From an optimization exercise on the open Yosys and OpenROAD flow, aimed at small area; shortcuts taken in it are not production practice. Where RTL was checked, it was by simulation tests only, not by an equivalence proof against the original. Not every run is shown, and edits may drop behaviour that the tests do not exercise. For runs 2 and 3, only the layout was checked, not whether the RTL still works.

--- flow/design.v ---
module control
#(
    parameter NB_COUNTER = 2                 
)
(
    output [NB_COUNTER - 1 : 0] o_counter,   
    input                       i_rst    ,   
    input                       clk          
);
    reg [NB_COUNTER - 1 : 0] counter;        
    always @(posedge clk) begin
        if (i_rst) begin
            counter <= {NB_COUNTER{1'b0}};
        end
        else begin
            if (counter == 2'b11) begin
                counter <= 2'b00;
            end
            else begin
                counter <= counter + 1'b1;
            end
        end
    end
    assign o_counter = counter;
endmodule
module prbs9
#(
    parameter NB_REG = 9           ,   
    parameter SEED   = 9'b110101010    
)
(
    output         o_out_bit      ,    
    input  [1 : 0] i_enable_sample,    
    input          i_EnbTx        ,    
    input          i_rst          ,    
    input          clk                 
);
    reg [NB_REG - 1 : 0] bit_reg;      
    reg                  init   ;      
    always @(posedge clk) begin
        if (i_rst) begin
            bit_reg <= {NB_REG{1'b0}};
            init    <= 1'b0          ;
        end
        else begin
            if (init == 1'b0) begin
                bit_reg <= SEED;
                init    <= 1'b1;
            end
            else begin
                if ((i_EnbTx == 1'b1) && (i_enable_sample == 2'b11) && (init == 1'b1)) begin
                    bit_reg <= {bit_reg[NB_REG - 2 : 0], bit_reg[8] ^ bit_reg[4]};
                end
                else begin
                  bit_reg <= bit_reg;
                end
            end
        end
    end
    assign o_out_bit = bit_reg[NB_REG - 1];
endmodule
module fir_filter
#(
    parameter NB_SAMPLE  = 6 ,                                            
    parameter N_COEFF    = 6 ,                                            
    parameter NB_COEFF   = 12,                                            
    parameter NB_OUTPUT  = 12                                             
)
(
    output signed [NB_OUTPUT - 1 : 0] o_rcTx_data   ,                     
    input         [1             : 0] i_select_phase,                     
    input                             i_rcTx_input  ,                     
    input                             i_EnbTx       ,                     
    input                             i_rst         ,                     
    input                             clk                                 
);
    localparam NB_PROD = NB_COEFF        ;                                
    localparam N_PROD  = N_COEFF         ;                                
    localparam N_SUM   = N_COEFF  - 1    ;                                
    localparam NB_SUM  = NB_COEFF + N_SUM;                                
    reg         [NB_SAMPLE - 1 : 0] samples_register                  ;   
    reg signed  [NB_PROD   - 1 : 0] prod             [N_PROD  - 1 : 0];   
    wire signed [NB_COEFF - 1 : 0] phase0            [N_COEFF - 1 : 0];   
    wire signed [NB_COEFF - 1 : 0] phase1            [N_COEFF - 1 : 0];   
    wire signed [NB_COEFF - 1 : 0] phase2            [N_COEFF - 1 : 0];   
    wire signed [NB_COEFF - 1 : 0] phase3            [N_COEFF - 1 : 0];   
    wire signed [NB_SUM   - 1 : 0] sum               [N_SUM   - 1 : 0];   
    assign phase0[0] = 12'b0000_0000_0000;   
    assign phase0[1] = 12'b1111_1111_1111;   
    assign phase0[2] = 12'b0000_0000_0000;   
    assign phase0[3] = 12'b0100_0000_0000;   
    assign phase0[4] = 12'b1111_1111_1111;   
    assign phase0[5] = 12'b0000_0000_0000;   
    assign phase1[0] = 12'b0000_0000_0100;   
    assign phase1[1] = 12'b1111_1100_0101;   
    assign phase1[2] = 12'b0001_0000_1100;   
    assign phase1[3] = 12'b0011_1000_1100;   
    assign phase1[4] = 12'b1111_1000_0010;   
    assign phase1[5] = 12'b0000_0001_0111;   
    assign phase2[0] = 12'b0000_0001_0001;   
    assign phase2[1] = 12'b1111_1000_0101;   
    assign phase2[2] = 12'b0010_0110_0110;   
    assign phase2[3] = 12'b0010_0110_0110;   
    assign phase2[4] = 12'b1111_1000_0101;   
    assign phase2[5] = 12'b0000_0001_0001;   
    assign phase3[0] = 12'b0000_0001_0111;   
    assign phase3[1] = 12'b1111_1000_0010;   
    assign phase3[2] = 12'b0011_1000_1100;   
    assign phase3[3] = 12'b0001_0000_1100;   
    assign phase3[4] = 12'b1111_1100_0101;   
    assign phase3[5] = 12'b0000_0000_0100;   
    integer ptr;
    always @(posedge clk) begin
        if (i_rst) begin
            samples_register <= {NB_SAMPLE{1'b0}};
            for (ptr = 0; ptr < N_PROD; ptr = ptr + 1) begin
                prod[ptr] <= {NB_PROD{1'b0}};
            end
        end
        else begin
            if (i_EnbTx == 1'b1) begin
                if (i_select_phase == 2'b11) begin
                    samples_register <= {samples_register[NB_SAMPLE - 2 : 0], i_rcTx_input};
                end
                else begin
                    samples_register <= samples_register;
                end
                if (i_select_phase == 2'b00) begin
                    for (ptr = 0; ptr < NB_SAMPLE; ptr = ptr + 1) begin
                        if (samples_register[ptr] == 1'b0) begin
                            prod[ptr] <= phase0[ptr];
                        end
                        else begin
                            prod[ptr] <= -phase0[ptr];
                        end
                    end
                end
                else if (i_select_phase == 2'b01) begin
                    for (ptr = 0; ptr < NB_SAMPLE; ptr = ptr + 1) begin
                        if (samples_register[ptr] == 1'b0) begin
                            prod[ptr] <= phase1[ptr];
                        end
                        else begin
                            prod[ptr] <= -phase1[ptr];
                        end
                    end
                end
                else if (i_select_phase == 2'b10) begin
                    for (ptr = 0; ptr < NB_SAMPLE; ptr = ptr + 1) begin
                        if (samples_register[ptr] == 1'b0) begin
                            prod[ptr] <= phase2[ptr];
                        end
                        else begin
                            prod[ptr] <= -phase2[ptr];
                        end
                    end
                end
                else begin
                    for (ptr = 0; ptr < NB_SAMPLE; ptr = ptr + 1) begin
                        if (samples_register[ptr] == 1'b0) begin
                            prod[ptr] <= phase3[ptr];
                        end
                        else begin
                            prod[ptr] <= -phase3[ptr];
                        end
                    end
                end
            end
            else begin
                samples_register <= samples_register;
                for (ptr = 0; ptr < N_PROD; ptr = ptr + 1) begin
                    prod[ptr] <= prod[ptr];
                end
            end
        end
    end
    generate
        genvar ptr2;
        for(ptr2 = 0; ptr2 < N_SUM; ptr2 = ptr2 + 1) begin
            if (ptr2 == 0) begin 
                assign sum[ptr2] = prod[ptr2] + prod[ptr2 + 1];
            end
            else begin
                assign sum[ptr2] = sum[ptr2 - 1] + prod[ptr2 + 1];
            end
        end
    endgenerate
    assign o_rcTx_data = ( ~|sum[4][NB_SUM-1 -: N_SUM] || &sum[4][NB_SUM-1 -: N_SUM]) ? sum[4][0 +: NB_OUTPUT] :
                          (sum[4][NB_SUM-1]) ? {{1'b1},{NB_OUTPUT-1{1'b0}}} : {{1'b0},{NB_OUTPUT-1{1'b1}}};
endmodule
module downsampler
#(
    parameter NB_SAMPLE = 4 ,                                              
    parameter NB_OUTPUT = 12,                                              
    parameter NB_SELECT = 2                                                
)
(
    output signed [NB_OUTPUT - 1 : 0] o_data         ,                     
    input  signed [NB_OUTPUT - 1 : 0] i_rcTx_data    ,                     
    input         [NB_SELECT - 1 : 0] i_select       ,                     
    input         [1             : 0] i_enable_sample,                     
    input                             i_rst          ,                     
    input                             clk                                  
);
    reg signed [NB_OUTPUT - 1 : 0] samples_register [NB_SAMPLE - 1 : 0];   
    reg signed [NB_OUTPUT - 1 : 0] output_register                     ;   
    integer ptr;
    always @(posedge clk) begin
        if (i_rst) begin
            for (ptr = 0; ptr < NB_SAMPLE; ptr = ptr + 1) begin
                samples_register[ptr] <= {NB_OUTPUT{1'b0}};
            end
            output_register <= {NB_OUTPUT{1'b0}};
        end
        else begin
            for (ptr = 0; ptr < NB_SAMPLE; ptr = ptr + 1) begin
                if (ptr == 0) begin
                    samples_register[ptr] <= i_rcTx_data;
                end
                else begin
                    samples_register[ptr] <= samples_register[ptr - 1];
                end
            end
            if (i_enable_sample == 2'b11) begin
                if (i_select == 2'b00) begin
                    output_register <= samples_register[0];
                end
                else if (i_select == 2'b01) begin
                    output_register <= samples_register[1];
                end
                else if (i_select == 2'b10) begin
                    output_register <= samples_register[2];
                end
                else begin
                    output_register <= samples_register[3];
                end
            end
            else begin
                output_register <= output_register;
            end
        end
    end
    assign o_data = output_register;
endmodule
module ber_counter
#(
    parameter NB_BITS_REG = 1024,
    parameter NB_COUNT    = 9   ,
    parameter NB_ADDR_REG = 10  ,
    parameter NB_ERRORS   = 64  ,
    parameter NB_FINE     = 4                           
)
(
    output                       o_led     ,
    output     [NB_ERRORS   - 1 : 0] o_errors  ,
    output     [NB_ADDR_REG - 1 : 0] o_min_addr,
    output     [NB_COUNT    - 1 : 0] o_min_sum ,
    input                        i_data_sign,             
    input                        i_prbs_bit ,             
    input                        i_ev       ,             
    input                        i_shift    ,             
    input                        i_hold     ,             
    input                        i_stop     ,             
    input                        i_wend     ,             
    input  [NB_ADDR_REG - 1 : 0] i_addr     ,             
    input                        i_rst      ,             
    input                        clk
);
    localparam N_FINE = 1 << NB_FINE;
    localparam N_TAP  = NB_BITS_REG >> NB_FINE;
    localparam NB_TAP = NB_ADDR_REG - NB_FINE;
    reg  [NB_BITS_REG - 1 : 0] hist    ;
    reg  [N_FINE      - 2 : 0] fine_s  ;                  
    reg  [N_FINE      - 2 : 0] fine_m  ;                  
    reg  [NB_COUNT    - 1 : 0] sum_reg ;
    reg  [NB_COUNT    - 1 : 0] min_sum ;
    reg  [NB_ADDR_REG - 1 : 0] min_addr;
    reg  [NB_ERRORS   - 1 : 0] errors  ;
    wire [N_TAP - 1 : 0] taps;
    genvar g;
    generate
        for (g = 0; g < N_TAP; g = g + 1) begin : g_tap
            assign taps[g] = hist[g << NB_FINE];
        end
    endgenerate
    wire                  tap_s  = taps[i_addr  [NB_ADDR_REG - 1 -: NB_TAP]];
    wire                  tap_m  = taps[min_addr[NB_ADDR_REG - 1 -: NB_TAP]];
    wire [N_FINE - 1 : 0] line_s = {fine_s, tap_s};
    wire [N_FINE - 1 : 0] line_m = {fine_m, tap_m};
    wire                  bit_s  = line_s[i_addr  [NB_FINE - 1 : 0]];
    wire                  bit_m  = line_m[min_addr[NB_FINE - 1 : 0]];
    wire search = i_ev & ~i_stop;
    wire upd    = search & i_wend & ((i_addr == {NB_ADDR_REG{1'b0}}) | (sum_reg < min_sum));
    reg prbs_bit_d;
    always @(posedge clk)
        prbs_bit_d <= i_prbs_bit;
    always @(posedge clk)
        hist <= ({NB_BITS_REG{i_shift}} & {hist[NB_BITS_REG - 2 : 0], prbs_bit_d}) |
                ({NB_BITS_REG{i_hold }} &  hist);
    always @(posedge clk) begin
        if (i_ev) begin
            fine_s <= {fine_s[N_FINE - 3 : 0], tap_s};
            if (upd)
                fine_m <= {fine_s[N_FINE - 3 : 0], tap_s};
            else
                fine_m <= {fine_m[N_FINE - 3 : 0], tap_m};
        end
    end
    always @(posedge clk) begin
        if (i_rst) begin
            sum_reg  <= {NB_COUNT{1'b0}};
            min_sum  <= {NB_COUNT{1'b0}};
            min_addr <= {NB_ADDR_REG{1'b0}};
            errors   <= {NB_ERRORS{1'b0}};
        end
        else begin
            if (search) begin
                if (i_wend)
                    sum_reg <= {NB_COUNT{1'b0}};
                else
                    sum_reg <= sum_reg + (bit_s ^ i_data_sign);
            end
            if (upd) begin
                min_sum  <= sum_reg;
                min_addr <= i_addr;
            end
            if (i_ev & i_stop)
                errors <= errors + (bit_m ^ i_data_sign);
        end
    end
    assign o_led      = (min_sum == {NB_COUNT{1'b0}});
    assign o_errors   = errors  ;
    assign o_min_addr = min_addr;
    assign o_min_sum  = min_sum ;
endmodule
module top
#(
    parameter NB_LEDS        = 4           ,
    parameter NB_SW          = 4           ,
    parameter NB_COUNTER     = 2           ,   
    parameter NB_REG         = 9           ,   
    parameter SEED_I         = 9'b110101010,   
    parameter SEED_Q         = 9'b111111110,   
    parameter NB_SAMPLE      = 5           ,   
    parameter N_COEFF        = 6           ,   
    parameter NB_COEFF       = 12          ,   
    parameter NB_OUTPUT      = 12          ,   
    parameter NB_DOWNSAMPLER = 4           ,   
    parameter NB_SELECT      = 2           ,   
    parameter NB_INTPUT    = 12  ,             
    parameter NB_BITS_REG  = 1024,             
    parameter NB_COUNT     = 9   , 
    parameter NB_ADDR_REG = 10   ,
    parameter NB_SAMPLES  = 64   ,
    parameter NB_ERRORS   = 64 
)
(
    output [NB_LEDS - 1  : 0] o_led,
    output [NB_OUTPUT   - 1 : 0] o_tx_i      ,   
    output [NB_OUTPUT   - 1 : 0] o_tx_q      ,   
    output [NB_OUTPUT   - 1 : 0] o_rx_i      ,   
    output [NB_OUTPUT   - 1 : 0] o_rx_q      ,   
    output [NB_ERRORS   - 1 : 0] o_errors_i  ,   
    output [NB_ERRORS   - 1 : 0] o_errors_q  ,   
    output [NB_ADDR_REG - 1 : 0] o_min_addr_i,   
    output [NB_ADDR_REG - 1 : 0] o_min_addr_q,   
    output [NB_COUNT    - 1 : 0] o_min_sum_i ,   
    output [NB_COUNT    - 1 : 0] o_min_sum_q ,   
    output                       o_lock_i    ,   
    output                       o_lock_q    ,   
    input  [NB_SW   - 1  : 0] i_sw ,
    input                     i_rst,
    input                     clk
);
    wire [NB_COUNTER - 1 : 0] connect_control_counter             ;   
    wire                      connect_prbs9I_output               ;   
    wire                      connect_prbs9Q_output               ;   
    wire [NB_OUTPUT  - 1 : 0] connect_rcTxI_downsampler_I         ;   
    wire [NB_OUTPUT  - 1 : 0] connect_rcTxQ_downsampler_Q         ;   
    wire [NB_OUTPUT  - 1 : 0] connect_downsamplerI_to_berI_counter;   
    wire [NB_OUTPUT  - 1 : 0] connect_downsamplerQ_to_berQ_counter;   
    wire                      out_ber_bit_I                       ;
    wire                      out_ber_bit_Q                       ;
    assign o_led[NB_LEDS - 1 : 2] = {(NB_LEDS - 2){1'b0}};
    assign o_tx_i = connect_rcTxI_downsampler_I;
    assign o_tx_q = connect_rcTxQ_downsampler_Q;
    assign o_rx_i = connect_downsamplerI_to_berI_counter;
    assign o_rx_q = connect_downsamplerQ_to_berQ_counter;
    control
    #(
        .NB_COUNTER(NB_COUNTER)
    )
        u_control
        (
            .o_counter (connect_control_counter),
            .i_rst     (~i_rst                 ),
            .clk       (clk                    )
        );
    prbs9
    #(
        .NB_REG (NB_REG),
        .SEED   (SEED_I)
    )
        u_prbs9_I
        (
            .o_out_bit       (connect_prbs9I_output  ),
            .i_enable_sample (connect_control_counter),
            .i_EnbTx         (i_sw[0]                ),
            .i_rst           (~i_rst                 ),
            .clk             (clk                    )
        );
    prbs9
    #(
        .NB_REG (NB_REG),
        .SEED   (SEED_Q)
    )
        u_prbs9_Q
        (
            .o_out_bit       (connect_prbs9Q_output  ),
            .i_enable_sample (connect_control_counter),
            .i_EnbTx         (i_sw[0]                ),
            .i_rst           (~i_rst                 ),
            .clk             (clk                    )
        );
    fir_filter
    #(
        .NB_SAMPLE (NB_SAMPLE),
        .N_COEFF   (N_COEFF  ),
        .NB_COEFF  (NB_COEFF ),
        .NB_OUTPUT (NB_OUTPUT)
    )
        u_fir_filter_I
        (
            .o_rcTx_data    (connect_rcTxI_downsampler_I),   
            .i_rcTx_input   (connect_prbs9I_output      ),   
            .i_select_phase (connect_control_counter    ),   
            .i_EnbTx        (i_sw[0]                    ),   
            .i_rst          (~i_rst                     ),   
            .clk            (clk                        )    
        );
    fir_filter
    #(
        .NB_SAMPLE (NB_SAMPLE),
        .N_COEFF   (N_COEFF  ),
        .NB_COEFF  (NB_COEFF ),
        .NB_OUTPUT (NB_OUTPUT)
    )
        u_fir_filter_Q
        (
            .o_rcTx_data    (connect_rcTxQ_downsampler_Q),   
            .i_rcTx_input   (connect_prbs9Q_output      ),   
            .i_select_phase (connect_control_counter    ),   
            .i_EnbTx        (i_sw[0]                    ),   
            .i_rst          (~i_rst                     ),   
            .clk            (clk                        )    
        );
    downsampler
    #(
        .NB_SAMPLE (NB_DOWNSAMPLER),   
        .NB_OUTPUT (NB_OUTPUT     ),   
        .NB_SELECT (NB_SELECT     )    
    )
        u_downsampler_I
        (
            .o_data          (connect_downsamplerI_to_berI_counter),   
            .i_rcTx_data     (connect_rcTxI_downsampler_I         ),   
            .i_select        (i_sw[NB_SW - 1 -: 2]                ),   
            .i_enable_sample (connect_control_counter             ),   
            .i_rst           (~i_rst                              ),   
            .clk             (clk                                 )    
        );
    downsampler
    #(
        .NB_SAMPLE (NB_DOWNSAMPLER),   
        .NB_OUTPUT (NB_OUTPUT     ),   
        .NB_SELECT (NB_SELECT     )    
    )
        u_downsampler_Q
        (
            .o_data          (connect_downsamplerQ_to_berQ_counter),   
            .i_rcTx_data     (connect_rcTxQ_downsampler_Q         ),   
            .i_select        (i_sw[NB_SW - 1 -: 2]                ),   
            .i_enable_sample (connect_control_counter             ),   
            .i_rst           (~i_rst                              ),   
            .clk             (clk                                 )    
        );
    reg  [NB_COUNT    - 1 : 0] win_cnt ;
    reg  [NB_ADDR_REG - 1 : 0] cand    ;
    reg                        stop_cal;
    wire rx_ev = i_sw[1] & (connect_control_counter == 2'b11);
    wire wend  = &win_cnt;
    reg  hist_shift, hist_hold;
    always @(posedge clk) begin
        hist_shift <=  rx_ev & i_rst;
        hist_hold  <= ~rx_ev & i_rst;
    end
    always @(posedge clk) begin
        if (~i_rst) begin
            win_cnt  <= {NB_COUNT{1'b0}};
            cand     <= {NB_ADDR_REG{1'b0}};
            stop_cal <= 1'b0;
        end
        else if (rx_ev & ~stop_cal) begin
            win_cnt <= win_cnt + 1'b1;
            if (wend) begin
                if (&cand)
                    stop_cal <= 1'b1;
                else
                    cand <= cand + 1'b1;
            end
        end
    end
    assign o_lock_i = stop_cal;
    assign o_lock_q = stop_cal;
    ber_counter
    #(
        .NB_BITS_REG (NB_BITS_REG),
        .NB_COUNT    (NB_COUNT   ),
        .NB_ADDR_REG (NB_ADDR_REG),
        .NB_ERRORS   (NB_ERRORS  )
    )
        u_ber_counter_I
        (
            .o_led       (o_led[0]                                ),
            .o_errors    (o_errors_i                              ),
            .o_min_addr  (o_min_addr_i                            ),
            .o_min_sum   (o_min_sum_i                             ),
            .i_data_sign (connect_downsamplerI_to_berI_counter[NB_OUTPUT-1]),
            .i_prbs_bit  (connect_prbs9I_output                   ),
            .i_ev        (rx_ev                                   ),
            .i_shift     (hist_shift                              ),
            .i_hold      (hist_hold                               ),
            .i_stop      (stop_cal                                ),
            .i_wend      (wend                                    ),
            .i_addr      (cand                                    ),
            .i_rst       (~i_rst                                  ),
            .clk         (clk                                     )
        );
    ber_counter
    #(
        .NB_BITS_REG (NB_BITS_REG),
        .NB_COUNT    (NB_COUNT   ),
        .NB_ADDR_REG (NB_ADDR_REG),
        .NB_ERRORS   (NB_ERRORS  )
    )
        u_ber_counter_Q
        (
            .o_led       (o_led[1]                                ),
            .o_errors    (o_errors_q                              ),
            .o_min_addr  (o_min_addr_q                            ),
            .o_min_sum   (o_min_sum_q                             ),
            .i_data_sign (connect_downsamplerQ_to_berQ_counter[NB_OUTPUT-1]),
            .i_prbs_bit  (connect_prbs9Q_output                   ),
            .i_ev        (rx_ev                                   ),
            .i_shift     (hist_shift                              ),
            .i_hold      (hist_hold                               ),
            .i_stop      (stop_cal                                ),
            .i_wend      (wend                                    ),
            .i_addr      (cand                                    ),
            .i_rst       (~i_rst                                  ),
            .clk         (clk                                     )
        );
endmodule
--- flow/run.sh ---
#!/bin/bash
# synth_recipe.tcl (not shown) runs the flow's synth.tcl, then flattens the netlist and writes it again
# the make line also repeats each setting of config.mk as NAME=value (left out here)
make -C /OpenROAD-flow-scripts/flow DESIGN_CONFIG=/design/flow/config.mk WORK_HOME=/design/flow/orfs CLKGATE_MAP_FILE= SYNTH_SCRIPT=/design/flow/synth_recipe.tcl finish
--- flow/config.mk ---
export PLATFORM = sky130hd
export DESIGN_NAME = top
export DESIGN_NICKNAME = top
export VERILOG_FILES = /design/flow/design.v
export SDC_FILE = /design/flow/constraint.sdc
export NUM_CORES = 4
export LEC_CHECK = 0
export CAP_MARGIN = 20
export CORE_MARGIN = 2
export CORE_UTILIZATION = 40
export SLEW_MARGIN = 20
--- flow/constraint.sdc ---
create_clock -name core_clock -period 9.0 [get_ports {clk}]
set_input_delay 1.8000 -clock core_clock [delete_from_list [all_inputs] [get_ports {clk}]]
set_output_delay 1.8000 -clock core_clock [all_outputs]
set_load 0.01 [all_outputs]
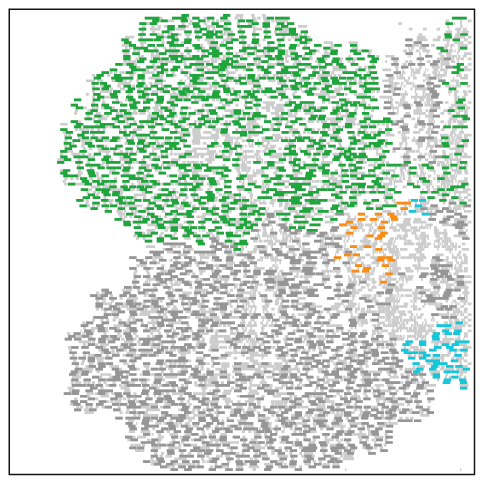
Figure 1: run 1, flops by top-level scope.
Drawn at 1 px/µm. Other sequential cells in the stronger grey, the rest of the logic in the fainter grey.
`u_fir_filter_I`: shown in orange, sequential cells 37, where middle right. `u_downsampler_Q`: shown in cyan, sequential cells 60, where lower right. `u_ber_counter_Q`: shown in green, sequential cells 1132.
utilization after layout: 0.461
Layout Cells excl Fill: 9903
area of the die: 215000 µm²

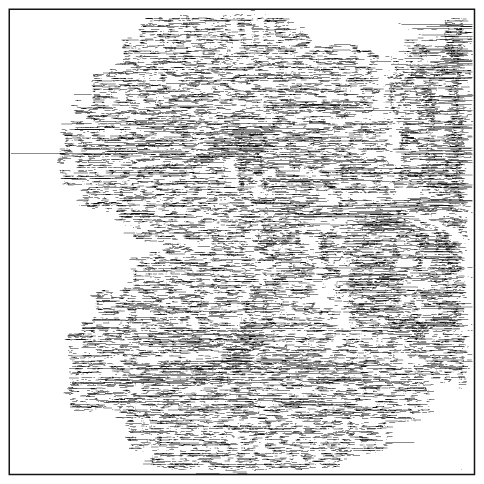
Figure 2: run 1, met1 routing.
Drawn at 1 px/µm.
The wires run mostly horizontal. The longest straight run is 136 µm. The layer holds 50% of the routed length. The layer carries 85.1 mm of wire. 6878 nets have wire on it.
routed wire length: 172000 µm
met1 track utilization from global routing: 0.220

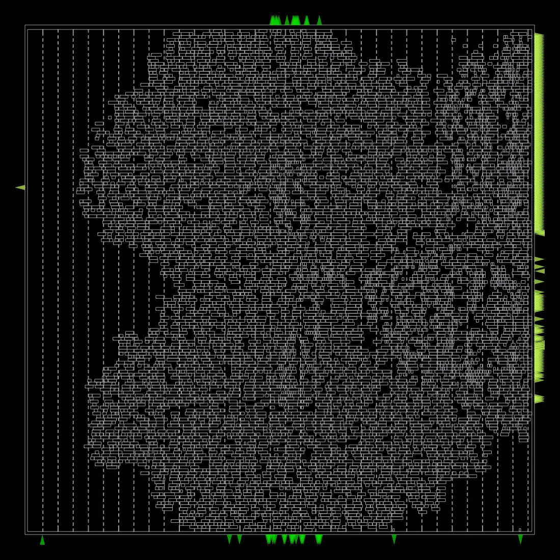
Figure 3: run 1, cell outlines without signal wires.
count of standard-cell rows: 168
number of fillers in the final layout: 18700
sequential fraction of total cell area: 0.523

==> flow_summary.rst, run 1 <==
.. list-table::
   :header-rows: 1

   * - Metric
     - Value
   * - Post-synthesis sequential area ratio
     - 0.598
   * - Antenna diode count
     - 2
   * - Number of sequential cells
     - 2497
   * - Ratio of final minimum period to clock period
     - 0.896
   * - CP Data Arrival Time
     - 6.27 ns
   * - Number of ordinary inverters in the final layout
     - 85
   * - HPWL Detailed
     - 103000 µm
   * - Global-route met3 utilization
     - 0.0270
   * - Hold path startpoint
     - u_prbs9_Q.bit_reg[8]$_SDFFE_PN0P_
   * - Top metal layer carrying routed signals
     - met4
   * - Routed length on met3
     - 6850 µm
   * - Number of sinks driven by the clock tree
     - 2497
   * - Startpoint types
     - flip-flop
   * - Final layout net count
     - 7047
   * - Clk_buf instances
     - 330
   * - GPL Wtd Cong
     - 0.834
   * - Cell area after synthesis
     - 84600 µm²
   * - Peak clock frequency supported by timing
     - 124 MHz
   * - Critical Path, Cell by Cell
     - ha_1 -> inv_1 -> fa_1 -> nor2b_1 -> o21ai_1 -> a21boi_1 -> o21ai_1 -> nand2_1 -> and2_1 -> o31ai_1 -> fa_1 -> ha_1 -> a21o_1 -> nand2_1 -> a22oi_1 -> or3_1 -> nand3_1 -> mux2i_1 -> o31ai_1 -> nand2_1 -> clkdlybuf4s50_1
   * - Cts hold-fix bufs
     - 0
   * - Number of post-CTS setup repair buffers
     - 0
   * - Biggest area contributors in the synthesized netlist
     - sky130_fd_sc_hd__dfxtp_1 (58%), sky130_fd_sc_hd__a22o_1 (21%), sky130_fd_sc_hd__mux4_2 (3.0%), sky130_fd_sc_hd__clkbuf_1 (2.4%), sky130_fd_sc_hd__edfxtp_1 (2.1%)
   * - Standard cell core area
     - 210000 µm²
   * - Clock root buffer master
     - sky130_fd_sc_hd__clkbuf_16
   * - Run status
     - complete, no violations
   * - Largest delay contributor family on the critical path
     - compound AO/OA/AOI/OAI gates
   * - Antenna Nets Post-Route
     - 0
   * - Signal buf overhead
     - 0.0288
   * - Initial standard-cell utilization of the core
     - 0.403
   * - Remaining max-slew budget at the tightest pin
     - 0.211
   * - Slew Limit Fails
     - 0
   * - Max-cap violation count
     - 0
   * - Hold Violations, Final
     - 0
   * - Maximum fanout encountered on the critical timing path
     - 12
   * - Area growth from synthesis to layout
     - 14.4%
   * - Skew-Pair Late Insertion Delay
     - 0.88 ns
   * - Met2 WL post-DR
     - 75600 µm
   * - Cell variety after synth
     - 71
   * - Avg Synthesized Cell Area
     - 12.1 µm²
   * - Global router's overall resource usage
     - 0.154
   * - Number of flops mapped to enable cells by yosys
     - 60
   * - First-pass DRT Iterations
     - 6
   * - Via count of the first global-routing pass
     - 50500
   * - Worst slack at placement
     - 1.79 ns
   * - Most used DFF post-synth
     - sky130_fd_sc_hd__dfxtp_1
   * - Post-route cell area
     - 96800 µm²
   * - CP endpoint kind
     - output pin
   * - Max incr delay on CP
     - 0.71 ns
   * - Inserted Clock Buffers
     - 234
   * - Via density
     - 5.41
   * - Pin count of the biggest net entering global routing
     - 254
   * - TritonCTS clock tree
     - built
   * - WL met1
     - 85100 µm
   * - Worst clock skew
     - 0.0501 ns
   * - Compound-cell area share of the yosys netlist
     - 0.238
   * - Area leader, netlist
     - sky130_fd_sc_hd__dfxtp_1
   * - Post-synthesis share of cell area spent on and, or, nand and nor gates
     - 0.0486
   * - I/O pins
     - 226
   * - Multiplexer share of the synthesized area
     - 0.0429
   * - Via Count
     - 53500
   * - Remaining global-route overflow
     - 0
   * - Number of antenna violations at the first check in global routing
     - 3
   * - Post-Synth Adder-Cell Area
     - 0.0248
## run 1: cell usage after synthesis (all sizes together) (16+ instances only)
cell,instances
dfxtp,2437
a22o,2018
clkbuf,537
nor2,262
nand2,207
a21oi,169
o21ai,133
mux4,115
xor2,92
ha,91
nand3,91
inv,85
and2,83
xnor2,67
mux2i,65
edfxtp,60
buf,53
fa,48
or3,44
nand4,35
and3,34
mux2,34
nor3,21
and4,18
o31ai,18
a21o,17
a31oi,16
## run 1: path summary, 6_finish.rpt
| check | endpoint | slack, ns | cells after the start |
|---|---|---|---|
| worst min-delay path | u_ber_counter_Q.prbs_bit_d$_DFF_P_ | 0.42 | 0 |
| worst max-delay path | o_tx_i[2] | 0.93 | 21 |
| worst max register to register | u_ber_counter_I.errors[50]$_SDFFE_PN0P_ | 2.19 | 16 |
| worst min register to register | u_ber_counter_Q.prbs_bit_d$_DFF_P_ | 0.42 | 0 |
==> run 2: a larger rewrite; changed files in full <==
==> flow/design.v <==
module control
#(
    parameter NB_COUNTER = 2                 
)
(
    output [NB_COUNTER - 1 : 0] o_counter,   
    input                       i_rst    ,   
    input                       clk          
);
    reg [NB_COUNTER - 1 : 0] counter;        
    always @(posedge clk) begin
        if (i_rst) begin
            counter <= {NB_COUNTER{1'b0}};
        end
        else begin
            if (counter == 2'b11) begin
                counter <= 2'b00;
            end
            else begin
                counter <= counter + 1'b1;
            end
        end
    end
    assign o_counter = counter;
endmodule
module prbs9
#(
    parameter NB_REG = 9           ,   
    parameter SEED   = 9'b110101010    
)
(
    output         o_out_bit      ,    
    input  [1 : 0] i_enable_sample,    
    input          i_EnbTx        ,    
    input          i_rst          ,    
    input          clk                 
);
    reg [NB_REG - 1 : 0] bit_reg;      
    reg                  init   ;      
    always @(posedge clk) begin
        if (i_rst) begin
            bit_reg <= {NB_REG{1'b0}};
            init    <= 1'b0          ;
        end
        else begin
            if (init == 1'b0) begin
                bit_reg <= SEED;
                init    <= 1'b1;
            end
            else begin
                if ((i_EnbTx == 1'b1) && (i_enable_sample == 2'b11) && (init == 1'b1)) begin
                    bit_reg <= {bit_reg[NB_REG - 2 : 0], bit_reg[8] ^ bit_reg[4]};
                end
                else begin
                  bit_reg <= bit_reg;
                end
            end
        end
    end
    assign o_out_bit = bit_reg[NB_REG - 1];
endmodule
module fir_filter
#(
    parameter NB_SAMPLE  = 6 ,                                            
    parameter N_COEFF    = 6 ,                                            
    parameter NB_COEFF   = 12,                                            
    parameter NB_OUTPUT  = 12                                             
)
(
    output signed [NB_OUTPUT - 1 : 0] o_rcTx_data   ,                     
    input         [1             : 0] i_select_phase,                     
    input                             i_rcTx_input  ,                     
    input                             i_EnbTx       ,                     
    input                             i_rst         ,                     
    input                             clk                                 
);
    localparam NB_PROD = NB_COEFF        ;                                
    localparam N_PROD  = N_COEFF         ;                                
    localparam N_SUM   = N_COEFF  - 1    ;                                
    localparam NB_SUM  = NB_COEFF + N_SUM;                                
    reg         [NB_SAMPLE - 1 : 0] samples_register                  ;   
    reg signed  [NB_PROD   - 1 : 0] prod             [N_PROD  - 1 : 0];   
    wire signed [NB_COEFF - 1 : 0] phase0            [N_COEFF - 1 : 0];   
    wire signed [NB_COEFF - 1 : 0] phase1            [N_COEFF - 1 : 0];   
    wire signed [NB_COEFF - 1 : 0] phase2            [N_COEFF - 1 : 0];   
    wire signed [NB_COEFF - 1 : 0] phase3            [N_COEFF - 1 : 0];   
    wire signed [NB_SUM   - 1 : 0] sum               [N_SUM   - 1 : 0];   
    assign phase0[0] = 12'b0000_0000_0000;   
    assign phase0[1] = 12'b1111_1111_1111;   
    assign phase0[2] = 12'b0000_0000_0000;   
    assign phase0[3] = 12'b0100_0000_0000;   
    assign phase0[4] = 12'b1111_1111_1111;   
    assign phase0[5] = 12'b0000_0000_0000;   
    assign phase1[0] = 12'b0000_0000_0100;   
    assign phase1[1] = 12'b1111_1100_0101;   
    assign phase1[2] = 12'b0001_0000_1100;   
    assign phase1[3] = 12'b0011_1000_1100;   
    assign phase1[4] = 12'b1111_1000_0010;   
    assign phase1[5] = 12'b0000_0001_0111;   
    assign phase2[0] = 12'b0000_0001_0001;   
    assign phase2[1] = 12'b1111_1000_0101;   
    assign phase2[2] = 12'b0010_0110_0110;   
    assign phase2[3] = 12'b0010_0110_0110;   
    assign phase2[4] = 12'b1111_1000_0101;   
    assign phase2[5] = 12'b0000_0001_0001;   
    assign phase3[0] = 12'b0000_0001_0111;   
    assign phase3[1] = 12'b1111_1000_0010;   
    assign phase3[2] = 12'b0011_1000_1100;   
    assign phase3[3] = 12'b0001_0000_1100;   
    assign phase3[4] = 12'b1111_1100_0101;   
    assign phase3[5] = 12'b0000_0000_0100;   
    integer ptr;
    always @(posedge clk) begin
        if (i_rst) begin
            samples_register <= {NB_SAMPLE{1'b0}};
            for (ptr = 0; ptr < N_PROD; ptr = ptr + 1) begin
                prod[ptr] <= {NB_PROD{1'b0}};
            end
        end
        else begin
            if (i_EnbTx == 1'b1) begin
                if (i_select_phase == 2'b11) begin
                    samples_register <= {samples_register[NB_SAMPLE - 2 : 0], i_rcTx_input};
                end
                else begin
                    samples_register <= samples_register;
                end
                if (i_select_phase == 2'b00) begin
                    for (ptr = 0; ptr < NB_SAMPLE; ptr = ptr + 1) begin
                        if (samples_register[ptr] == 1'b0) begin
                            prod[ptr] <= phase0[ptr];
                        end
                        else begin
                            prod[ptr] <= -phase0[ptr];
                        end
                    end
                end
                else if (i_select_phase == 2'b01) begin
                    for (ptr = 0; ptr < NB_SAMPLE; ptr = ptr + 1) begin
                        if (samples_register[ptr] == 1'b0) begin
                            prod[ptr] <= phase1[ptr];
                        end
                        else begin
                            prod[ptr] <= -phase1[ptr];
                        end
                    end
                end
                else if (i_select_phase == 2'b10) begin
                    for (ptr = 0; ptr < NB_SAMPLE; ptr = ptr + 1) begin
                        if (samples_register[ptr] == 1'b0) begin
                            prod[ptr] <= phase2[ptr];
                        end
                        else begin
                            prod[ptr] <= -phase2[ptr];
                        end
                    end
                end
                else begin
                    for (ptr = 0; ptr < NB_SAMPLE; ptr = ptr + 1) begin
                        if (samples_register[ptr] == 1'b0) begin
                            prod[ptr] <= phase3[ptr];
                        end
                        else begin
                            prod[ptr] <= -phase3[ptr];
                        end
                    end
                end
            end
            else begin
                samples_register <= samples_register;
                for (ptr = 0; ptr < N_PROD; ptr = ptr + 1) begin
                    prod[ptr] <= prod[ptr];
                end
            end
        end
    end
    generate
        genvar ptr2;
        for(ptr2 = 0; ptr2 < N_SUM; ptr2 = ptr2 + 1) begin
            if (ptr2 == 0) begin 
                assign sum[ptr2] = prod[ptr2] + prod[ptr2 + 1];
            end
            else begin
                assign sum[ptr2] = sum[ptr2 - 1] + prod[ptr2 + 1];
            end
        end
    endgenerate
    assign o_rcTx_data = ( ~|sum[4][NB_SUM-1 -: N_SUM] || &sum[4][NB_SUM-1 -: N_SUM]) ? sum[4][0 +: NB_OUTPUT] :
                          (sum[4][NB_SUM-1]) ? {{1'b1},{NB_OUTPUT-1{1'b0}}} : {{1'b0},{NB_OUTPUT-1{1'b1}}};
endmodule
module downsampler
#(
    parameter NB_SAMPLE = 4 ,                                              
    parameter NB_OUTPUT = 12,                                              
    parameter NB_SELECT = 2                                                
)
(
    output signed [NB_OUTPUT - 1 : 0] o_data         ,                     
    input  signed [NB_OUTPUT - 1 : 0] i_rcTx_data    ,                     
    input         [NB_SELECT - 1 : 0] i_select       ,                     
    input         [1             : 0] i_enable_sample,                     
    input                             i_rst          ,                     
    input                             clk                                  
);
    reg signed [NB_OUTPUT - 1 : 0] samples_register [NB_SAMPLE - 1 : 0];   
    reg signed [NB_OUTPUT - 1 : 0] output_register                     ;   
    integer ptr;
    always @(posedge clk) begin
        if (i_rst) begin
            for (ptr = 0; ptr < NB_SAMPLE; ptr = ptr + 1) begin
                samples_register[ptr] <= {NB_OUTPUT{1'b0}};
            end
            output_register <= {NB_OUTPUT{1'b0}};
        end
        else begin
            for (ptr = 0; ptr < NB_SAMPLE; ptr = ptr + 1) begin
                if (ptr == 0) begin
                    samples_register[ptr] <= i_rcTx_data;
                end
                else begin
                    samples_register[ptr] <= samples_register[ptr - 1];
                end
            end
            if (i_enable_sample == 2'b11) begin
                if (i_select == 2'b00) begin
                    output_register <= samples_register[0];
                end
                else if (i_select == 2'b01) begin
                    output_register <= samples_register[1];
                end
                else if (i_select == 2'b10) begin
                    output_register <= samples_register[2];
                end
                else begin
                    output_register <= samples_register[3];
                end
            end
            else begin
                output_register <= output_register;
            end
        end
    end
    assign o_data = output_register;
endmodule
module ber_counter
#(
    parameter NB_INTPUT   = 12  ,                      
    parameter NB_BITS_REG = 1024,                      
    parameter NB_COUNT    = 9   ,
    parameter NB_ADDR_REG = 10  ,
    parameter NB_SAMPLES  = 64  ,
    parameter NB_ERRORS   = 64  
)
(
    output                           o_out_bit ,
    output                           o_led     ,         
    output       [NB_ERRORS   - 1 : 0] o_errors  ,       
    output       [NB_ADDR_REG - 1 : 0] o_min_addr,       
    output       [NB_COUNT    - 1 : 0] o_min_sum ,       
    output                           o_lock    ,         
    input signed [NB_INTPUT - 1 : 0] i_data    ,         
    input        [1             : 0] i_enable  ,         
    input                            i_prbs_bit,         
    input                            i_EnbRx   ,         
    input                            i_rst     ,         
    input                            clk                 
);                                                      
    reg [NB_BITS_REG - 1 : 0] prbs_input_reg;
    reg [NB_ADDR_REG - 1 : 0] input_reg_addr;
    reg [NB_COUNT    - 1 : 0] sum_reg       ;
    reg [NB_COUNT    - 1 : 0] min_sum_reg   ;
    reg [NB_ADDR_REG - 1 : 0] min_sum_addr  ;
    reg [NB_COUNT    - 1 : 0] counter       ;
    reg [NB_SAMPLES  - 1 : 0] samples       ;
    reg [NB_ERRORS   - 1 : 0] errors        ;
    reg                       stop_cal      ;
    always @(posedge clk) begin
        if (i_rst) begin
            prbs_input_reg <= {NB_BITS_REG{1'b0}};
            input_reg_addr <= {NB_ADDR_REG{1'b0}};
            sum_reg        <= {NB_COUNT{1'b0}   };
            min_sum_reg    <= {NB_COUNT{1'b0}   };
            min_sum_addr   <= {NB_ADDR_REG{1'b0}};
            counter        <= {NB_COUNT{1'b0}   };
            samples        <= {NB_SAMPLES{1'b0} };
            errors         <= {NB_ERRORS{1'b0}  };
            stop_cal       <= 1'b0               ;
        end
        else begin
            if (i_EnbRx == 1'b1) begin
                if (i_enable == 2'b11) begin
                    if (stop_cal == 1'b0) begin
                        prbs_input_reg <= {prbs_input_reg[NB_BITS_REG - 2 : 0], i_prbs_bit};
                        if (counter == {NB_COUNT{1'b1}}) begin
                            counter <= {NB_COUNT{1'b0}};
                            sum_reg <= {NB_COUNT{1'b0}};
                            if (input_reg_addr == {NB_ADDR_REG{1'b1}}) begin
                                input_reg_addr <= input_reg_addr;
                                stop_cal       <= 1'b1;
                                if (sum_reg < min_sum_reg) begin
                                    min_sum_reg  <= sum_reg       ;
                                    min_sum_addr <= input_reg_addr;
                                end
                                else begin
                                    min_sum_reg  <= min_sum_reg ;
                                    min_sum_addr <= min_sum_addr;
                                end
                            end
                            else if (input_reg_addr == {NB_ADDR_REG{1'b0}}) begin
                                input_reg_addr <= input_reg_addr + 1'b1;
                                stop_cal       <= stop_cal             ;
                                min_sum_reg    <= sum_reg              ;
                                min_sum_addr   <= input_reg_addr       ;
                            end
                            else begin
                                input_reg_addr <= input_reg_addr + 1'b1;
                                stop_cal       <= stop_cal             ;
                                if (sum_reg < min_sum_reg) begin
                                    min_sum_reg  <= sum_reg       ;
                                    min_sum_addr <= input_reg_addr;
                                end
                                else begin
                                    min_sum_reg  <= min_sum_reg ;
                                    min_sum_addr <= min_sum_addr;
                                end
                            end
                        end
                        else begin
                            input_reg_addr <= input_reg_addr                                                    ;
                            sum_reg        <= sum_reg + (prbs_input_reg[input_reg_addr] ^ i_data[NB_INTPUT - 1]);
                            min_sum_reg    <= min_sum_reg                                                       ;
                            min_sum_addr   <= min_sum_addr                                                      ;
                            counter        <= counter + 1'b1                                                    ;
                            samples        <= samples                                                           ;
                            errors         <= errors                                                            ;
                            stop_cal       <= stop_cal                                                          ;
                        end
                    end
                    else begin
                        prbs_input_reg <= {prbs_input_reg[NB_BITS_REG - 2 : 0], i_prbs_bit              };
                        input_reg_addr <= {NB_ADDR_REG{1'b0}                                            };
                        sum_reg        <= {NB_COUNT{1'b0}                                               };
                        min_sum_reg    <= min_sum_reg                                                    ;
                        min_sum_addr   <= min_sum_addr                                                   ;
                        counter        <= {NB_COUNT{1'b0}                                               };
                        samples        <= {samples[NB_SAMPLES - 2 : 0], i_data[NB_INTPUT - 1]           };
                        errors         <= errors + (prbs_input_reg[min_sum_addr] ^ i_data[NB_INTPUT - 1]);
                        stop_cal       <= 1'b1                                                           ;
                    end
                end
            end
            else begin
                prbs_input_reg <= prbs_input_reg;
                input_reg_addr <= input_reg_addr;
                sum_reg        <= sum_reg       ;
                min_sum_reg    <= min_sum_reg   ;
                min_sum_addr   <= min_sum_addr  ;
                counter        <= counter       ;
                samples        <= samples       ;
                errors         <= errors        ;
                stop_cal       <= stop_cal      ;
            end
        end
    end
    assign o_led     = (min_sum_reg == 1'b0)           ? 1'b1 : 1'b0;
    assign o_out_bit = (i_data[NB_INTPUT - 1] == 1'b0) ? 1'b0 : 1'b1;
    assign o_errors   = errors      ;
    assign o_min_addr = min_sum_addr;
    assign o_min_sum  = min_sum_reg ;
    assign o_lock     = stop_cal    ;
endmodule
module top
#(
    parameter NB_LEDS        = 4           ,
    parameter NB_SW          = 4           ,
    parameter NB_COUNTER     = 2           ,   
    parameter NB_REG         = 9           ,   
    parameter SEED_I         = 9'b110101010,   
    parameter SEED_Q         = 9'b111111110,   
    parameter NB_SAMPLE      = 5           ,   
    parameter N_COEFF        = 6           ,   
    parameter NB_COEFF       = 12          ,   
    parameter NB_OUTPUT      = 12          ,   
    parameter NB_DOWNSAMPLER = 4           ,   
    parameter NB_SELECT      = 2           ,   
    parameter NB_INTPUT    = 12  ,             
    parameter NB_BITS_REG  = 1024,             
    parameter NB_COUNT     = 9   , 
    parameter NB_ADDR_REG = 10   ,
    parameter NB_SAMPLES  = 64   ,
    parameter NB_ERRORS   = 64 
)
(
    output [NB_LEDS - 1  : 0] o_led,
    output [NB_OUTPUT   - 1 : 0] o_tx_i      ,   
    output [NB_OUTPUT   - 1 : 0] o_tx_q      ,   
    output [NB_OUTPUT   - 1 : 0] o_rx_i      ,   
    output [NB_OUTPUT   - 1 : 0] o_rx_q      ,   
    output [NB_ERRORS   - 1 : 0] o_errors_i  ,   
    output [NB_ERRORS   - 1 : 0] o_errors_q  ,   
    output [NB_ADDR_REG - 1 : 0] o_min_addr_i,   
    output [NB_ADDR_REG - 1 : 0] o_min_addr_q,   
    output [NB_COUNT    - 1 : 0] o_min_sum_i ,   
    output [NB_COUNT    - 1 : 0] o_min_sum_q ,   
    output                       o_lock_i    ,   
    output                       o_lock_q    ,   
    input  [NB_SW   - 1  : 0] i_sw ,
    input                     i_rst,
    input                     clk
);
    wire [NB_COUNTER - 1 : 0] connect_control_counter             ;   
    wire                      connect_prbs9I_output               ;   
    wire                      connect_prbs9Q_output               ;   
    wire [NB_OUTPUT  - 1 : 0] connect_rcTxI_downsampler_I         ;   
    wire [NB_OUTPUT  - 1 : 0] connect_rcTxQ_downsampler_Q         ;   
    wire [NB_OUTPUT  - 1 : 0] connect_downsamplerI_to_berI_counter;   
    wire [NB_OUTPUT  - 1 : 0] connect_downsamplerQ_to_berQ_counter;   
    wire                      out_ber_bit_I                       ;
    wire                      out_ber_bit_Q                       ;
    assign o_led[NB_LEDS - 1 : 2] = {(NB_LEDS - 2){1'b0}};
    assign o_tx_i = connect_rcTxI_downsampler_I;
    assign o_tx_q = connect_rcTxQ_downsampler_Q;
    assign o_rx_i = connect_downsamplerI_to_berI_counter;
    assign o_rx_q = connect_downsamplerQ_to_berQ_counter;
    control
    #(
        .NB_COUNTER(NB_COUNTER)
    )
        u_control
        (
            .o_counter (connect_control_counter),
            .i_rst     (~i_rst                 ),
            .clk       (clk                    )
        );
    prbs9
    #(
        .NB_REG (NB_REG),
        .SEED   (SEED_I)
    )
        u_prbs9_I
        (
            .o_out_bit       (connect_prbs9I_output  ),
            .i_enable_sample (connect_control_counter),
            .i_EnbTx         (i_sw[0]                ),
            .i_rst           (~i_rst                 ),
            .clk             (clk                    )
        );
    prbs9
    #(
        .NB_REG (NB_REG),
        .SEED   (SEED_Q)
    )
        u_prbs9_Q
        (
            .o_out_bit       (connect_prbs9Q_output  ),
            .i_enable_sample (connect_control_counter),
            .i_EnbTx         (i_sw[0]                ),
            .i_rst           (~i_rst                 ),
            .clk             (clk                    )
        );
    fir_filter
    #(
        .NB_SAMPLE (NB_SAMPLE),
        .N_COEFF   (N_COEFF  ),
        .NB_COEFF  (NB_COEFF ),
        .NB_OUTPUT (NB_OUTPUT)
    )
        u_fir_filter_I
        (
            .o_rcTx_data    (connect_rcTxI_downsampler_I),   
            .i_rcTx_input   (connect_prbs9I_output      ),   
            .i_select_phase (connect_control_counter    ),   
            .i_EnbTx        (i_sw[0]                    ),   
            .i_rst          (~i_rst                     ),   
            .clk            (clk                        )    
        );
    fir_filter
    #(
        .NB_SAMPLE (NB_SAMPLE),
        .N_COEFF   (N_COEFF  ),
        .NB_COEFF  (NB_COEFF ),
        .NB_OUTPUT (NB_OUTPUT)
    )
        u_fir_filter_Q
        (
            .o_rcTx_data    (connect_rcTxQ_downsampler_Q),   
            .i_rcTx_input   (connect_prbs9Q_output      ),   
            .i_select_phase (connect_control_counter    ),   
            .i_EnbTx        (i_sw[0]                    ),   
            .i_rst          (~i_rst                     ),   
            .clk            (clk                        )    
        );
    downsampler
    #(
        .NB_SAMPLE (NB_DOWNSAMPLER),   
        .NB_OUTPUT (NB_OUTPUT     ),   
        .NB_SELECT (NB_SELECT     )    
    )
        u_downsampler_I
        (
            .o_data          (connect_downsamplerI_to_berI_counter),   
            .i_rcTx_data     (connect_rcTxI_downsampler_I         ),   
            .i_select        (i_sw[NB_SW - 1 -: 2]                ),   
            .i_enable_sample (connect_control_counter             ),   
            .i_rst           (~i_rst                              ),   
            .clk             (clk                                 )    
        );
    downsampler
    #(
        .NB_SAMPLE (NB_DOWNSAMPLER),   
        .NB_OUTPUT (NB_OUTPUT     ),   
        .NB_SELECT (NB_SELECT     )    
    )
        u_downsampler_Q
        (
            .o_data          (connect_downsamplerQ_to_berQ_counter),   
            .i_rcTx_data     (connect_rcTxQ_downsampler_Q         ),   
            .i_select        (i_sw[NB_SW - 1 -: 2]                ),   
            .i_enable_sample (connect_control_counter             ),   
            .i_rst           (~i_rst                              ),   
            .clk             (clk                                 )    
        );
    ber_counter
    #(
        .NB_INTPUT    (NB_INTPUT   ),   
        .NB_BITS_REG  (NB_BITS_REG ),   
        .NB_COUNT     (NB_COUNT    ), 
        .NB_ADDR_REG  (NB_ADDR_REG ),
        .NB_SAMPLES   (NB_SAMPLES  ),
        .NB_ERRORS    (NB_ERRORS   )
    )
        u_ber_counter_I
        (
            .o_out_bit  (out_ber_bit_I                       ),   
            .o_led      (o_led[0]                            ),   
            .o_errors   (o_errors_i                          ),
            .o_min_addr (o_min_addr_i                        ),
            .o_min_sum  (o_min_sum_i                         ),
            .o_lock     (o_lock_i                            ),
            .i_data     (connect_downsamplerI_to_berI_counter),   
            .i_enable   (connect_control_counter             ),   
            .i_prbs_bit (connect_prbs9I_output               ),   
            .i_EnbRx    (i_sw[1]                             ),   
            .i_rst      (~i_rst                              ),   
            .clk        (clk                                 )    
        );
    ber_counter
    #(
        .NB_INTPUT    (NB_INTPUT   ),   
        .NB_BITS_REG  (NB_BITS_REG ),   
        .NB_COUNT     (NB_COUNT    ),
        .NB_ADDR_REG  (NB_ADDR_REG ),
        .NB_SAMPLES   (NB_SAMPLES  ),
        .NB_ERRORS    (NB_ERRORS   )
    )
        u_ber_counter_Q
        (
            .o_out_bit  (out_ber_bit_Q                       ),   
            .o_led      (o_led[1]                            ),   
            .o_errors   (o_errors_q                          ),
            .o_min_addr (o_min_addr_q                        ),
            .o_min_sum  (o_min_sum_q                         ),
            .o_lock     (o_lock_q                            ),
            .i_data     (connect_downsamplerQ_to_berQ_counter),   
            .i_enable   (connect_control_counter             ),   
            .i_prbs_bit (connect_prbs9Q_output               ),   
            .i_EnbRx    (i_sw[1]                             ),   
            .i_rst      (~i_rst                              ),   
            .clk        (clk                                 )    
        );
endmodule
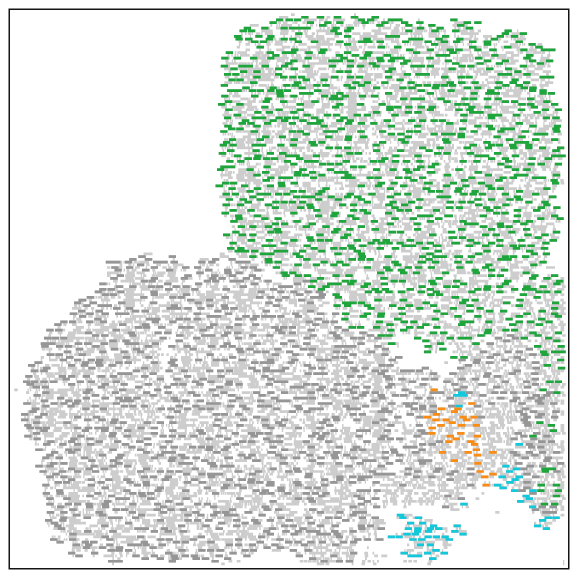
Figure 4: run 2, flops by top-level scope.
Drawn at 1 px/µm. Other sequential cells in the stronger grey, the rest of the logic in the fainter grey.
`u_ber_counter_Q`: shown in green, sequential cells 1136. `u_downsampler_Q`: shown in cyan, sequential cells 60, where lower right. `u_fir_filter_I`: shown in orange, sequential cells 36, where lower right.
Another 1251 sequential cells are not coloured.
area of the die: 311000 µm²
utilization after layout: 0.448
Layout Cells excl Fill: 17400

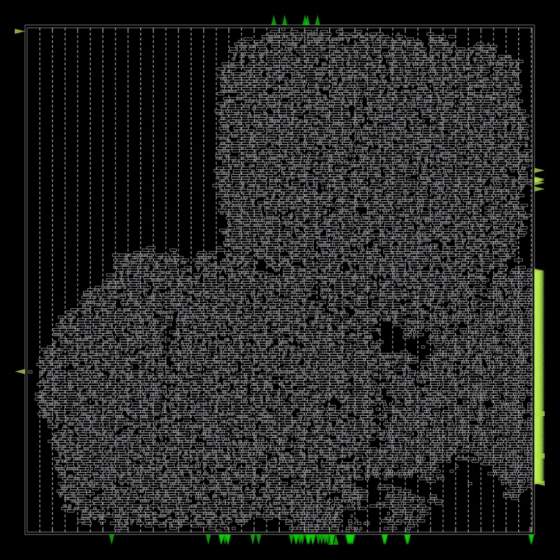
Figure 5: run 2, cell outlines without signal wires.
number of fillers in the final layout: 29100
sequential fraction of total cell area: 0.363
standard cell core area: 306000 µm²
n_taps: 4100
count of standard-cell rows: 203

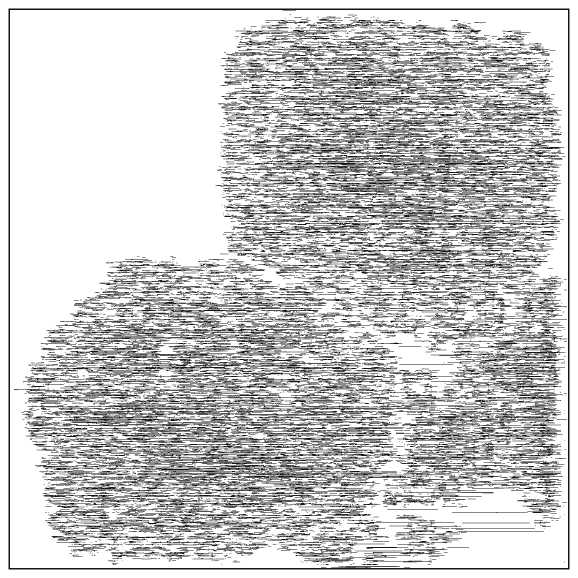
Figure 6: run 2, met1 routing.
Drawn at 1 px/µm.
12545 nets have wire on it. The layer carries 158 mm of wire. The layer holds 45% of the routed length.
routed wire length: 352000 µm
met1 track utilization from global routing: 0.314
Via Count: 98900

==> flow_summary.rst, run 2 <==
.. list-table::
   :header-rows: 1

   * - Metric
     - Value
   * - Worst Hold Depth
     - 1
   * - Gates resized, CTS repair
     - 0
   * - Yosys top cell area share
     - 0.405
   * - Cell area after synthesis
     - 123000 µm²
   * - Die height
     - 558 µm
   * - Max incr delay on CP
     - 0.65 ns
   * - Initial standard-cell utilization of the core
     - 0.402
   * - Pin count of the biggest net entering global routing
     - 220
   * - Fin Setup TNS
     - 0 ns
   * - Critical path capture point
     - o_tx_q[11]
   * - Multiplexer share of the synthesized area
     - 0.228
   * - Compound-cell area share of the yosys netlist
     - 0.124
   * - # H-tree levels
     - 5
   * - Setup repair after global routing missed its margin
     - false
   * - Placed inst area
     - 128000 µm²
   * - Number of post-CTS setup repair buffers
     - 0
   * - Synthesized-area fraction occupied by xor and xnor cells
     - 0.0130
   * - Residual DRC
     - 0
   * - Remaining max-slew budget at the tightest pin
     - 0.169
   * - Multi-input combinational cell area
     - 68200 µm²
   * - Inst Count DP
     - 16900
   * - Worst clock skew
     - 0.0479 ns
   * - Floorplan die width
     - 558 µm
   * - Post-Synth Adder-Cell Area
     - 0.0175
   * - Critical path origin
     - u_fir_filter_I.prod[0][0]$_SDFFE_PN0P_
   * - Biggest area contributors in the synthesized netlist
     - sky130_fd_sc_hd__dfxtp_1 (40%), sky130_fd_sc_hd__mux4_2 (21%), sky130_fd_sc_hd__nand2_1 (14%), sky130_fd_sc_hd__a21oi_1 (9.2%), sky130_fd_sc_hd__clkbuf_1 (2.6%)
   * - Count of input and output buffers
     - 223
   * - Antenna Nets Post-Route
     - 0
   * - Area leader, netlist
     - sky130_fd_sc_hd__dfxtp_1
   * - Cell variety after synth
     - 81
   * - Worst Max-Slew Pin Slew
     - 1.25 ns
   * - Startpoint types
     - flip-flop
   * - Run status
     - complete, no violations
   * - Via count of the first global-routing pass
     - 91600
   * - Number of design-rule violations left by the first detailed-router iteration
     - 10400
   * - Seq. cell area
     - 49800 µm²
   * - CP bufs+invs
     - 4
   * - Avg Synthesized Cell Area
     - 9.06 µm²
   * - End point of the worst hold path
     - u_downsampler_Q.samples_register[3][10]$_SDFF_PN0_
   * - Capture point of the worst reg-to-reg path
     - u_ber_counter_I.errors[61]$_SDFFE_PN0P_
   * - Hold path startpoint
     - u_downsampler_Q.samples_register[2][10]$_SDFF_PN0_
   * - Fin crit period
     - 8.41 ns
   * - CP endpoint kind
     - output pin
   * - GPL Wtd Cong
     - 0.844
   * - Number of buffers on the longest clock path
     - 4
   * - First-pass DRT Iterations
     - 7
   * - CP Data Arrival Time
     - 6.61 ns
   * - Leading cell type in the layout, fill and taps excluded
     - sky130_fd_sc_hd__nand2_1
   * - Warning count from the yosys run
     - 8
   * - Combinational family with the most area after synthesis
     - multiplexers
   * - Post-synthesis async set-or-reset flop share
     - 0
   * - Global-route wire length before repair
     - 552000 µm
   * - I/O pins
     - 226
   * - Most used DFF post-synth
     - sky130_fd_sc_hd__dfxtp_1
   * - Peak clock frequency supported by timing
     - 119 MHz
   * - Global router's overall resource usage
     - 0.220
   * - Post-route cell area
     - 137000 µm²
   * - Cts hold-fix bufs
     - 0
   * - Remaining global-route overflow
     - 0
   * - Largest delay contributor family on the critical path
     - compound AO/OA/AOI/OAI gates
   * - Clock root buffer master
     - sky130_fd_sc_hd__clkbuf_16
   * - Post-synthesis share of cell area spent on and, or, nand and nor gates
     - 0.173
   * - Maximum fanout encountered on the critical timing path
     - 8
   * - Post-synthesis sequential area ratio
     - 0.405
   * - Via density
     - 5.68
   * - Number of sinks driven by the clock tree
     - 2483
   * - Most used standard cell by instance count after synthesis
     - sky130_fd_sc_hd__nand2_1
   * - Clock slew at the register clock pins of the worst setup and hold paths
     - 0.06 ns
   * - Kind of critical path
     - flip-flop to output pin
   * - Path length in cells of the critical path
     - 20
   * - Crit path required time
     - 7.20 ns
   * - Final layout net count
     - 13200
   * - Critical Path, Cell by Cell
     - ha_1 -> inv_1 -> fa_1 -> inv_1 -> a21oi_1 -> o21ai_0 -> a21oi_1 -> o21ai_0 -> and2_1 -> o31ai_1 -> fa_1 -> ha_1 -> or3_1 -> o2111a_1 -> or2_1 -> xnor2_1 -> o211ai_1 -> buf_4 -> o21a_1 -> clkdlybuf4s50_1
   * - Routed wire per std cell
     - 20.2 µm
   * - Max-cap violation count
     - 0
   * - Skew-Pair Late Insertion Delay
     - 0.89 ns
   * - Number of antenna violations at the first check in global routing
     - 6
   * - Cell count after synthesis
     - 13600
   * - Number of flops mapped to enable cells by yosys
     - 0
   * - Ratio of final minimum period to clock period
     - 0.935
   * - Setup slack of the worst register-to-register path
     - 1.06 ns
   * - Slowest stage cell on the critical path
     - sky130_fd_sc_hd__o211ai_1
   * - Commonest cells after routing, fill and taps aside
     - sky130_fd_sc_hd__nand2_1 (4441), sky130_fd_sc_hd__dfxtp_1 (2460), sky130_fd_sc_hd__a21oi_1 (2250)
   * - Layout cells sized above 1
     - 0.137
   * - HPWL Detailed
     - 217000 µm
   * - Slew Limit Fails
     - 0
   * - Count of endpoints failing setup in the final report
     - 0
   * - TritonCTS clock tree
     - built
   * - Worst hold path class
     - flip-flop to flip-flop
   * - Area growth from synthesis to layout
     - 11.6%
   * - Inserted Clock Buffers
     - 284
   * - Source of the worst register-to-register timing path
     - u_ber_counter_I.min_sum_addr[0]$_SDFFE_PN0P_
   * - Most frequent cells after synthesis
     - sky130_fd_sc_hd__nand2_1 (4442), sky130_fd_sc_hd__dfxtp_1 (2483), sky130_fd_sc_hd__a21oi_1 (2250)
   * - Number of storage elements in the synthesis netlist
     - 2483
   * - Hold Violations, Final
     - 0
   * - Number of cell instances on the worst register-to-register path
     - 22
run 2: through the flow:
step           worst slack (ns)   util  hold WS (ns)
4_1_cts                   0.287  0.448         0.446
2_1_floorplan              2.81      -         0.424
5_1_grt                   0.183  0.448         0.467
6_report                  0.585  0.448         0.447
3_5_place_dp               1.14  0.417         0.437
3_3_place_gp               1.13  0.417         0.427
run 2: cell families (layout without fill, tap and decap cells):
kind of cell,after synthesis,in the layout
AND/OR/NAND/NOR,5330,5330
other,1,4
AO/OA/AOI/OAI,2798,2798
buffers and inverters,1233,989
adder cells (fa/ha/maj),143,143
multiplexers,1381,1381
flip-flops,2483,2483
XOR/XNOR,182,182
run 2: final cells by class:
cell class                      count  share of cell area
Clock inverter                     72             0.00731
Antenna cell                        2           0.0000365
Multi-Input combinational cell   9836               0.498
Clock buffer                      428              0.0617
Timing Repair Buffer              399              0.0295
Inverter                           90             0.00252
Sequential cell                  2483               0.363
Tap cell                         4100              0.0374
run 2: layer usage:
metal  track usage  up-vias  share of wire
met5             0        -       0.000037
met4        0.0643        2          0.030
met3        0.0370      522          0.071
met2         0.340     3050           0.45
met1         0.314    48700           0.45
li1              -    46600              -
## Run 3: files that changed since run 2, shown whole
==> flow/design.v <==
module control
#(
    parameter NB_COUNTER = 2                 
)
(
    output [NB_COUNTER - 1 : 0] o_counter,   
    input                       i_rst    ,   
    input                       clk          
);
    reg [NB_COUNTER - 1 : 0] counter;        
    always @(posedge clk) begin
        if (i_rst) begin
            counter <= {NB_COUNTER{1'b0}};
        end
        else begin
            if (counter == 2'b11) begin
                counter <= 2'b00;
            end
            else begin
                counter <= counter + 1'b1;
            end
        end
    end
    assign o_counter = counter;
endmodule
module prbs9
#(
    parameter NB_REG = 9           ,   
    parameter SEED   = 9'b110101010    
)
(
    output           o_out_bit,        
    output [8 : 1]   o_past   ,        
    input            i_init   ,        
    input            i_step   ,        
    input            i_rst    ,        
    input            clk               
);
    reg [NB_REG - 1 : 0] bit_reg;
    reg [8 : 1]          past   ;
    always @(posedge clk) begin
        if (i_rst) begin
            bit_reg <= {NB_REG{1'b0}};
            past    <= 8'd0;
        end
        else if (~i_init)
            bit_reg <= SEED;
        else if (i_step) begin
            bit_reg <= {bit_reg[NB_REG - 2 : 0], bit_reg[8] ^ bit_reg[4]};
            past    <= {past[7 : 1], bit_reg[8]};
        end
    end
    assign o_out_bit = bit_reg[NB_REG - 1];
    assign o_past    = past;
endmodule
module fir_filter
#(
    parameter NB_OUTPUT = 12
)
(
    output signed [NB_OUTPUT - 1 : 0] o_data ,
    input                             i_valid,    
    input         [1 : 0]             i_phase,    
    input         [1 : 0]             i_back ,    
    input         [8 : 1]             i_past      
);
    reg  [4 : 0] sym;
    integer j;
    always @(*) begin
        for (j = 0; j < 5; j = j + 1)
            sym[j] = i_past[j + 1 + i_back];
    end
    reg signed [NB_OUTPUT - 1 : 0] rom;
    always @(*) begin
        case ({i_phase, sym})
            7'd0: rom = 12'h3fe;
            7'd1: rom = 12'h3fe;
            7'd2: rom = 12'h400;
            7'd3: rom = 12'h400;
            7'd4: rom = 12'h3fe;
            7'd5: rom = 12'h3fe;
            7'd6: rom = 12'h400;
            7'd7: rom = 12'h400;
            7'd8: rom = 12'hbfe;
            7'd9: rom = 12'hbfe;
            7'd10: rom = 12'hc00;
            7'd11: rom = 12'hc00;
            7'd12: rom = 12'hbfe;
            7'd13: rom = 12'hbfe;
            7'd14: rom = 12'hc00;
            7'd15: rom = 12'hc00;
            7'd16: rom = 12'h400;
            7'd17: rom = 12'h400;
            7'd18: rom = 12'h402;
            7'd19: rom = 12'h402;
            7'd20: rom = 12'h400;
            7'd21: rom = 12'h400;
            7'd22: rom = 12'h402;
            7'd23: rom = 12'h402;
            7'd24: rom = 12'hc00;
            7'd25: rom = 12'hc00;
            7'd26: rom = 12'hc02;
            7'd27: rom = 12'hc02;
            7'd28: rom = 12'hc00;
            7'd29: rom = 12'hc00;
            7'd30: rom = 12'hc02;
            7'd31: rom = 12'hc02;
            7'd32: rom = 12'h3e3;
            7'd33: rom = 12'h3db;
            7'd34: rom = 12'h459;
            7'd35: rom = 12'h451;
            7'd36: rom = 12'h1cb;
            7'd37: rom = 12'h1c3;
            7'd38: rom = 12'h241;
            7'd39: rom = 12'h239;
            7'd40: rom = 12'hccb;
            7'd41: rom = 12'hcc3;
            7'd42: rom = 12'hd41;
            7'd43: rom = 12'hd39;
            7'd44: rom = 12'hab3;
            7'd45: rom = 12'haab;
            7'd46: rom = 12'hb29;
            7'd47: rom = 12'hb21;
            7'd48: rom = 12'h4df;
            7'd49: rom = 12'h4d7;
            7'd50: rom = 12'h555;
            7'd51: rom = 12'h54d;
            7'd52: rom = 12'h2c7;
            7'd53: rom = 12'h2bf;
            7'd54: rom = 12'h33d;
            7'd55: rom = 12'h335;
            7'd56: rom = 12'hdc7;
            7'd57: rom = 12'hdbf;
            7'd58: rom = 12'he3d;
            7'd59: rom = 12'he35;
            7'd60: rom = 12'hbaf;
            7'd61: rom = 12'hba7;
            7'd62: rom = 12'hc25;
            7'd63: rom = 12'hc1d;
            7'd64: rom = 12'h3e7;
            7'd65: rom = 12'h3c5;
            7'd66: rom = 12'h4dd;
            7'd67: rom = 12'h4bb;
            7'd68: rom = 12'hf1b;
            7'd69: rom = 12'hef9;
            7'd70: rom = 12'h011;
            7'd71: rom = 12'hfef;
            7'd72: rom = 12'hf1b;
            7'd73: rom = 12'hef9;
            7'd74: rom = 12'h011;
            7'd75: rom = 12'hfef;
            7'd76: rom = 12'ha4f;
            7'd77: rom = 12'ha2d;
            7'd78: rom = 12'hb45;
            7'd79: rom = 12'hb23;
            7'd80: rom = 12'h4dd;
            7'd81: rom = 12'h4bb;
            7'd82: rom = 12'h5d3;
            7'd83: rom = 12'h5b1;
            7'd84: rom = 12'h011;
            7'd85: rom = 12'hfef;
            7'd86: rom = 12'h107;
            7'd87: rom = 12'h0e5;
            7'd88: rom = 12'h011;
            7'd89: rom = 12'hfef;
            7'd90: rom = 12'h107;
            7'd91: rom = 12'h0e5;
            7'd92: rom = 12'hb45;
            7'd93: rom = 12'hb23;
            7'd94: rom = 12'hc3b;
            7'd95: rom = 12'hc19;
            7'd96: rom = 12'h3f6;
            7'd97: rom = 12'h3c8;
            7'd98: rom = 12'h4f2;
            7'd99: rom = 12'h4c4;
            7'd100: rom = 12'hcde;
            7'd101: rom = 12'hcb0;
            7'd102: rom = 12'hdda;
            7'd103: rom = 12'hdac;
            7'd104: rom = 12'h1de;
            7'd105: rom = 12'h1b0;
            7'd106: rom = 12'h2da;
            7'd107: rom = 12'h2ac;
            7'd108: rom = 12'hac6;
            7'd109: rom = 12'ha98;
            7'd110: rom = 12'hbc2;
            7'd111: rom = 12'hb94;
            7'd112: rom = 12'h46c;
            7'd113: rom = 12'h43e;
            7'd114: rom = 12'h568;
            7'd115: rom = 12'h53a;
            7'd116: rom = 12'hd54;
            7'd117: rom = 12'hd26;
            7'd118: rom = 12'he50;
            7'd119: rom = 12'he22;
            7'd120: rom = 12'h254;
            7'd121: rom = 12'h226;
            7'd122: rom = 12'h350;
            7'd123: rom = 12'h322;
            7'd124: rom = 12'hb3c;
            7'd125: rom = 12'hb0e;
            7'd126: rom = 12'hc38;
            7'd127: rom = 12'hc0a;
            default: rom = 12'h000;
        endcase
    end
    assign o_data = i_valid ? rom : {NB_OUTPUT{1'b0}};
endmodule
module downsampler
(
    output reg         o_valid ,                   
    output reg [1 : 0] o_phase ,                   
    output reg [1 : 0] o_back  ,                   
    input              i_valid ,                   
    input      [1 : 0] i_phase ,                   
    input      [1 : 0] i_select,                   
    input              i_strobe,                   
    input              i_step  ,                   
    input              i_rst   ,                   
    input              clk                         
);
    reg [2 : 0] slot [3 : 0];
    reg         step_d;                            
    wire [2 : 0] sel = slot[i_select];
    wire [1 : 0] back = {1'b0, &sel[1:0]} + {1'b0, (&i_select) & step_d} + {1'b0, i_step};
    integer ptr;
    always @(posedge clk) begin
        if (i_rst) begin
            for (ptr = 0; ptr < 4; ptr = ptr + 1)
                slot[ptr] <= 3'b000;
            step_d  <= 1'b0;
            o_valid <= 1'b0;
            o_phase <= 2'b00;
            o_back  <= 2'b00;
        end
        else begin
            slot[0] <= {i_valid, i_phase};
            for (ptr = 1; ptr < 4; ptr = ptr + 1)
                slot[ptr] <= slot[ptr - 1];
            if (i_strobe) begin
                step_d  <= i_step;
                o_valid <= sel[2];
                o_phase <= sel[1:0];
                o_back  <= back;
            end
        end
    end
endmodule
module ber_counter
#(
    parameter NB_BITS_REG = 1024,
    parameter NB_COUNT    = 9   ,
    parameter NB_ADDR_REG = 10  ,
    parameter NB_ERRORS   = 64  ,
    parameter NB_FINE     = 4                           
)
(
    output                       o_led     ,
    output     [NB_ERRORS   - 1 : 0] o_errors  ,
    output     [NB_ADDR_REG - 1 : 0] o_min_addr,
    output     [NB_COUNT    - 1 : 0] o_min_sum ,
    input                        i_data_sign,             
    input                        i_prbs_bit ,             
    input  [1 : 0]               i_cnt      ,             
    input                        i_ev       ,             
    input                        i_shift    ,             
    input                        i_hold     ,             
    input                        i_stop     ,             
    input                        i_wend     ,             
    input  [NB_ADDR_REG - 1 : 0] i_addr     ,             
    input                        i_rst      ,             
    input                        clk
);
    localparam N_FINE = 1 << NB_FINE;
    localparam N_TAP  = NB_BITS_REG >> NB_FINE;
    localparam NB_TAP = NB_ADDR_REG - NB_FINE;
    reg  [NB_BITS_REG - 1 : 0] hist    ;
    reg  [N_FINE      - 2 : 0] fine_s  ;                  
    reg  [N_FINE      - 2 : 0] fine_m  ;                  
    reg  [NB_COUNT    - 1 : 0] sum_reg ;
    reg  [NB_COUNT    - 1 : 0] min_sum ;
    reg  [NB_ADDR_REG - 1 : 0] min_addr;
    reg  [NB_ERRORS   - 1 : 0] errors  ;
    wire [N_TAP - 1 : 0] taps;
    genvar g;
    generate
        for (g = 0; g < N_TAP; g = g + 1) begin : g_tap
            assign taps[g] = hist[g << NB_FINE];
        end
    endgenerate
    wire [NB_TAP - 1 : 0] tap_sel = i_cnt[0] ? i_addr  [NB_ADDR_REG - 1 -: NB_TAP]
                                             : min_addr[NB_ADDR_REG - 1 -: NB_TAP];
    wire                  tap_s   = taps[tap_sel];
    reg                   tap_m;
    always @(posedge clk)
        tap_m <= tap_s;
    wire [N_FINE - 1 : 0] line_s = {fine_s, tap_s};
    wire [N_FINE - 1 : 0] line_m = {fine_m, tap_m};
    wire                  bit_s  = line_s[i_addr  [NB_FINE - 1 : 0]];
    wire                  bit_m  = (&min_addr) ? fine_s[N_FINE - 2]
                                               : line_m[min_addr[NB_FINE - 1 : 0]];
    wire search = i_ev & ~i_stop;
    wire upd    = search & i_wend & ((i_addr == {NB_ADDR_REG{1'b0}}) | (sum_reg < min_sum));
    reg prbs_bit_d;
    always @(posedge clk)
        prbs_bit_d <= i_prbs_bit;
    always @(posedge clk)
        hist <= ({NB_BITS_REG{i_shift}} & {hist[NB_BITS_REG - 2 : 0], prbs_bit_d}) |
                ({NB_BITS_REG{i_hold }} &  hist);
    always @(posedge clk) begin
        if (i_ev) begin
            fine_s <= {fine_s[N_FINE - 3 : 0], tap_s};
            fine_m <= {fine_m[N_FINE - 3 : 0], tap_m};
        end
    end
    always @(posedge clk) begin
        if (i_rst) begin
            sum_reg  <= {NB_COUNT{1'b0}};
            min_sum  <= {NB_COUNT{1'b0}};
            min_addr <= {NB_ADDR_REG{1'b0}};
            errors   <= {NB_ERRORS{1'b0}};
        end
        else begin
            if (search) begin
                if (i_wend)
                    sum_reg <= {NB_COUNT{1'b0}};
                else
                    sum_reg <= sum_reg + (bit_s ^ i_data_sign);
            end
            if (upd) begin
                min_sum  <= sum_reg;
                min_addr <= i_addr;
            end
            if (i_ev & i_stop)
                errors <= errors + (bit_m ^ i_data_sign);
        end
    end
    assign o_led      = (min_sum == {NB_COUNT{1'b0}});
    assign o_errors   = errors  ;
    assign o_min_addr = min_addr;
    assign o_min_sum  = min_sum ;
endmodule
module top
#(
    parameter NB_LEDS        = 4           ,
    parameter NB_SW          = 4           ,
    parameter NB_COUNTER     = 2           ,   
    parameter NB_REG         = 9           ,   
    parameter SEED_I         = 9'b110101010,   
    parameter SEED_Q         = 9'b111111110,   
    parameter NB_OUTPUT      = 12          ,   
    parameter NB_BITS_REG    = 1024        ,   
    parameter NB_COUNT       = 9           ,
    parameter NB_ADDR_REG    = 10          ,
    parameter NB_ERRORS      = 64          ,
    parameter NB_FINE        = 4               
)
(
    output [NB_LEDS - 1  : 0] o_led,
    output [NB_OUTPUT   - 1 : 0] o_tx_i      ,   
    output [NB_OUTPUT   - 1 : 0] o_tx_q      ,   
    output [NB_OUTPUT   - 1 : 0] o_rx_i      ,   
    output [NB_OUTPUT   - 1 : 0] o_rx_q      ,   
    output [NB_ERRORS   - 1 : 0] o_errors_i  ,   
    output [NB_ERRORS   - 1 : 0] o_errors_q  ,   
    output [NB_ADDR_REG - 1 : 0] o_min_addr_i,   
    output [NB_ADDR_REG - 1 : 0] o_min_addr_q,   
    output [NB_COUNT    - 1 : 0] o_min_sum_i ,   
    output [NB_COUNT    - 1 : 0] o_min_sum_q ,   
    output                       o_lock_i    ,   
    output                       o_lock_q    ,   
    input  [NB_SW   - 1  : 0] i_sw ,
    input                     i_rst,
    input                     clk
);
    wire                      rst = ~i_rst;
    wire [NB_COUNTER - 1 : 0] cnt;
    wire                      strobe = (cnt == 2'b11);
    assign o_led[NB_LEDS - 1 : 2] = {(NB_LEDS - 2){1'b0}};
    control
    #(
        .NB_COUNTER(NB_COUNTER)
    )
        u_control
        (
            .o_counter (cnt),
            .i_rst     (rst),
            .clk       (clk)
        );
    reg          init ;                  
    reg          tx_valid;               
    reg  [1 : 0] tx_phase;               
    wire         step = i_sw[0] & strobe;
    always @(posedge clk) begin
        if (rst) begin
            init     <= 1'b0;
            tx_valid <= 1'b0;
            tx_phase <= 2'b00;
        end
        else begin
            init <= 1'b1;
            if (i_sw[0]) begin
                tx_valid <= 1'b1;
                tx_phase <= cnt;
            end
        end
    end
    wire         bit_i, bit_q;
    wire [8 : 1] past_i, past_q;
    prbs9 #(.NB_REG(NB_REG), .SEED(SEED_I)) u_prbs9_I
        (.o_out_bit(bit_i), .o_past(past_i), .i_init(init), .i_step(step), .i_rst(rst), .clk(clk));
    prbs9 #(.NB_REG(NB_REG), .SEED(SEED_Q)) u_prbs9_Q
        (.o_out_bit(bit_q), .o_past(past_q), .i_init(init), .i_step(step), .i_rst(rst), .clk(clk));
    wire [1 : 0] tx_back = {1'b0, &tx_phase};
    fir_filter #(.NB_OUTPUT(NB_OUTPUT)) u_fir_tx_I
        (.o_data(o_tx_i), .i_valid(tx_valid), .i_phase(tx_phase), .i_back(tx_back), .i_past(past_i));
    fir_filter #(.NB_OUTPUT(NB_OUTPUT)) u_fir_tx_Q
        (.o_data(o_tx_q), .i_valid(tx_valid), .i_phase(tx_phase), .i_back(tx_back), .i_past(past_q));
    wire         rx_valid;
    wire [1 : 0] rx_phase, rx_back;
    downsampler u_downsampler
        (
            .o_valid  (rx_valid  ),
            .o_phase  (rx_phase  ),
            .o_back   (rx_back   ),
            .i_valid  (tx_valid  ),
            .i_phase  (tx_phase  ),
            .i_select (i_sw[3:2] ),
            .i_strobe (strobe    ),
            .i_step   (step      ),
            .i_rst    (rst       ),
            .clk      (clk       )
        );
    fir_filter #(.NB_OUTPUT(NB_OUTPUT)) u_fir_rx_I
        (.o_data(o_rx_i), .i_valid(rx_valid), .i_phase(rx_phase), .i_back(rx_back), .i_past(past_i));
    fir_filter #(.NB_OUTPUT(NB_OUTPUT)) u_fir_rx_Q
        (.o_data(o_rx_q), .i_valid(rx_valid), .i_phase(rx_phase), .i_back(rx_back), .i_past(past_q));
    reg  [NB_COUNT    - 1 : 0] win_cnt ;
    reg  [NB_ADDR_REG - 1 : 0] cand    ;
    reg                        stop_cal;
    reg                        hist_shift, hist_hold;
    wire rx_ev = i_sw[1] & strobe;
    wire wend  = &win_cnt;
    always @(posedge clk) begin
        if (rst) begin
            win_cnt  <= {NB_COUNT{1'b0}};
            cand     <= {NB_ADDR_REG{1'b0}};
            stop_cal <= 1'b0;
        end
        else if (rx_ev & ~stop_cal) begin
            win_cnt <= win_cnt + 1'b1;
            if (wend) begin
                if (&cand)
                    stop_cal <= 1'b1;
                else
                    cand <= cand + 1'b1;
            end
        end
    end
    always @(posedge clk) begin
        hist_shift <=  rx_ev & ~rst;
        hist_hold  <= ~rx_ev & ~rst;
    end
    assign o_lock_i = stop_cal;
    assign o_lock_q = stop_cal;
    ber_counter
    #(
        .NB_BITS_REG (NB_BITS_REG),
        .NB_COUNT    (NB_COUNT   ),
        .NB_ADDR_REG (NB_ADDR_REG),
        .NB_ERRORS   (NB_ERRORS  ),
        .NB_FINE     (NB_FINE    )
    )
        u_ber_counter_I
        (
            .o_led       (o_led[0]            ),
            .o_errors    (o_errors_i          ),
            .o_min_addr  (o_min_addr_i        ),
            .o_min_sum   (o_min_sum_i         ),
            .i_data_sign (o_rx_i[NB_OUTPUT-1] ),
            .i_prbs_bit  (bit_i               ),
            .i_cnt       (cnt                 ),
            .i_ev        (rx_ev               ),
            .i_shift     (hist_shift          ),
            .i_hold      (hist_hold           ),
            .i_stop      (stop_cal            ),
            .i_wend      (wend                ),
            .i_addr      (cand                ),
            .i_rst       (rst                 ),
            .clk         (clk                 )
        );
    ber_counter
    #(
        .NB_BITS_REG (NB_BITS_REG),
        .NB_COUNT    (NB_COUNT   ),
        .NB_ADDR_REG (NB_ADDR_REG),
        .NB_ERRORS   (NB_ERRORS  ),
        .NB_FINE     (NB_FINE    )
    )
        u_ber_counter_Q
        (
            .o_led       (o_led[1]            ),
            .o_errors    (o_errors_q          ),
            .o_min_addr  (o_min_addr_q        ),
            .o_min_sum   (o_min_sum_q         ),
            .i_data_sign (o_rx_q[NB_OUTPUT-1] ),
            .i_prbs_bit  (bit_q               ),
            .i_cnt       (cnt                 ),
            .i_ev        (rx_ev               ),
            .i_shift     (hist_shift          ),
            .i_hold      (hist_hold           ),
            .i_stop      (stop_cal            ),
            .i_wend      (wend                ),
            .i_addr      (cand                ),
            .i_rst       (rst                 ),
            .clk         (clk                 )
        );
endmodule
==> flow/config.mk <==
export PLATFORM = sky130hd
export DESIGN_NAME = top
export DESIGN_NICKNAME = top
export VERILOG_FILES = /design/flow/design.v
export SDC_FILE = /design/flow/constraint.sdc
export NUM_CORES = 4
export LEC_CHECK = 0
export CAP_MARGIN = 20
export CORE_MARGIN = 2
export CORE_UTILIZATION = 75
export CTS_BUF_LIST = sky130_fd_sc_hd__clkbuf_16
export CTS_CLUSTER_DIAMETER = 60
export CTS_CLUSTER_SIZE = 30
export PLACE_DENSITY = 0.85
export SLEW_MARGIN = 20
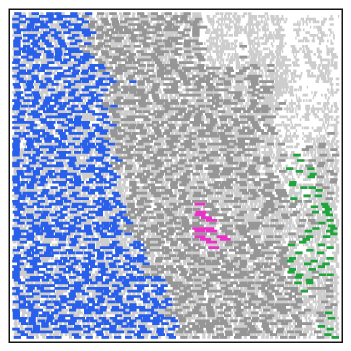
Figure 7: run 3, sequential cells coloured by netlist name.
Drawn at 1 px/µm. Other sequential cells in the stronger grey, the rest of the logic in the fainter grey.
`u_ber_counter_I.fine_m`: shown in magenta, sequential cells 15. `u_ber_counter_I.errors`: shown in green, sequential cells 64. `u_ber_counter_I.hist`: shown in blue, sequential cells 1009.
utilization after layout: 0.812
Seq. cell area: 47600 µm²
sequential fraction of total cell area: 0.549

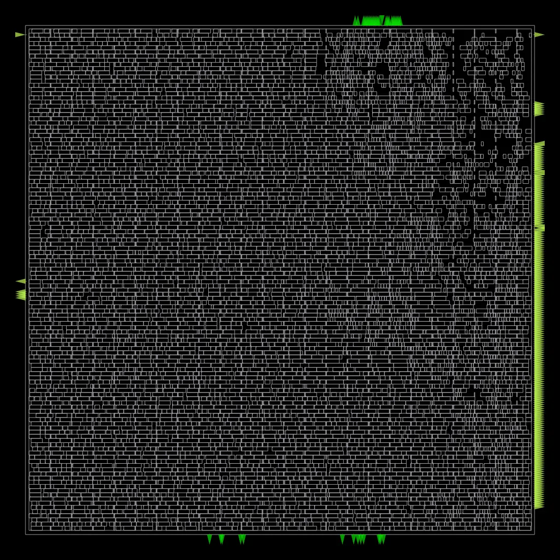
Figure 8: run 3, cell outlines without signal wires.
number of fillers in the final layout: 6143
count of standard-cell rows: 120
n_taps: 1403
number of sequential cells: 2346

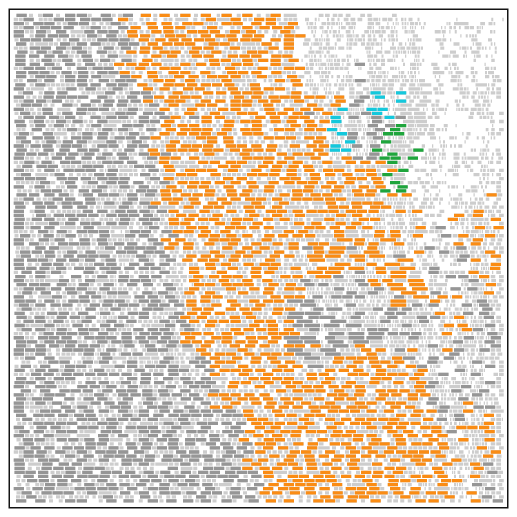
Figure 9: run 3, flops by top-level scope.
Drawn at 1.5 px/µm. Other sequential cells in the stronger grey, the rest of the logic in the fainter grey.
`u_prbs9_Q`: shown in cyan, sequential cells 17. `u_ber_counter_Q`: shown in orange, sequential cells 1133. `u_downsampler`: shown in green, sequential cells 18.
Another 1178 sequential cells are not coloured.
Layout Cells excl Fill: 8165
area of the die: 110000 µm²

==> flow_summary.rst, run 3 <==
.. list-table::
   :header-rows: 1

   * - Metric
     - Value
   * - Capture point of the worst reg-to-reg path
     - u_ber_counter_I.errors[52]$_SDFFE_PN0P_
   * - Post-synthesis async set-or-reset flop share
     - 0
   * - Setup slack of the worst register-to-register path
     - 2.40 ns
   * - Setup repair after global routing missed its margin
     - false
   * - Area growth from synthesis to layout
     - 7.84%
   * - Routed wire length
     - 163000 µm
   * - Worst slack at placement
     - 2.35 ns
   * - Via Count
     - 53400
   * - Compound-cell area share of the yosys netlist
     - 0.261
   * - I/O pins
     - 226
   * - Peak clock frequency supported by timing
     - 138 MHz
   * - Met1 track utilization from global routing
     - 0.403
   * - CP Data Arrival Time
     - 5.46 ns
   * - Combinational family with the most area after synthesis
     - compound AO/OA/AOI/OAI gates
   * - Path length in cells of the critical path
     - 13
   * - Via density
     - 6.54
   * - Post-route worst setup slack
     - 1.74 ns
   * - Cell count after synthesis
     - 6877
   * - Residual DRC
     - 0
   * - Multi-input combinational cell count
     - 3863
   * - Crit path required time
     - 7.20 ns
   * - Worst clock skew
     - 0.0283 ns
   * - Signal buf overhead
     - 0.0318
   * - Number of cell instances on the worst register-to-register path
     - 22
   * - Hold Violations, Final
     - 0
   * - Fin crit period
     - 7.26 ns
   * - Number of buffers on the longest clock path
     - 3
   * - Number of ordinary inverters in the final layout
     - 66
   * - Largest delay contributor family on the critical path
     - buffers and inverters
   * - WL met1
     - 74200 µm
   * - Slew Limit Fails
     - 0
   * - Ratio of final minimum period to clock period
     - 0.807
   * - Critical path origin
     - u_downsampler.o_back[1]$_SDFFE_PN0N_
   * - Remaining max-slew budget at the tightest pin
     - 0.213
   * - Max incr delay on CP
     - 0.82 ns
   * - First-pass DRT Iterations
     - 6
   * - Global router's overall resource usage
     - 0.285
   * - Max-cap violation count
     - 0
   * - Relative area of clock buffers and inverters in the final design
     - 0.0476
   * - Routed wire per std cell
     - 19.9 µm
   * - Antenna Nets Post-Route
     - 0
   * - Run status
     - complete, no violations
   * - CP bufs+invs
     - 5
   * - Remaining global-route overflow
     - 0
   * - Worst hold path class
     - flip-flop to flip-flop
   * - Layout cells sized above 1
     - 0.0530
   * - Antenna diode count
     - 1
   * - TritonCTS clock tree
     - built
   * - Multi-input combinational cell area
     - 30200 µm²
   * - Global-route met3 utilization
     - 0.0409
   * - Initial standard-cell utilization of the core
     - 0.753
   * - Met2 capacity usage during global routing
     - 0.454
   * - Hold Worst Slack
     - 0.421 ns
   * - Standard cell core area
     - 107000 µm²
   * - Post-Synth Adder-Cell Area
     - 0.0177
   * - Number of storage elements in the synthesis netlist
     - 2346
   * - Maximum fanout encountered on the critical timing path
     - 15
   * - Busiest layer in global routing
     - met2
   * - Post-route cell area
     - 86700 µm²
   * - Most used DFF post-synth
     - sky130_fd_sc_hd__dfxtp_1
   * - Multiplexer share of the synthesized area
     - 0.0262
   * - Final layout net count
     - 6780
   * - Post-synthesis sequential area ratio
     - 0.592
   * - CP endpoint kind
     - output pin
   * - Cell variety after synth
     - 87
   * - Critical Path, Cell by Cell
     - inv_1 -> ha_1 -> mux4_2 -> nor2_1 -> a21oi_1 -> buf_4 -> inv_1 -> ha_1 -> inv_1 -> mux2_4 -> o211ai_1 -> o2111a_1 -> clkdlybuf4s50_1
   * - Number of flops mapped to enable cells by yosys
     - 60
   * - Hold path startpoint
     - u_prbs9_Q.bit_reg[8]$_SDFFE_PN0P_
   * - Clock root buffer master
     - sky130_fd_sc_hd__clkbuf_16
   * - Die height
     - 331 µm
   * - Via count of the first global-routing pass
     - 50100
   * - Startpoint types
     - flip-flop
   * - Number of antenna violations at the first check in global routing
     - 0
   * - Cell kind with the greatest summed area
     - flip-flops and latches
   * - Skew-Pair Late Insertion Delay
     - 0.75 ns
   * - Cell area after synthesis
     - 80400 µm²
   * - Count of input and output buffers
     - 223
   * - Kind of critical path
     - flip-flop to output pin
   * - Routed length on met3
     - 8360 µm
   * - Biggest area contributors in the synthesized netlist
     - sky130_fd_sc_hd__dfxtp_1 (57%), sky130_fd_sc_hd__a22o_1 (22%), sky130_fd_sc_hd__clkbuf_1 (2.4%), sky130_fd_sc_hd__edfxtp_1 (2.2%), sky130_fd_sc_hd__ha_1 (1.7%)
   * - Leading cell type in the layout, fill and taps excluded
     - sky130_fd_sc_hd__dfxtp_1
   * - Yosys top cell area share
     - 0.569
   * - Global-route wire length before repair
     - 265000 µm
   * - Cts hold-fix bufs
     - 0
   * - HPWL Detailed
     - 97900 µm
   * - Avg Synthesized Cell Area
     - 11.7 µm²
   * - Most used standard cell by instance count after synthesis
     - sky130_fd_sc_hd__dfxtp_1
   * - End point of the worst hold path
     - u_ber_counter_Q.prbs_bit_d$_DFF_P_
   * - Slowest stage cell on the critical path
     - sky130_fd_sc_hd__clkdlybuf4s50_1
   * - Number of design-rule violations left by the first detailed-router iteration
     - 4443
   * - Count of buffers not belonging to the clock network in the layout
     - 268
   * - Placed inst area
     - 82500 µm²
   * - Fin Setup TNS
     - 0 ns
   * - Floorplan die width
     - 331 µm
   * - Area leader, netlist
     - sky130_fd_sc_hd__dfxtp_1
   * - Worst Max-Slew Pin Slew
     - 1.18 ns
   * - GPL Wtd Cong
     - 0.918
   * - Worst Hold Depth
     - 0
   * - Inserted Clock Buffers
     - 116
   * - Top metal layer carrying routed signals
     - met4
   * - Number of sinks driven by the clock tree
     - 2346
   * - Pin count of the biggest net entering global routing
     - 271
   * - Count of endpoints failing setup in the final report
     - 0
   * - Clock slew at the register clock pins of the worst setup and hold paths
     - 0.10 ns
[run 3: cell count changes in the layout (fill, tap and decap cells not counted), moves of 65 or more]
| cell | previous run | this run |
|---|---|---|
| sky130_fd_sc_hd__nor2_1 | 330 | 258 |
| sky130_fd_sc_hd__nand2_1 | 4441 | 268 |
| sky130_fd_sc_hd__clkbuf_8 | 65 | 0 |
| sky130_fd_sc_hd__clkbuf_16 | 291 | 120 |
| sky130_fd_sc_hd__dfxtp_1 | 2460 | 2283 |
| sky130_fd_sc_hd__buf_4 | 134 | 31 |
| sky130_fd_sc_hd__a22o_1 | 24 | 2020 |
| sky130_fd_sc_hd__mux2i_1 | 225 | 69 |
| sky130_fd_sc_hd__a22oi_1 | 121 | 7 |
| sky130_fd_sc_hd__and2_1 | 122 | 37 |
| sky130_fd_sc_hd__a21oi_1 | 2250 | 165 |
| sky130_fd_sc_hd__clkbuf_1 | 72 | 0 |
| sky130_fd_sc_hd__mux4_2 | 1132 | 48 |
==> inputs of run 4 (changes only) <==
--- a/flow/design.v
+++ b/flow/design.v
@@ -70,142 +70,150 @@
         for (j = 0; j < 5; j = j + 1)
             sym[j] = i_past[j + 1 + i_back];
     end
-    reg signed [NB_OUTPUT - 1 : 0] rom;
-    always @(*) begin
-        case ({i_phase, sym})
-            7'd0: rom = 12'h3fe;
-            7'd1: rom = 12'h3fe;
-            7'd2: rom = 12'h400;
-            7'd3: rom = 12'h400;
-            7'd4: rom = 12'h3fe;
-            7'd5: rom = 12'h3fe;
-            7'd6: rom = 12'h400;
-            7'd7: rom = 12'h400;
-            7'd8: rom = 12'hbfe;
-            7'd9: rom = 12'hbfe;
-            7'd10: rom = 12'hc00;
-            7'd11: rom = 12'hc00;
-            7'd12: rom = 12'hbfe;
-            7'd13: rom = 12'hbfe;
-            7'd14: rom = 12'hc00;
-            7'd15: rom = 12'hc00;
-            7'd16: rom = 12'h400;
-            7'd17: rom = 12'h400;
-            7'd18: rom = 12'h402;
-            7'd19: rom = 12'h402;
-            7'd20: rom = 12'h400;
-            7'd21: rom = 12'h400;
-            7'd22: rom = 12'h402;
-            7'd23: rom = 12'h402;
-            7'd24: rom = 12'hc00;
-            7'd25: rom = 12'hc00;
-            7'd26: rom = 12'hc02;
-            7'd27: rom = 12'hc02;
-            7'd28: rom = 12'hc00;
-            7'd29: rom = 12'hc00;
-            7'd30: rom = 12'hc02;
-            7'd31: rom = 12'hc02;
-            7'd32: rom = 12'h3e3;
-            7'd33: rom = 12'h3db;
-            7'd34: rom = 12'h459;
-            7'd35: rom = 12'h451;
-            7'd36: rom = 12'h1cb;
-            7'd37: rom = 12'h1c3;
-            7'd38: rom = 12'h241;
-            7'd39: rom = 12'h239;
-            7'd40: rom = 12'hccb;
-            7'd41: rom = 12'hcc3;
-            7'd42: rom = 12'hd41;
-            7'd43: rom = 12'hd39;
-            7'd44: rom = 12'hab3;
-            7'd45: rom = 12'haab;
-            7'd46: rom = 12'hb29;
-            7'd47: rom = 12'hb21;
-            7'd48: rom = 12'h4df;
-            7'd49: rom = 12'h4d7;
-            7'd50: rom = 12'h555;
-            7'd51: rom = 12'h54d;
-            7'd52: rom = 12'h2c7;
-            7'd53: rom = 12'h2bf;
-            7'd54: rom = 12'h33d;
-            7'd55: rom = 12'h335;
-            7'd56: rom = 12'hdc7;
-            7'd57: rom = 12'hdbf;
-            7'd58: rom = 12'he3d;
-            7'd59: rom = 12'he35;
-            7'd60: rom = 12'hbaf;
-            7'd61: rom = 12'hba7;
-            7'd62: rom = 12'hc25;
-            7'd63: rom = 12'hc1d;
-            7'd64: rom = 12'h3e7;
-            7'd65: rom = 12'h3c5;
-            7'd66: rom = 12'h4dd;
-            7'd67: rom = 12'h4bb;
-            7'd68: rom = 12'hf1b;
-            7'd69: rom = 12'hef9;
-            7'd70: rom = 12'h011;
-            7'd71: rom = 12'hfef;
-            7'd72: rom = 12'hf1b;
-            7'd73: rom = 12'hef9;
-            7'd74: rom = 12'h011;
-            7'd75: rom = 12'hfef;
-            7'd76: rom = 12'ha4f;
-            7'd77: rom = 12'ha2d;
-            7'd78: rom = 12'hb45;
-            7'd79: rom = 12'hb23;
-            7'd80: rom = 12'h4dd;
-            7'd81: rom = 12'h4bb;
-            7'd82: rom = 12'h5d3;
-            7'd83: rom = 12'h5b1;
-            7'd84: rom = 12'h011;
-            7'd85: rom = 12'hfef;
-            7'd86: rom = 12'h107;
-            7'd87: rom = 12'h0e5;
-            7'd88: rom = 12'h011;
-            7'd89: rom = 12'hfef;
-            7'd90: rom = 12'h107;
-            7'd91: rom = 12'h0e5;
-            7'd92: rom = 12'hb45;
-            7'd93: rom = 12'hb23;
-            7'd94: rom = 12'hc3b;
-            7'd95: rom = 12'hc19;
-            7'd96: rom = 12'h3f6;
-            7'd97: rom = 12'h3c8;
-            7'd98: rom = 12'h4f2;
-            7'd99: rom = 12'h4c4;
-            7'd100: rom = 12'hcde;
-            7'd101: rom = 12'hcb0;
-            7'd102: rom = 12'hdda;
-            7'd103: rom = 12'hdac;
-            7'd104: rom = 12'h1de;
-            7'd105: rom = 12'h1b0;
-            7'd106: rom = 12'h2da;
-            7'd107: rom = 12'h2ac;
-            7'd108: rom = 12'hac6;
-            7'd109: rom = 12'ha98;
-            7'd110: rom = 12'hbc2;
-            7'd111: rom = 12'hb94;
-            7'd112: rom = 12'h46c;
-            7'd113: rom = 12'h43e;
-            7'd114: rom = 12'h568;
-            7'd115: rom = 12'h53a;
-            7'd116: rom = 12'hd54;
-            7'd117: rom = 12'hd26;
-            7'd118: rom = 12'he50;
-            7'd119: rom = 12'he22;
-            7'd120: rom = 12'h254;
-            7'd121: rom = 12'h226;
-            7'd122: rom = 12'h350;
-            7'd123: rom = 12'h322;
-            7'd124: rom = 12'hb3c;
-            7'd125: rom = 12'hb0e;
-            7'd126: rom = 12'hc38;
-            7'd127: rom = 12'hc0a;
-            default: rom = 12'h000;
-        endcase
-    end
+    wire [NB_OUTPUT - 1 : 0] rom;
+    fir_rom u_rom (.p(i_phase), .g(sym), .o(rom));
     assign o_data = i_valid ? rom : {NB_OUTPUT{1'b0}};
 endmodule
+module fir_rom(input [1:0] p, input [4:0] g, output [11:0] o);
+  wire new_n20, new_n21, new_n23, new_n24, new_n25, new_n26, new_n27, new_n28, new_n29, new_n30, new_n31, new_n32, new_n33, new_n34, new_n35, new_n37, new_n38, new_n39, new_n40, new_n41, new_n42, new_n43, new_n44, new_n45, new_n46, new_n47, new_n48, new_n49, new_n50, new_n51, new_n52, new_n53, new_n54, new_n55, new_n56, new_n57, new_n58, new_n60, new_n61, new_n62, new_n63, new_n64, new_n65, new_n66, new_n67, new_n68, new_n69, new_n70, new_n71, new_n72, new_n73, new_n74, new_n75, new_n77, new_n78, new_n80, new_n81, new_n82, new_n83, new_n84, new_n85, new_n86, new_n87, new_n88, new_n89, new_n90, new_n91, new_n92, new_n93, new_n94, new_n95, new_n97, new_n98, new_n99, new_n100, new_n101, new_n102, new_n103, new_n104, new_n105, new_n106, new_n107, new_n108, new_n109, new_n110, new_n111, new_n112, new_n113, new_n114, new_n115, new_n116, new_n117, new_n118, new_n119, new_n121, new_n122, new_n123, new_n124, new_n125, new_n126, new_n127, new_n128, new_n129, new_n130, new_n131, new_n132, new_n133, new_n134, new_n135, new_n137, new_n138, new_n139, new_n140, new_n141, new_n142, new_n143, new_n144, new_n147, new_n148, new_n149, new_n150, new_n151, new_n152, new_n153, new_n155;
+  assign new_n20 = p[0]& ~p[1];
+  assign new_n21 = ~p[0]& p[1];
+  assign o[0]= new_n20 | new_n21;
+  assign new_n23 = ~g[1]& ~g[4];
+  assign new_n24 = g[1]& g[4];
+  assign new_n25 = ~p[0]& ~new_n24;
+  assign new_n26 = ~p[1]& g[1];
+  assign new_n27 = p[0]& g[4];
+  assign new_n28 = p[1]& new_n27;
+  assign new_n29 = ~new_n26 & ~new_n28;
+  assign new_n30 = p[0]& ~new_n29;
+  assign new_n31 = ~new_n25 & ~new_n30;
+  assign new_n32 = ~new_n23 & ~new_n31;
+  assign new_n33 = p[1]& g[0];
+  assign new_n34 = new_n32 & ~new_n33;
+  assign new_n35 = ~new_n32 & new_n33;
+  assign o[1]= ~new_n34 & ~new_n35;
+  assign new_n37 = g[2]& g[3];
+  assign new_n38 = ~g[2]& ~g[3];
+  assign new_n39 = ~new_n37 & ~new_n38;
+  assign new_n40 = ~p[0]& ~p[1];
+  assign new_n41 = new_n39 & ~new_n40;
+  assign new_n42 = p[1]& g[2];
+  assign new_n43 = p[0]& p[1];
+  assign new_n44 = g[3]& ~new_n43;
+  assign new_n45 = ~new_n42 & ~new_n44;
+  assign new_n46 = ~new_n23 & ~new_n24;
+  assign new_n47 = ~p[0]& new_n39;
+  assign new_n48 = p[1]& ~g[0];
+  assign new_n49 = new_n47 & new_n48;
+  assign new_n50 = ~new_n40 & ~new_n49;
+  assign new_n51 = ~new_n45 & new_n50;
+  assign new_n52 = new_n46 & new_n51;
+  assign new_n53 = ~new_n23 & ~new_n52;
+  assign new_n54 = new_n21 & new_n37;
+  assign new_n55 = g[4]& new_n40;
+  assign new_n56 = new_n29 & ~new_n55;
+  assign new_n57 = ~new_n54 & new_n56;
+  assign new_n58 = new_n53 & new_n57;
+  assign o[11]= ~new_n45 & ~new_n58;
+  assign new_n60 = new_n41 & o[11];
+  assign new_n61 = new_n21 & ~new_n60;
+  assign new_n62 = new_n33 & new_n46;
+  assign new_n63 = ~new_n61 & new_n62;
+  assign new_n64 = new_n24 & new_n47;
+  assign new_n65 = p[1]& ~new_n64;
+  assign new_n66 = ~p[1]& ~new_n27;
+  assign new_n67 = ~new_n65 & ~new_n66;
+  assign new_n68 = ~g[1]& new_n48;
+  assign new_n69 = p[0]& ~new_n68;
+  assign new_n70 = new_n23 & ~new_n41;
+  assign new_n71 = ~new_n47 & new_n48;
+  assign new_n72 = ~new_n24 & new_n71;
+  assign new_n73 = ~new_n70 & ~new_n72;
+  assign new_n74 = ~new_n69 & ~new_n73;
+  assign new_n75 = ~new_n67 & ~new_n74;
+  assign o[2]= new_n63 | ~new_n75;
+  assign new_n77 = ~new_n46 & ~new_n55;
+  assign new_n78 = ~new_n51 & new_n77;
+  assign o[8]= new_n52 | new_n78;
+  assign new_n80 = ~new_n39 & ~o[8];
+  assign new_n81 = new_n61 & ~new_n80;
+  assign new_n82 = g[0]& ~g[1];
+  assign new_n83 = ~g[4]& ~new_n82;
+  assign new_n84 = ~new_n39 & ~new_n83;
+  assign new_n85 = new_n39 & new_n83;
+  assign new_n86 = p[0]& ~new_n85;
+  assign new_n87 = ~new_n84 & new_n86;
+  assign new_n88 = ~new_n81 & ~new_n87;
+  assign new_n89 = ~g[0]& g[1];
+  assign new_n90 = ~new_n82 & ~new_n89;
+  assign new_n91 = p[0]& new_n90;
+  assign new_n92 = ~p[1]& ~new_n23;
+  assign new_n93 = ~new_n91 & new_n92;
+  assign new_n94 = ~new_n88 & ~new_n93;
+  assign new_n95 = new_n88 & new_n93;
+  assign o[3]= ~new_n94 & ~new_n95;
+  assign new_n97 = ~g[0]& ~new_n38;
+  assign new_n98 = g[0]& ~g[3];
+  assign new_n99 = ~new_n97 & ~new_n98;
+  assign new_n100 = new_n27 & new_n99;
+  assign new_n101 = g[0]& ~new_n23;
+  assign new_n102 = new_n39 & ~new_n101;
+  assign new_n103 = ~g[3]& ~new_n23;
+  assign new_n104 = new_n25 & ~new_n103;
+  assign new_n105 = p[0]& ~g[4];
+  assign new_n106 = ~new_n99 & new_n105;
+  assign new_n107 = ~new_n104 & ~new_n106;
+  assign new_n108 = ~new_n39 & new_n107;
+  assign new_n109 = ~new_n102 & ~new_n108;
+  assign new_n110 = ~new_n100 & ~new_n109;
+  assign new_n111 = new_n65 & new_n110;
+  assign new_n112 = new_n23 & new_n40;
+  assign new_n113 = ~g[4]& ~new_n38;
+  assign new_n114 = ~new_n37 & ~new_n90;
+  assign new_n115 = ~new_n113 & new_n114;
+  assign new_n116 = new_n90 & ~new_n110;
+  assign new_n117 = ~new_n115 & ~new_n116;
+  assign new_n118 = new_n20 & ~new_n117;
+  assign new_n119 = ~new_n112 & ~new_n118;
+  assign o[4]= new_n111 | ~new_n119;
+  assign new_n121 = ~g[0]& ~new_n109;
+  assign new_n122 = ~p[0]& new_n121;
+  assign new_n123 = ~new_n97 & ~new_n122;
+  assign new_n124 = ~new_n37 & ~new_n123;
+  assign new_n125 = ~new_n38 & ~new_n110;
+  assign new_n126 = ~new_n37 & new_n110;
+  assign new_n127 = g[0]& ~new_n126;
+  assign new_n128 = ~new_n125 & new_n127;
+  assign new_n129 = g[0]& new_n109;
+  assign new_n130 = new_n125 & ~new_n129;
+  assign new_n131 = ~new_n128 & ~new_n130;
+  assign new_n132 = ~new_n124 & new_n131;
+  assign new_n133 = p[0]& new_n39;
+  assign new_n134 = new_n53 & new_n133;
+  assign new_n135 = ~new_n53 & ~new_n133;
+  assign o[9]= new_n134 | new_n135;
+  assign new_n137 = ~new_n132 & ~o[9];
+  assign new_n138 = ~new_n40 & ~new_n132;
+  assign new_n139 = ~p[1]& ~o[9];
+  assign new_n140 = ~new_n138 & ~new_n139;
+  assign new_n141 = ~new_n37 & ~o[4];
+  assign new_n142 = new_n20 & ~new_n141;
+  assign new_n143 = ~new_n38 & new_n142;
+  assign new_n144 = ~new_n140 & ~new_n143;
+  assign o[5]= ~new_n137 & ~new_n144;
+  assign o[7]= ~new_n49 & new_n57;
+  assign new_n147 = ~new_n133 & o[7];
+  assign new_n148 = ~new_n71 & ~new_n147;
+  assign new_n149 = ~g[0]& new_n57;
+  assign new_n150 = ~new_n39 & ~new_n149;
+  assign new_n151 = new_n110 & new_n150;
+  assign new_n152 = ~new_n148 & ~new_n151;
+  assign new_n153 = ~new_n20 & ~new_n152;
+  assign o[6]= ~new_n143 & ~new_n153;
+  assign new_n155 = ~new_n41 & new_n53;
+  assign o[10]= new_n60 | new_n155;
+endmodule
 module downsampler
 (
     output reg         o_valid ,                   
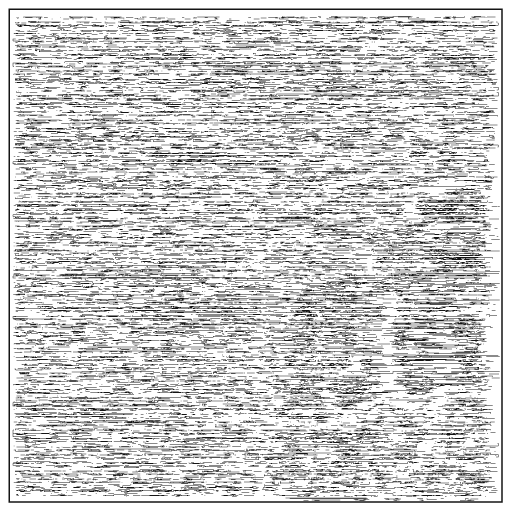
Figure 10: run 4, met1 routing.
Drawn at 1.5 px/µm.
routed wire length: 149000 µm
met1 track utilization from global routing: 0.389

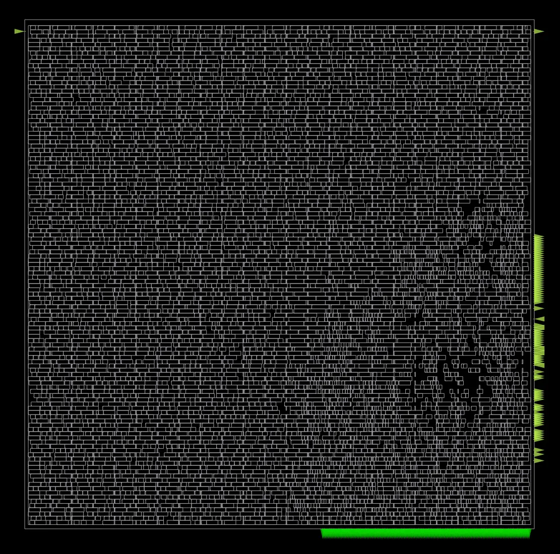
Figure 11: run 4, cell outlines without signal wires.
utilization after layout: 0.821
count of standard-cell rows: 118
Layout Cells excl Fill: 7853

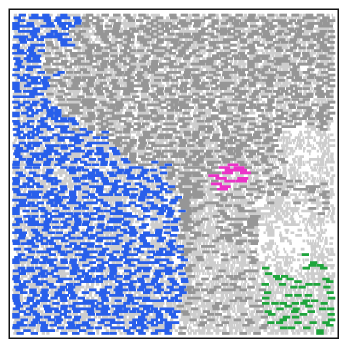
Figure 12: run 4, sequential cells coloured by netlist name.
Drawn at 1 px/µm. Other sequential cells in the stronger grey, the rest of the logic in the fainter grey.
Seq. cell area: 47600 µm²
sequential fraction of total cell area: 0.559

==> flow_summary.rst, run 4 <==
.. list-table::
   :header-rows: 1

   * - Metric
     - Value
   * - Via count of the first global-routing pass
     - 46600
   * - Clock slew at the register clock pins of the worst setup and hold paths
     - 0.10 ns
   * - Fin Setup TNS
     - 0 ns
   * - Cell kind with the greatest summed area
     - flip-flops and latches
   * - WL met1
     - 70000 µm
   * - Final layout net count
     - 6439
   * - Post-route worst setup slack
     - 0.933 ns
   * - Cell variety after synth
     - 91
   * - Worst Max-Slew Pin Slew
     - 1.12 ns
   * - Capture point of the worst reg-to-reg path
     - u_ber_counter_I.errors[40]$_SDFFE_PN0P_
   * - Residual DRC
     - 0
   * - Cts hold-fix bufs
     - 0
   * - Remaining max-slew budget at the tightest pin
     - 0.255
   * - Kind of critical path
     - flip-flop to output pin
   * - Number of post-CTS setup repair buffers
     - 0
   * - Clock root buffer master
     - sky130_fd_sc_hd__clkbuf_16
   * - Most used DFF post-synth
     - sky130_fd_sc_hd__dfxtp_1
   * - Most used standard cell by instance count after synthesis
     - sky130_fd_sc_hd__dfxtp_1
   * - Area of the die
     - 107000 µm²
   * - Global-route met3 utilization
     - 0.0357
   * - Via density
     - 6.42
   * - Die height
     - 327 µm
   * - Setup slack of the worst register-to-register path
     - 1.64 ns
   * - First-pass DRT Iterations
     - 7
   * - Multi-input combinational cell area
     - 28300 µm²
   * - Layout cells sized above 1
     - 0.0607
   * - HPWL Detailed
     - 87100 µm
   * - Worst hold path class
     - flip-flop to flip-flop
   * - N_taps
     - 1380
   * - Cell count after synthesis
     - 6550
   * - Fraction of standard cell area in multi-input logic
     - 0.333
   * - Most used cell, CP
     - sky130_fd_sc_hd__ha_1
   * - Leading cell type in the layout, fill and taps excluded
     - sky130_fd_sc_hd__dfxtp_1
   * - Number of flops mapped to enable cells by yosys
     - 60
   * - Inserted Clock Buffers
     - 121
   * - Worst clock skew
     - 0.0519 ns
   * - Commonest cells after routing, fill and taps aside
     - sky130_fd_sc_hd__dfxtp_1 (2284), sky130_fd_sc_hd__a22o_1 (2019), sky130_fd_sc_hd__clkdlybuf4s50_1 (223)
   * - Met2 WL post-DR
     - 68700 µm
   * - Run status
     - complete, no violations
   * - Post-synthesis sequential area ratio
     - 0.606
   * - Setup repair after global routing missed its margin
     - false
   * - Number of fillers in the final layout
     - 6039
   * - Area leader, netlist
     - sky130_fd_sc_hd__dfxtp_1
   * - Floorplan die width
     - 327 µm
   * - Avg Synthesized Cell Area
     - 12.0 µm²
   * - Top metal layer carrying routed signals
     - met4
   * - Routed length on met3
     - 5910 µm
   * - Count of buffers not belonging to the clock network in the layout
     - 268
   * - Signal buf overhead
     - 0.0323
   * - Number of buffers on the longest clock path
     - 3
   * - Most frequent cells after synthesis
     - sky130_fd_sc_hd__dfxtp_1 (2286), sky130_fd_sc_hd__a22o_1 (2019), sky130_fd_sc_hd__clkbuf_1 (508)
   * - Initial standard-cell utilization of the core
     - 0.757
   * - Number of antenna violations at the first check in global routing
     - 0
   * - Met2 capacity usage during global routing
     - 0.416
   * - CP endpoint kind
     - output pin
   * - Global-route wire length before repair
     - 242000 µm
   * - Slowest stage cell on the critical path
     - sky130_fd_sc_hd__dfxtp_1
   * - CP Data Arrival Time
     - 6.27 ns
   * - I/O pins
     - 226
   * - Area growth from synthesis to layout
     - 8.42%
   * - Standard cell core area
     - 104000 µm²
   * - Count of input and output buffers
     - 223
   * - End point of the worst hold path
     - u_ber_counter_Q.prbs_bit_d$_DFF_P_
   * - Number of sinks driven by the clock tree
     - 2346
   * - Critical Path, Cell by Cell
     - inv_2 -> ha_1 -> ha_1 -> mux4_2 -> mux2i_1 -> nor2_1 -> ha_1 -> nand2b_1 -> nor3_1 -> nor3b_1 -> and2_1 -> a2111o_1 -> a32oi_1 -> xor2_1 -> and2_1 -> clkdlybuf4s50_1
   * - Multi-input combinational cell count
     - 3541
   * - Fin crit period
     - 8.07 ns
   * - Warning count from the yosys run
     - 8
   * - Count of endpoints failing setup in the final report
     - 0
   * - Remaining global-route overflow
     - 0
   * - GPL Wtd Cong
     - 0.870
   * - Post-synthesis async set-or-reset flop share
     - 0
   * - Pin count of the biggest net entering global routing
     - 292
   * - Source of the worst register-to-register timing path
     - u_downsampler.o_back[0]$_SDFFE_PN0N_
   * - Critical path capture point
     - o_rx_i[3]
   * - Hold Violations, Final
     - 0
   * - Critical path origin
     - u_downsampler.o_back[0]$_SDFFE_PN0N_
   * - Ratio of final minimum period to clock period
     - 0.896
   * - Biggest area contributors in the synthesized netlist
     - sky130_fd_sc_hd__dfxtp_1 (58%), sky130_fd_sc_hd__a22o_1 (23%), sky130_fd_sc_hd__clkbuf_1 (2.4%), sky130_fd_sc_hd__edfxtp_1 (2.3%), sky130_fd_sc_hd__mux4_2 (1.7%)
   * - Gates resized, CTS repair
     - 0
   * - Number of storage elements in the synthesis netlist
     - 2346
   * - Maximum fanout encountered on the critical timing path
     - 16
   * - TritonCTS clock tree
     - built
   * - Number of sequential cells
     - 2346
   * - Worst Hold Depth
     - 0
   * - Crit path required time
     - 7.20 ns
   * - Max-cap violation count
     - 0
   * - Number of design-rule violations left by the first detailed-router iteration
     - 4150
   * - Via Count
     - 50400
   * - Max incr delay on CP
     - 0.73 ns
   * - # H-tree levels
     - 3
   * - Antenna Nets Post-Route
     - 0
   * - Number of cell instances on the worst register-to-register path
     - 21
   * - Busiest layer in global routing
     - met2
   * - Number of ordinary inverters in the final layout
     - 92
   * - Cell area after synthesis
     - 78500 µm²
   * - Antenna diode count
     - 0
   * - Peak clock frequency supported by timing
     - 124 MHz
   * - Hold path startpoint
     - u_prbs9_Q.bit_reg[8]$_SDFFE_PN0P_
   * - Skew-Pair Late Insertion Delay
     - 0.76 ns
   * - Worst slack at placement
     - 1.70 ns
   * - Global router's overall resource usage
     - 0.265
   * - Yosys top cell area share
     - 0.583
   * - Clk_buf instances
     - 123
   * - Routed wire per std cell
     - 18.9 µm
   * - Slew Limit Fails
     - 0
   * - Startpoint types
     - flip-flop
   * - Relative area of clock buffers and inverters in the final design
     - 0.0512
==> run 4: critical path: cells and delay by family (launching register included) <==
family | cells | cell delay, ns
xor+xnor | 1 | 0.17
fa+ha+maj | 3 | 1.51
compound gates | 2 | 0.56
simple gates | 6 | 1.00
buf+inv | 2 | 0.82
flops | 1 | 0.73
mux | 2 | 0.77
==> run 4: kinds of logic after synthesis <==
family | Yosys count | share of synthesized area
xor gates and xnor gates | 143 | 0.0160
muxes | 137 | 0.0281
buffers and inverters | 664 | 0.0332
other | 1 | 0.0000478
adders and majority gates | 63 | 0.0101
DFF | 2346 | 0.606
and+or+nand+nor | 770 | 0.0491
AOI/OAI and AO/OA | 2426 | 0.257
==> run 4: through the flow <==
stage                     instance area, µm²  instances  hold WS [ns]   util
after global routing                   85100       7853         0.424  0.821
after floorplan                        78500       6551         0.376      -
final                                  85100       7853         0.409  0.821
after global placement                 80700       7625         0.407  0.778
after detailed placement               80700       7625         0.404  0.778
after CTS                              85000       7851         0.405  0.820
==> inputs of run 5 (changes only) <==
--- a/flow/design.v
+++ b/flow/design.v
@@ -29,29 +29,57 @@
     parameter SEED   = 9'b110101010    
 )
 (
-    output           o_out_bit,        
-    output [8 : 1]   o_past   ,        
+    output           o_bit_i  ,        
+    output           o_bit_q  ,        
+    output [8 : 1]   o_past_i ,        
+    output [8 : 1]   o_past_q ,        
     input            i_init   ,        
     input            i_step   ,        
     input            i_rst    ,        
     input            clk               
 );
-    reg [NB_REG - 1 : 0] bit_reg;
-    reg [8 : 1]          past   ;
+    reg [NB_REG - 1 : 0] s    ;        
+    reg [3 : 0]          nstep;        
     always @(posedge clk) begin
         if (i_rst) begin
-            bit_reg <= {NB_REG{1'b0}};
-            past    <= 8'd0;
+            s     <= {NB_REG{1'b0}};
+            nstep <= 4'd0;
         end
-        else if (~i_init)
-            bit_reg <= SEED;
-        else if (i_step) begin
-            bit_reg <= {bit_reg[NB_REG - 2 : 0], bit_reg[8] ^ bit_reg[4]};
-            past    <= {past[7 : 1], bit_reg[8]};
+        else begin
+            if (~i_init)
+                s <= SEED;
+            else if (i_step)
+                s <= {s[NB_REG - 2 : 0], s[8] ^ s[4]};
+            if (i_step & ~nstep[3])
+                nstep <= nstep + 1'b1;
         end
     end
-    assign o_out_bit = bit_reg[NB_REG - 1];
-    assign o_past    = past;
+    wire [8 : 1] pi, pq;
+    assign pi[1] = s[0] ^ s[5];
+    assign pi[2] = s[1] ^ s[6];
+    assign pi[3] = s[2] ^ s[7];
+    assign pi[4] = s[3] ^ s[8];
+    assign pi[5] = s[4] ^ pi[1];
+    assign pi[6] = s[5] ^ pi[2];
+    assign pi[7] = s[6] ^ pi[3];
+    assign pi[8] = s[7] ^ pi[4];
+    assign pq[1] = s[6] ^ s[7];
+    assign pq[2] = s[7] ^ s[8];
+    assign pq[3] = s[0] ^ s[5] ^ s[8];
+    assign pq[4] = s[0] ^ s[1] ^ s[5] ^ s[6];
+    assign pq[5] = s[1] ^ s[2] ^ s[6] ^ s[7];
+    assign pq[6] = s[2] ^ s[3] ^ s[7] ^ s[8];
+    assign pq[7] = s[0] ^ s[3] ^ s[4] ^ s[5] ^ s[8];
+    assign pq[8] = s[0] ^ s[1] ^ s[4] ^ s[6];
+    genvar k;
+    generate
+        for (k = 1; k <= 8; k = k + 1) begin : g_past
+            assign o_past_i[k] = (nstep >= k) & pi[k];
+            assign o_past_q[k] = (nstep >= k) & pq[k];
+        end
+    endgenerate
+    assign o_bit_i = s[8];
+    assign o_bit_q = s[5] ^ s[6];
 endmodule
 module fir_filter
 #(
@@ -415,10 +443,9 @@
     end
     wire         bit_i, bit_q;
     wire [8 : 1] past_i, past_q;
-    prbs9 #(.NB_REG(NB_REG), .SEED(SEED_I)) u_prbs9_I
-        (.o_out_bit(bit_i), .o_past(past_i), .i_init(init), .i_step(step), .i_rst(rst), .clk(clk));
-    prbs9 #(.NB_REG(NB_REG), .SEED(SEED_Q)) u_prbs9_Q
-        (.o_out_bit(bit_q), .o_past(past_q), .i_init(init), .i_step(step), .i_rst(rst), .clk(clk));
+    prbs9 #(.NB_REG(NB_REG), .SEED(SEED_I)) u_prbs9
+        (.o_bit_i(bit_i), .o_bit_q(bit_q), .o_past_i(past_i), .o_past_q(past_q),
+         .i_init(init), .i_step(step), .i_rst(rst), .clk(clk));
     wire [1 : 0] tx_back = {1'b0, &tx_phase};
     fir_filter #(.NB_OUTPUT(NB_OUTPUT)) u_fir_tx_I
         (.o_data(o_tx_i), .i_valid(tx_valid), .i_phase(tx_phase), .i_back(tx_back), .i_past(past_i));
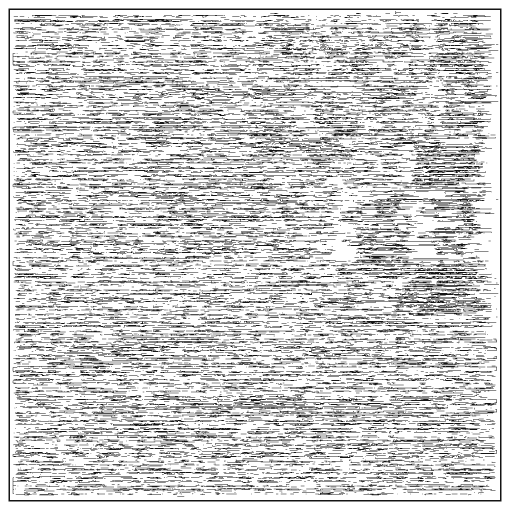
Figure 13: run 5, met1 routing.
Drawn at 1.5 px/µm.
met1 track utilization from global routing: 0.391
Via Count: 50100
routed wire length: 148000 µm

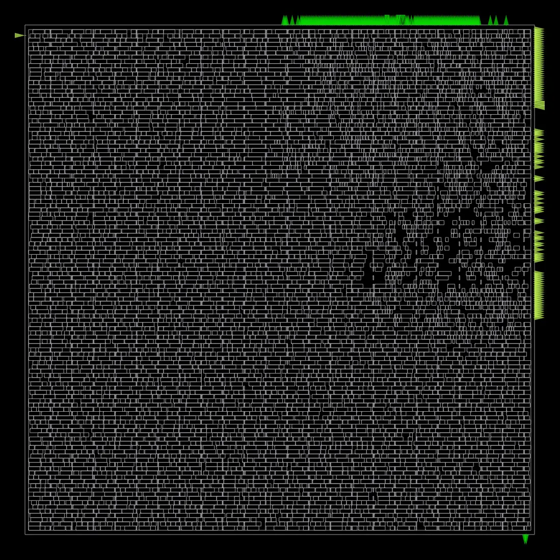
Figure 14: run 5, cell outlines without signal wires.
n_taps: 1380
number of fillers in the final layout: 5937
Layout Cells excl Fill: 7794
utilization after layout: 0.818

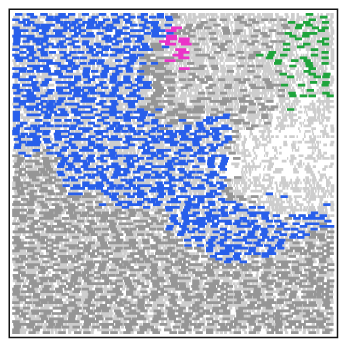
Figure 15: run 5, sequential cells coloured by netlist name.
Drawn at 1 px/µm. Other sequential cells in the stronger grey, the rest of the logic in the fainter grey.
`u_ber_counter_I.hist`: shown in blue, sequential cells 1009. `u_ber_counter_I.errors`: shown in green, sequential cells 64, where upper right. `u_ber_counter_I.fine_m`: shown in magenta, sequential cells 15, where top centre.
Another 1237 sequential cells are not coloured.
Seq. cell area: 47200 µm²
sequential fraction of total cell area: 0.558

==> flow_summary.rst, run 5 <==
.. list-table::
   :header-rows: 1

   * - Metric
     - Value
   * - Kind of critical path
     - flip-flop to output pin
   * - Worst clock skew
     - 0.0443 ns
   * - Antenna diode count
     - 0
   * - Post-Synth Adder-Cell Area
     - 0.0107
   * - Final layout net count
     - 6395
   * - Inst Count DP
     - 7587
   * - Max incr delay on CP
     - 0.62 ns
   * - Via density
     - 6.43
   * - Cell count after synthesis
     - 6500
   * - CP endpoint kind
     - output pin
   * - Largest delay contributor family on the critical path
     - compound AO/OA/AOI/OAI gates
   * - Remaining max-slew budget at the tightest pin
     - 0.291
   * - Count of input and output buffers
     - 223
   * - Signal buf overhead
     - 0.0322
   * - Initial standard-cell utilization of the core
     - 0.755
   * - Critical Path, Cell by Cell
     - inv_1 -> ha_1 -> nand2b_1 -> a21oi_1 -> o32ai_1 -> o221ai_1 -> nand2_1 -> ha_1 -> nor2b_1 -> a311oi_2 -> o311ai_1 -> o311ai_0 -> a21o_1 -> a21oi_1 -> clkdlybuf4s50_1
   * - Maximum fanout encountered on the critical timing path
     - 16
   * - Area growth from synthesis to layout
     - 8.27%
   * - Hold path startpoint
     - u_ber_counter_I.fine_m[5]$_DFFE_PP_
   * - Capture point of the worst reg-to-reg path
     - u_ber_counter_I.errors[60]$_SDFFE_PN0P_
   * - Clk_buf instances
     - 117
   * - Avg Synthesized Cell Area
     - 12.0 µm²
   * - Multiplexer share of the synthesized area
     - 0.0284
   * - Most frequent cells after synthesis
     - sky130_fd_sc_hd__dfxtp_1 (2265), sky130_fd_sc_hd__a22o_1 (2020), sky130_fd_sc_hd__clkbuf_1 (492)
   * - Cell area after synthesis
     - 78100 µm²
   * - Multi-input combinational cell area
     - 28500 µm²
   * - Inserted Clock Buffers
     - 114
   * - Pin count of the biggest net entering global routing
     - 257
   * - Synthesized-area fraction occupied by xor and xnor cells
     - 0.0191
   * - Clock root buffer master
     - sky130_fd_sc_hd__clkbuf_16
   * - TritonCTS clock tree
     - built
   * - Standard cell core area
     - 103000 µm²
   * - # H-tree levels
     - 3
   * - Routed wire per std cell
     - 19.0 µm
   * - HPWL Detailed
     - 88000 µm
   * - Multi-input combinational cell count
     - 3531
   * - Global-route wire length before repair
     - 245000 µm
   * - Number of antenna violations at the first check in global routing
     - 0
   * - End point of the worst hold path
     - u_ber_counter_I.fine_m[6]$_DFFE_PP_
   * - Post-synthesis share of cell area spent on and, or, nand and nor gates
     - 0.0490
   * - Number of post-CTS setup repair buffers
     - 0
   * - Setup slack of the worst register-to-register path
     - 1.71 ns
   * - Worst hold path class
     - flip-flop to flip-flop
   * - CP Data Arrival Time
     - 5.78 ns
   * - Number of flops mapped to enable cells by yosys
     - 60
   * - Area leader, netlist
     - sky130_fd_sc_hd__dfxtp_1
   * - Run status
     - complete, no violations
   * - Warning count from the yosys run
     - 7
   * - CP bufs+invs
     - 2
   * - Most used DFF post-synth
     - sky130_fd_sc_hd__dfxtp_1
   * - Via count of the first global-routing pass
     - 47300
run 5: cell count changes after synthesis, moves of 16 or more:
cell | before | now
sky130_fd_sc_hd__o21ai_0 | 101 | 65
sky130_fd_sc_hd__clkbuf_1 | 508 | 492
sky130_fd_sc_hd__a21oi_1 | 141 | 104
sky130_fd_sc_hd__mux2i_1 | 53 | 69
sky130_fd_sc_hd__dfxtp_1 | 2286 | 2265
sky130_fd_sc_hd__xor2_1 | 74 | 102
sky130_fd_sc_hd__nor2_1 | 208 | 240
sky130_fd_sc_hd__nand3_1 | 90 | 53
run 5: through the flow:
step / hold slack [ns] / worst slack, ns / area (µm²)
2_1_floorplan: 0.332 / 2.32 / 78100
3_3_place_gp: 0.420 / 2.22 / 80400
3_5_place_dp: 0.424 / 1.83 / 80400
4_1_cts: 0.437 / 1.46 / 84500
5_1_grt: 0.454 / 1.01 / 84500
6_report: 0.446 / 1.42 / 84500
run 5: per-layer routing:
layer  share of wire  global-route usage  up-vias
li1                -                   -    24200
met2            0.47               0.429     1002
met1            0.47               0.391    24700
met4           0.026              0.0774        0
met3           0.037              0.0304      243
met5               0                   0        -

static timing again, ports no longer ideal:
The results above use ideal ports. As a check the final layouts listed here were re-extracted and re-timed, cells and wires unchanged. Step 1 assumes that a clkbuf_16 drives the clock port and a buf_2 every other input. Step 2 moves the port delays by t, midway between the first and last clock arrival at a register: inputs arrive t later, outputs are due t later. That takes back most of the time a late clock gives input paths. Three values: ideal ports, drivers, drivers and shift; two values: the first two.
run | t, ns | setup WS [ns] | worst setup path at the end
run 1 | 0.948 | 0.935 / 0.842 / 1.789 | register to output
run 2 | 0.962 | 0.585 / 0.493 / 1.061 | register to register
run 3 | 0.806 | 1.738 / 1.662 / 2.396 | register to register
run 4 | 0.806 | 0.933 / 0.859 / 1.640 | register to register
run 5 | 0.802 | 1.420 / 1.343 / 1.710 | register to register
After both steps setup and hold are still met in every run listed.
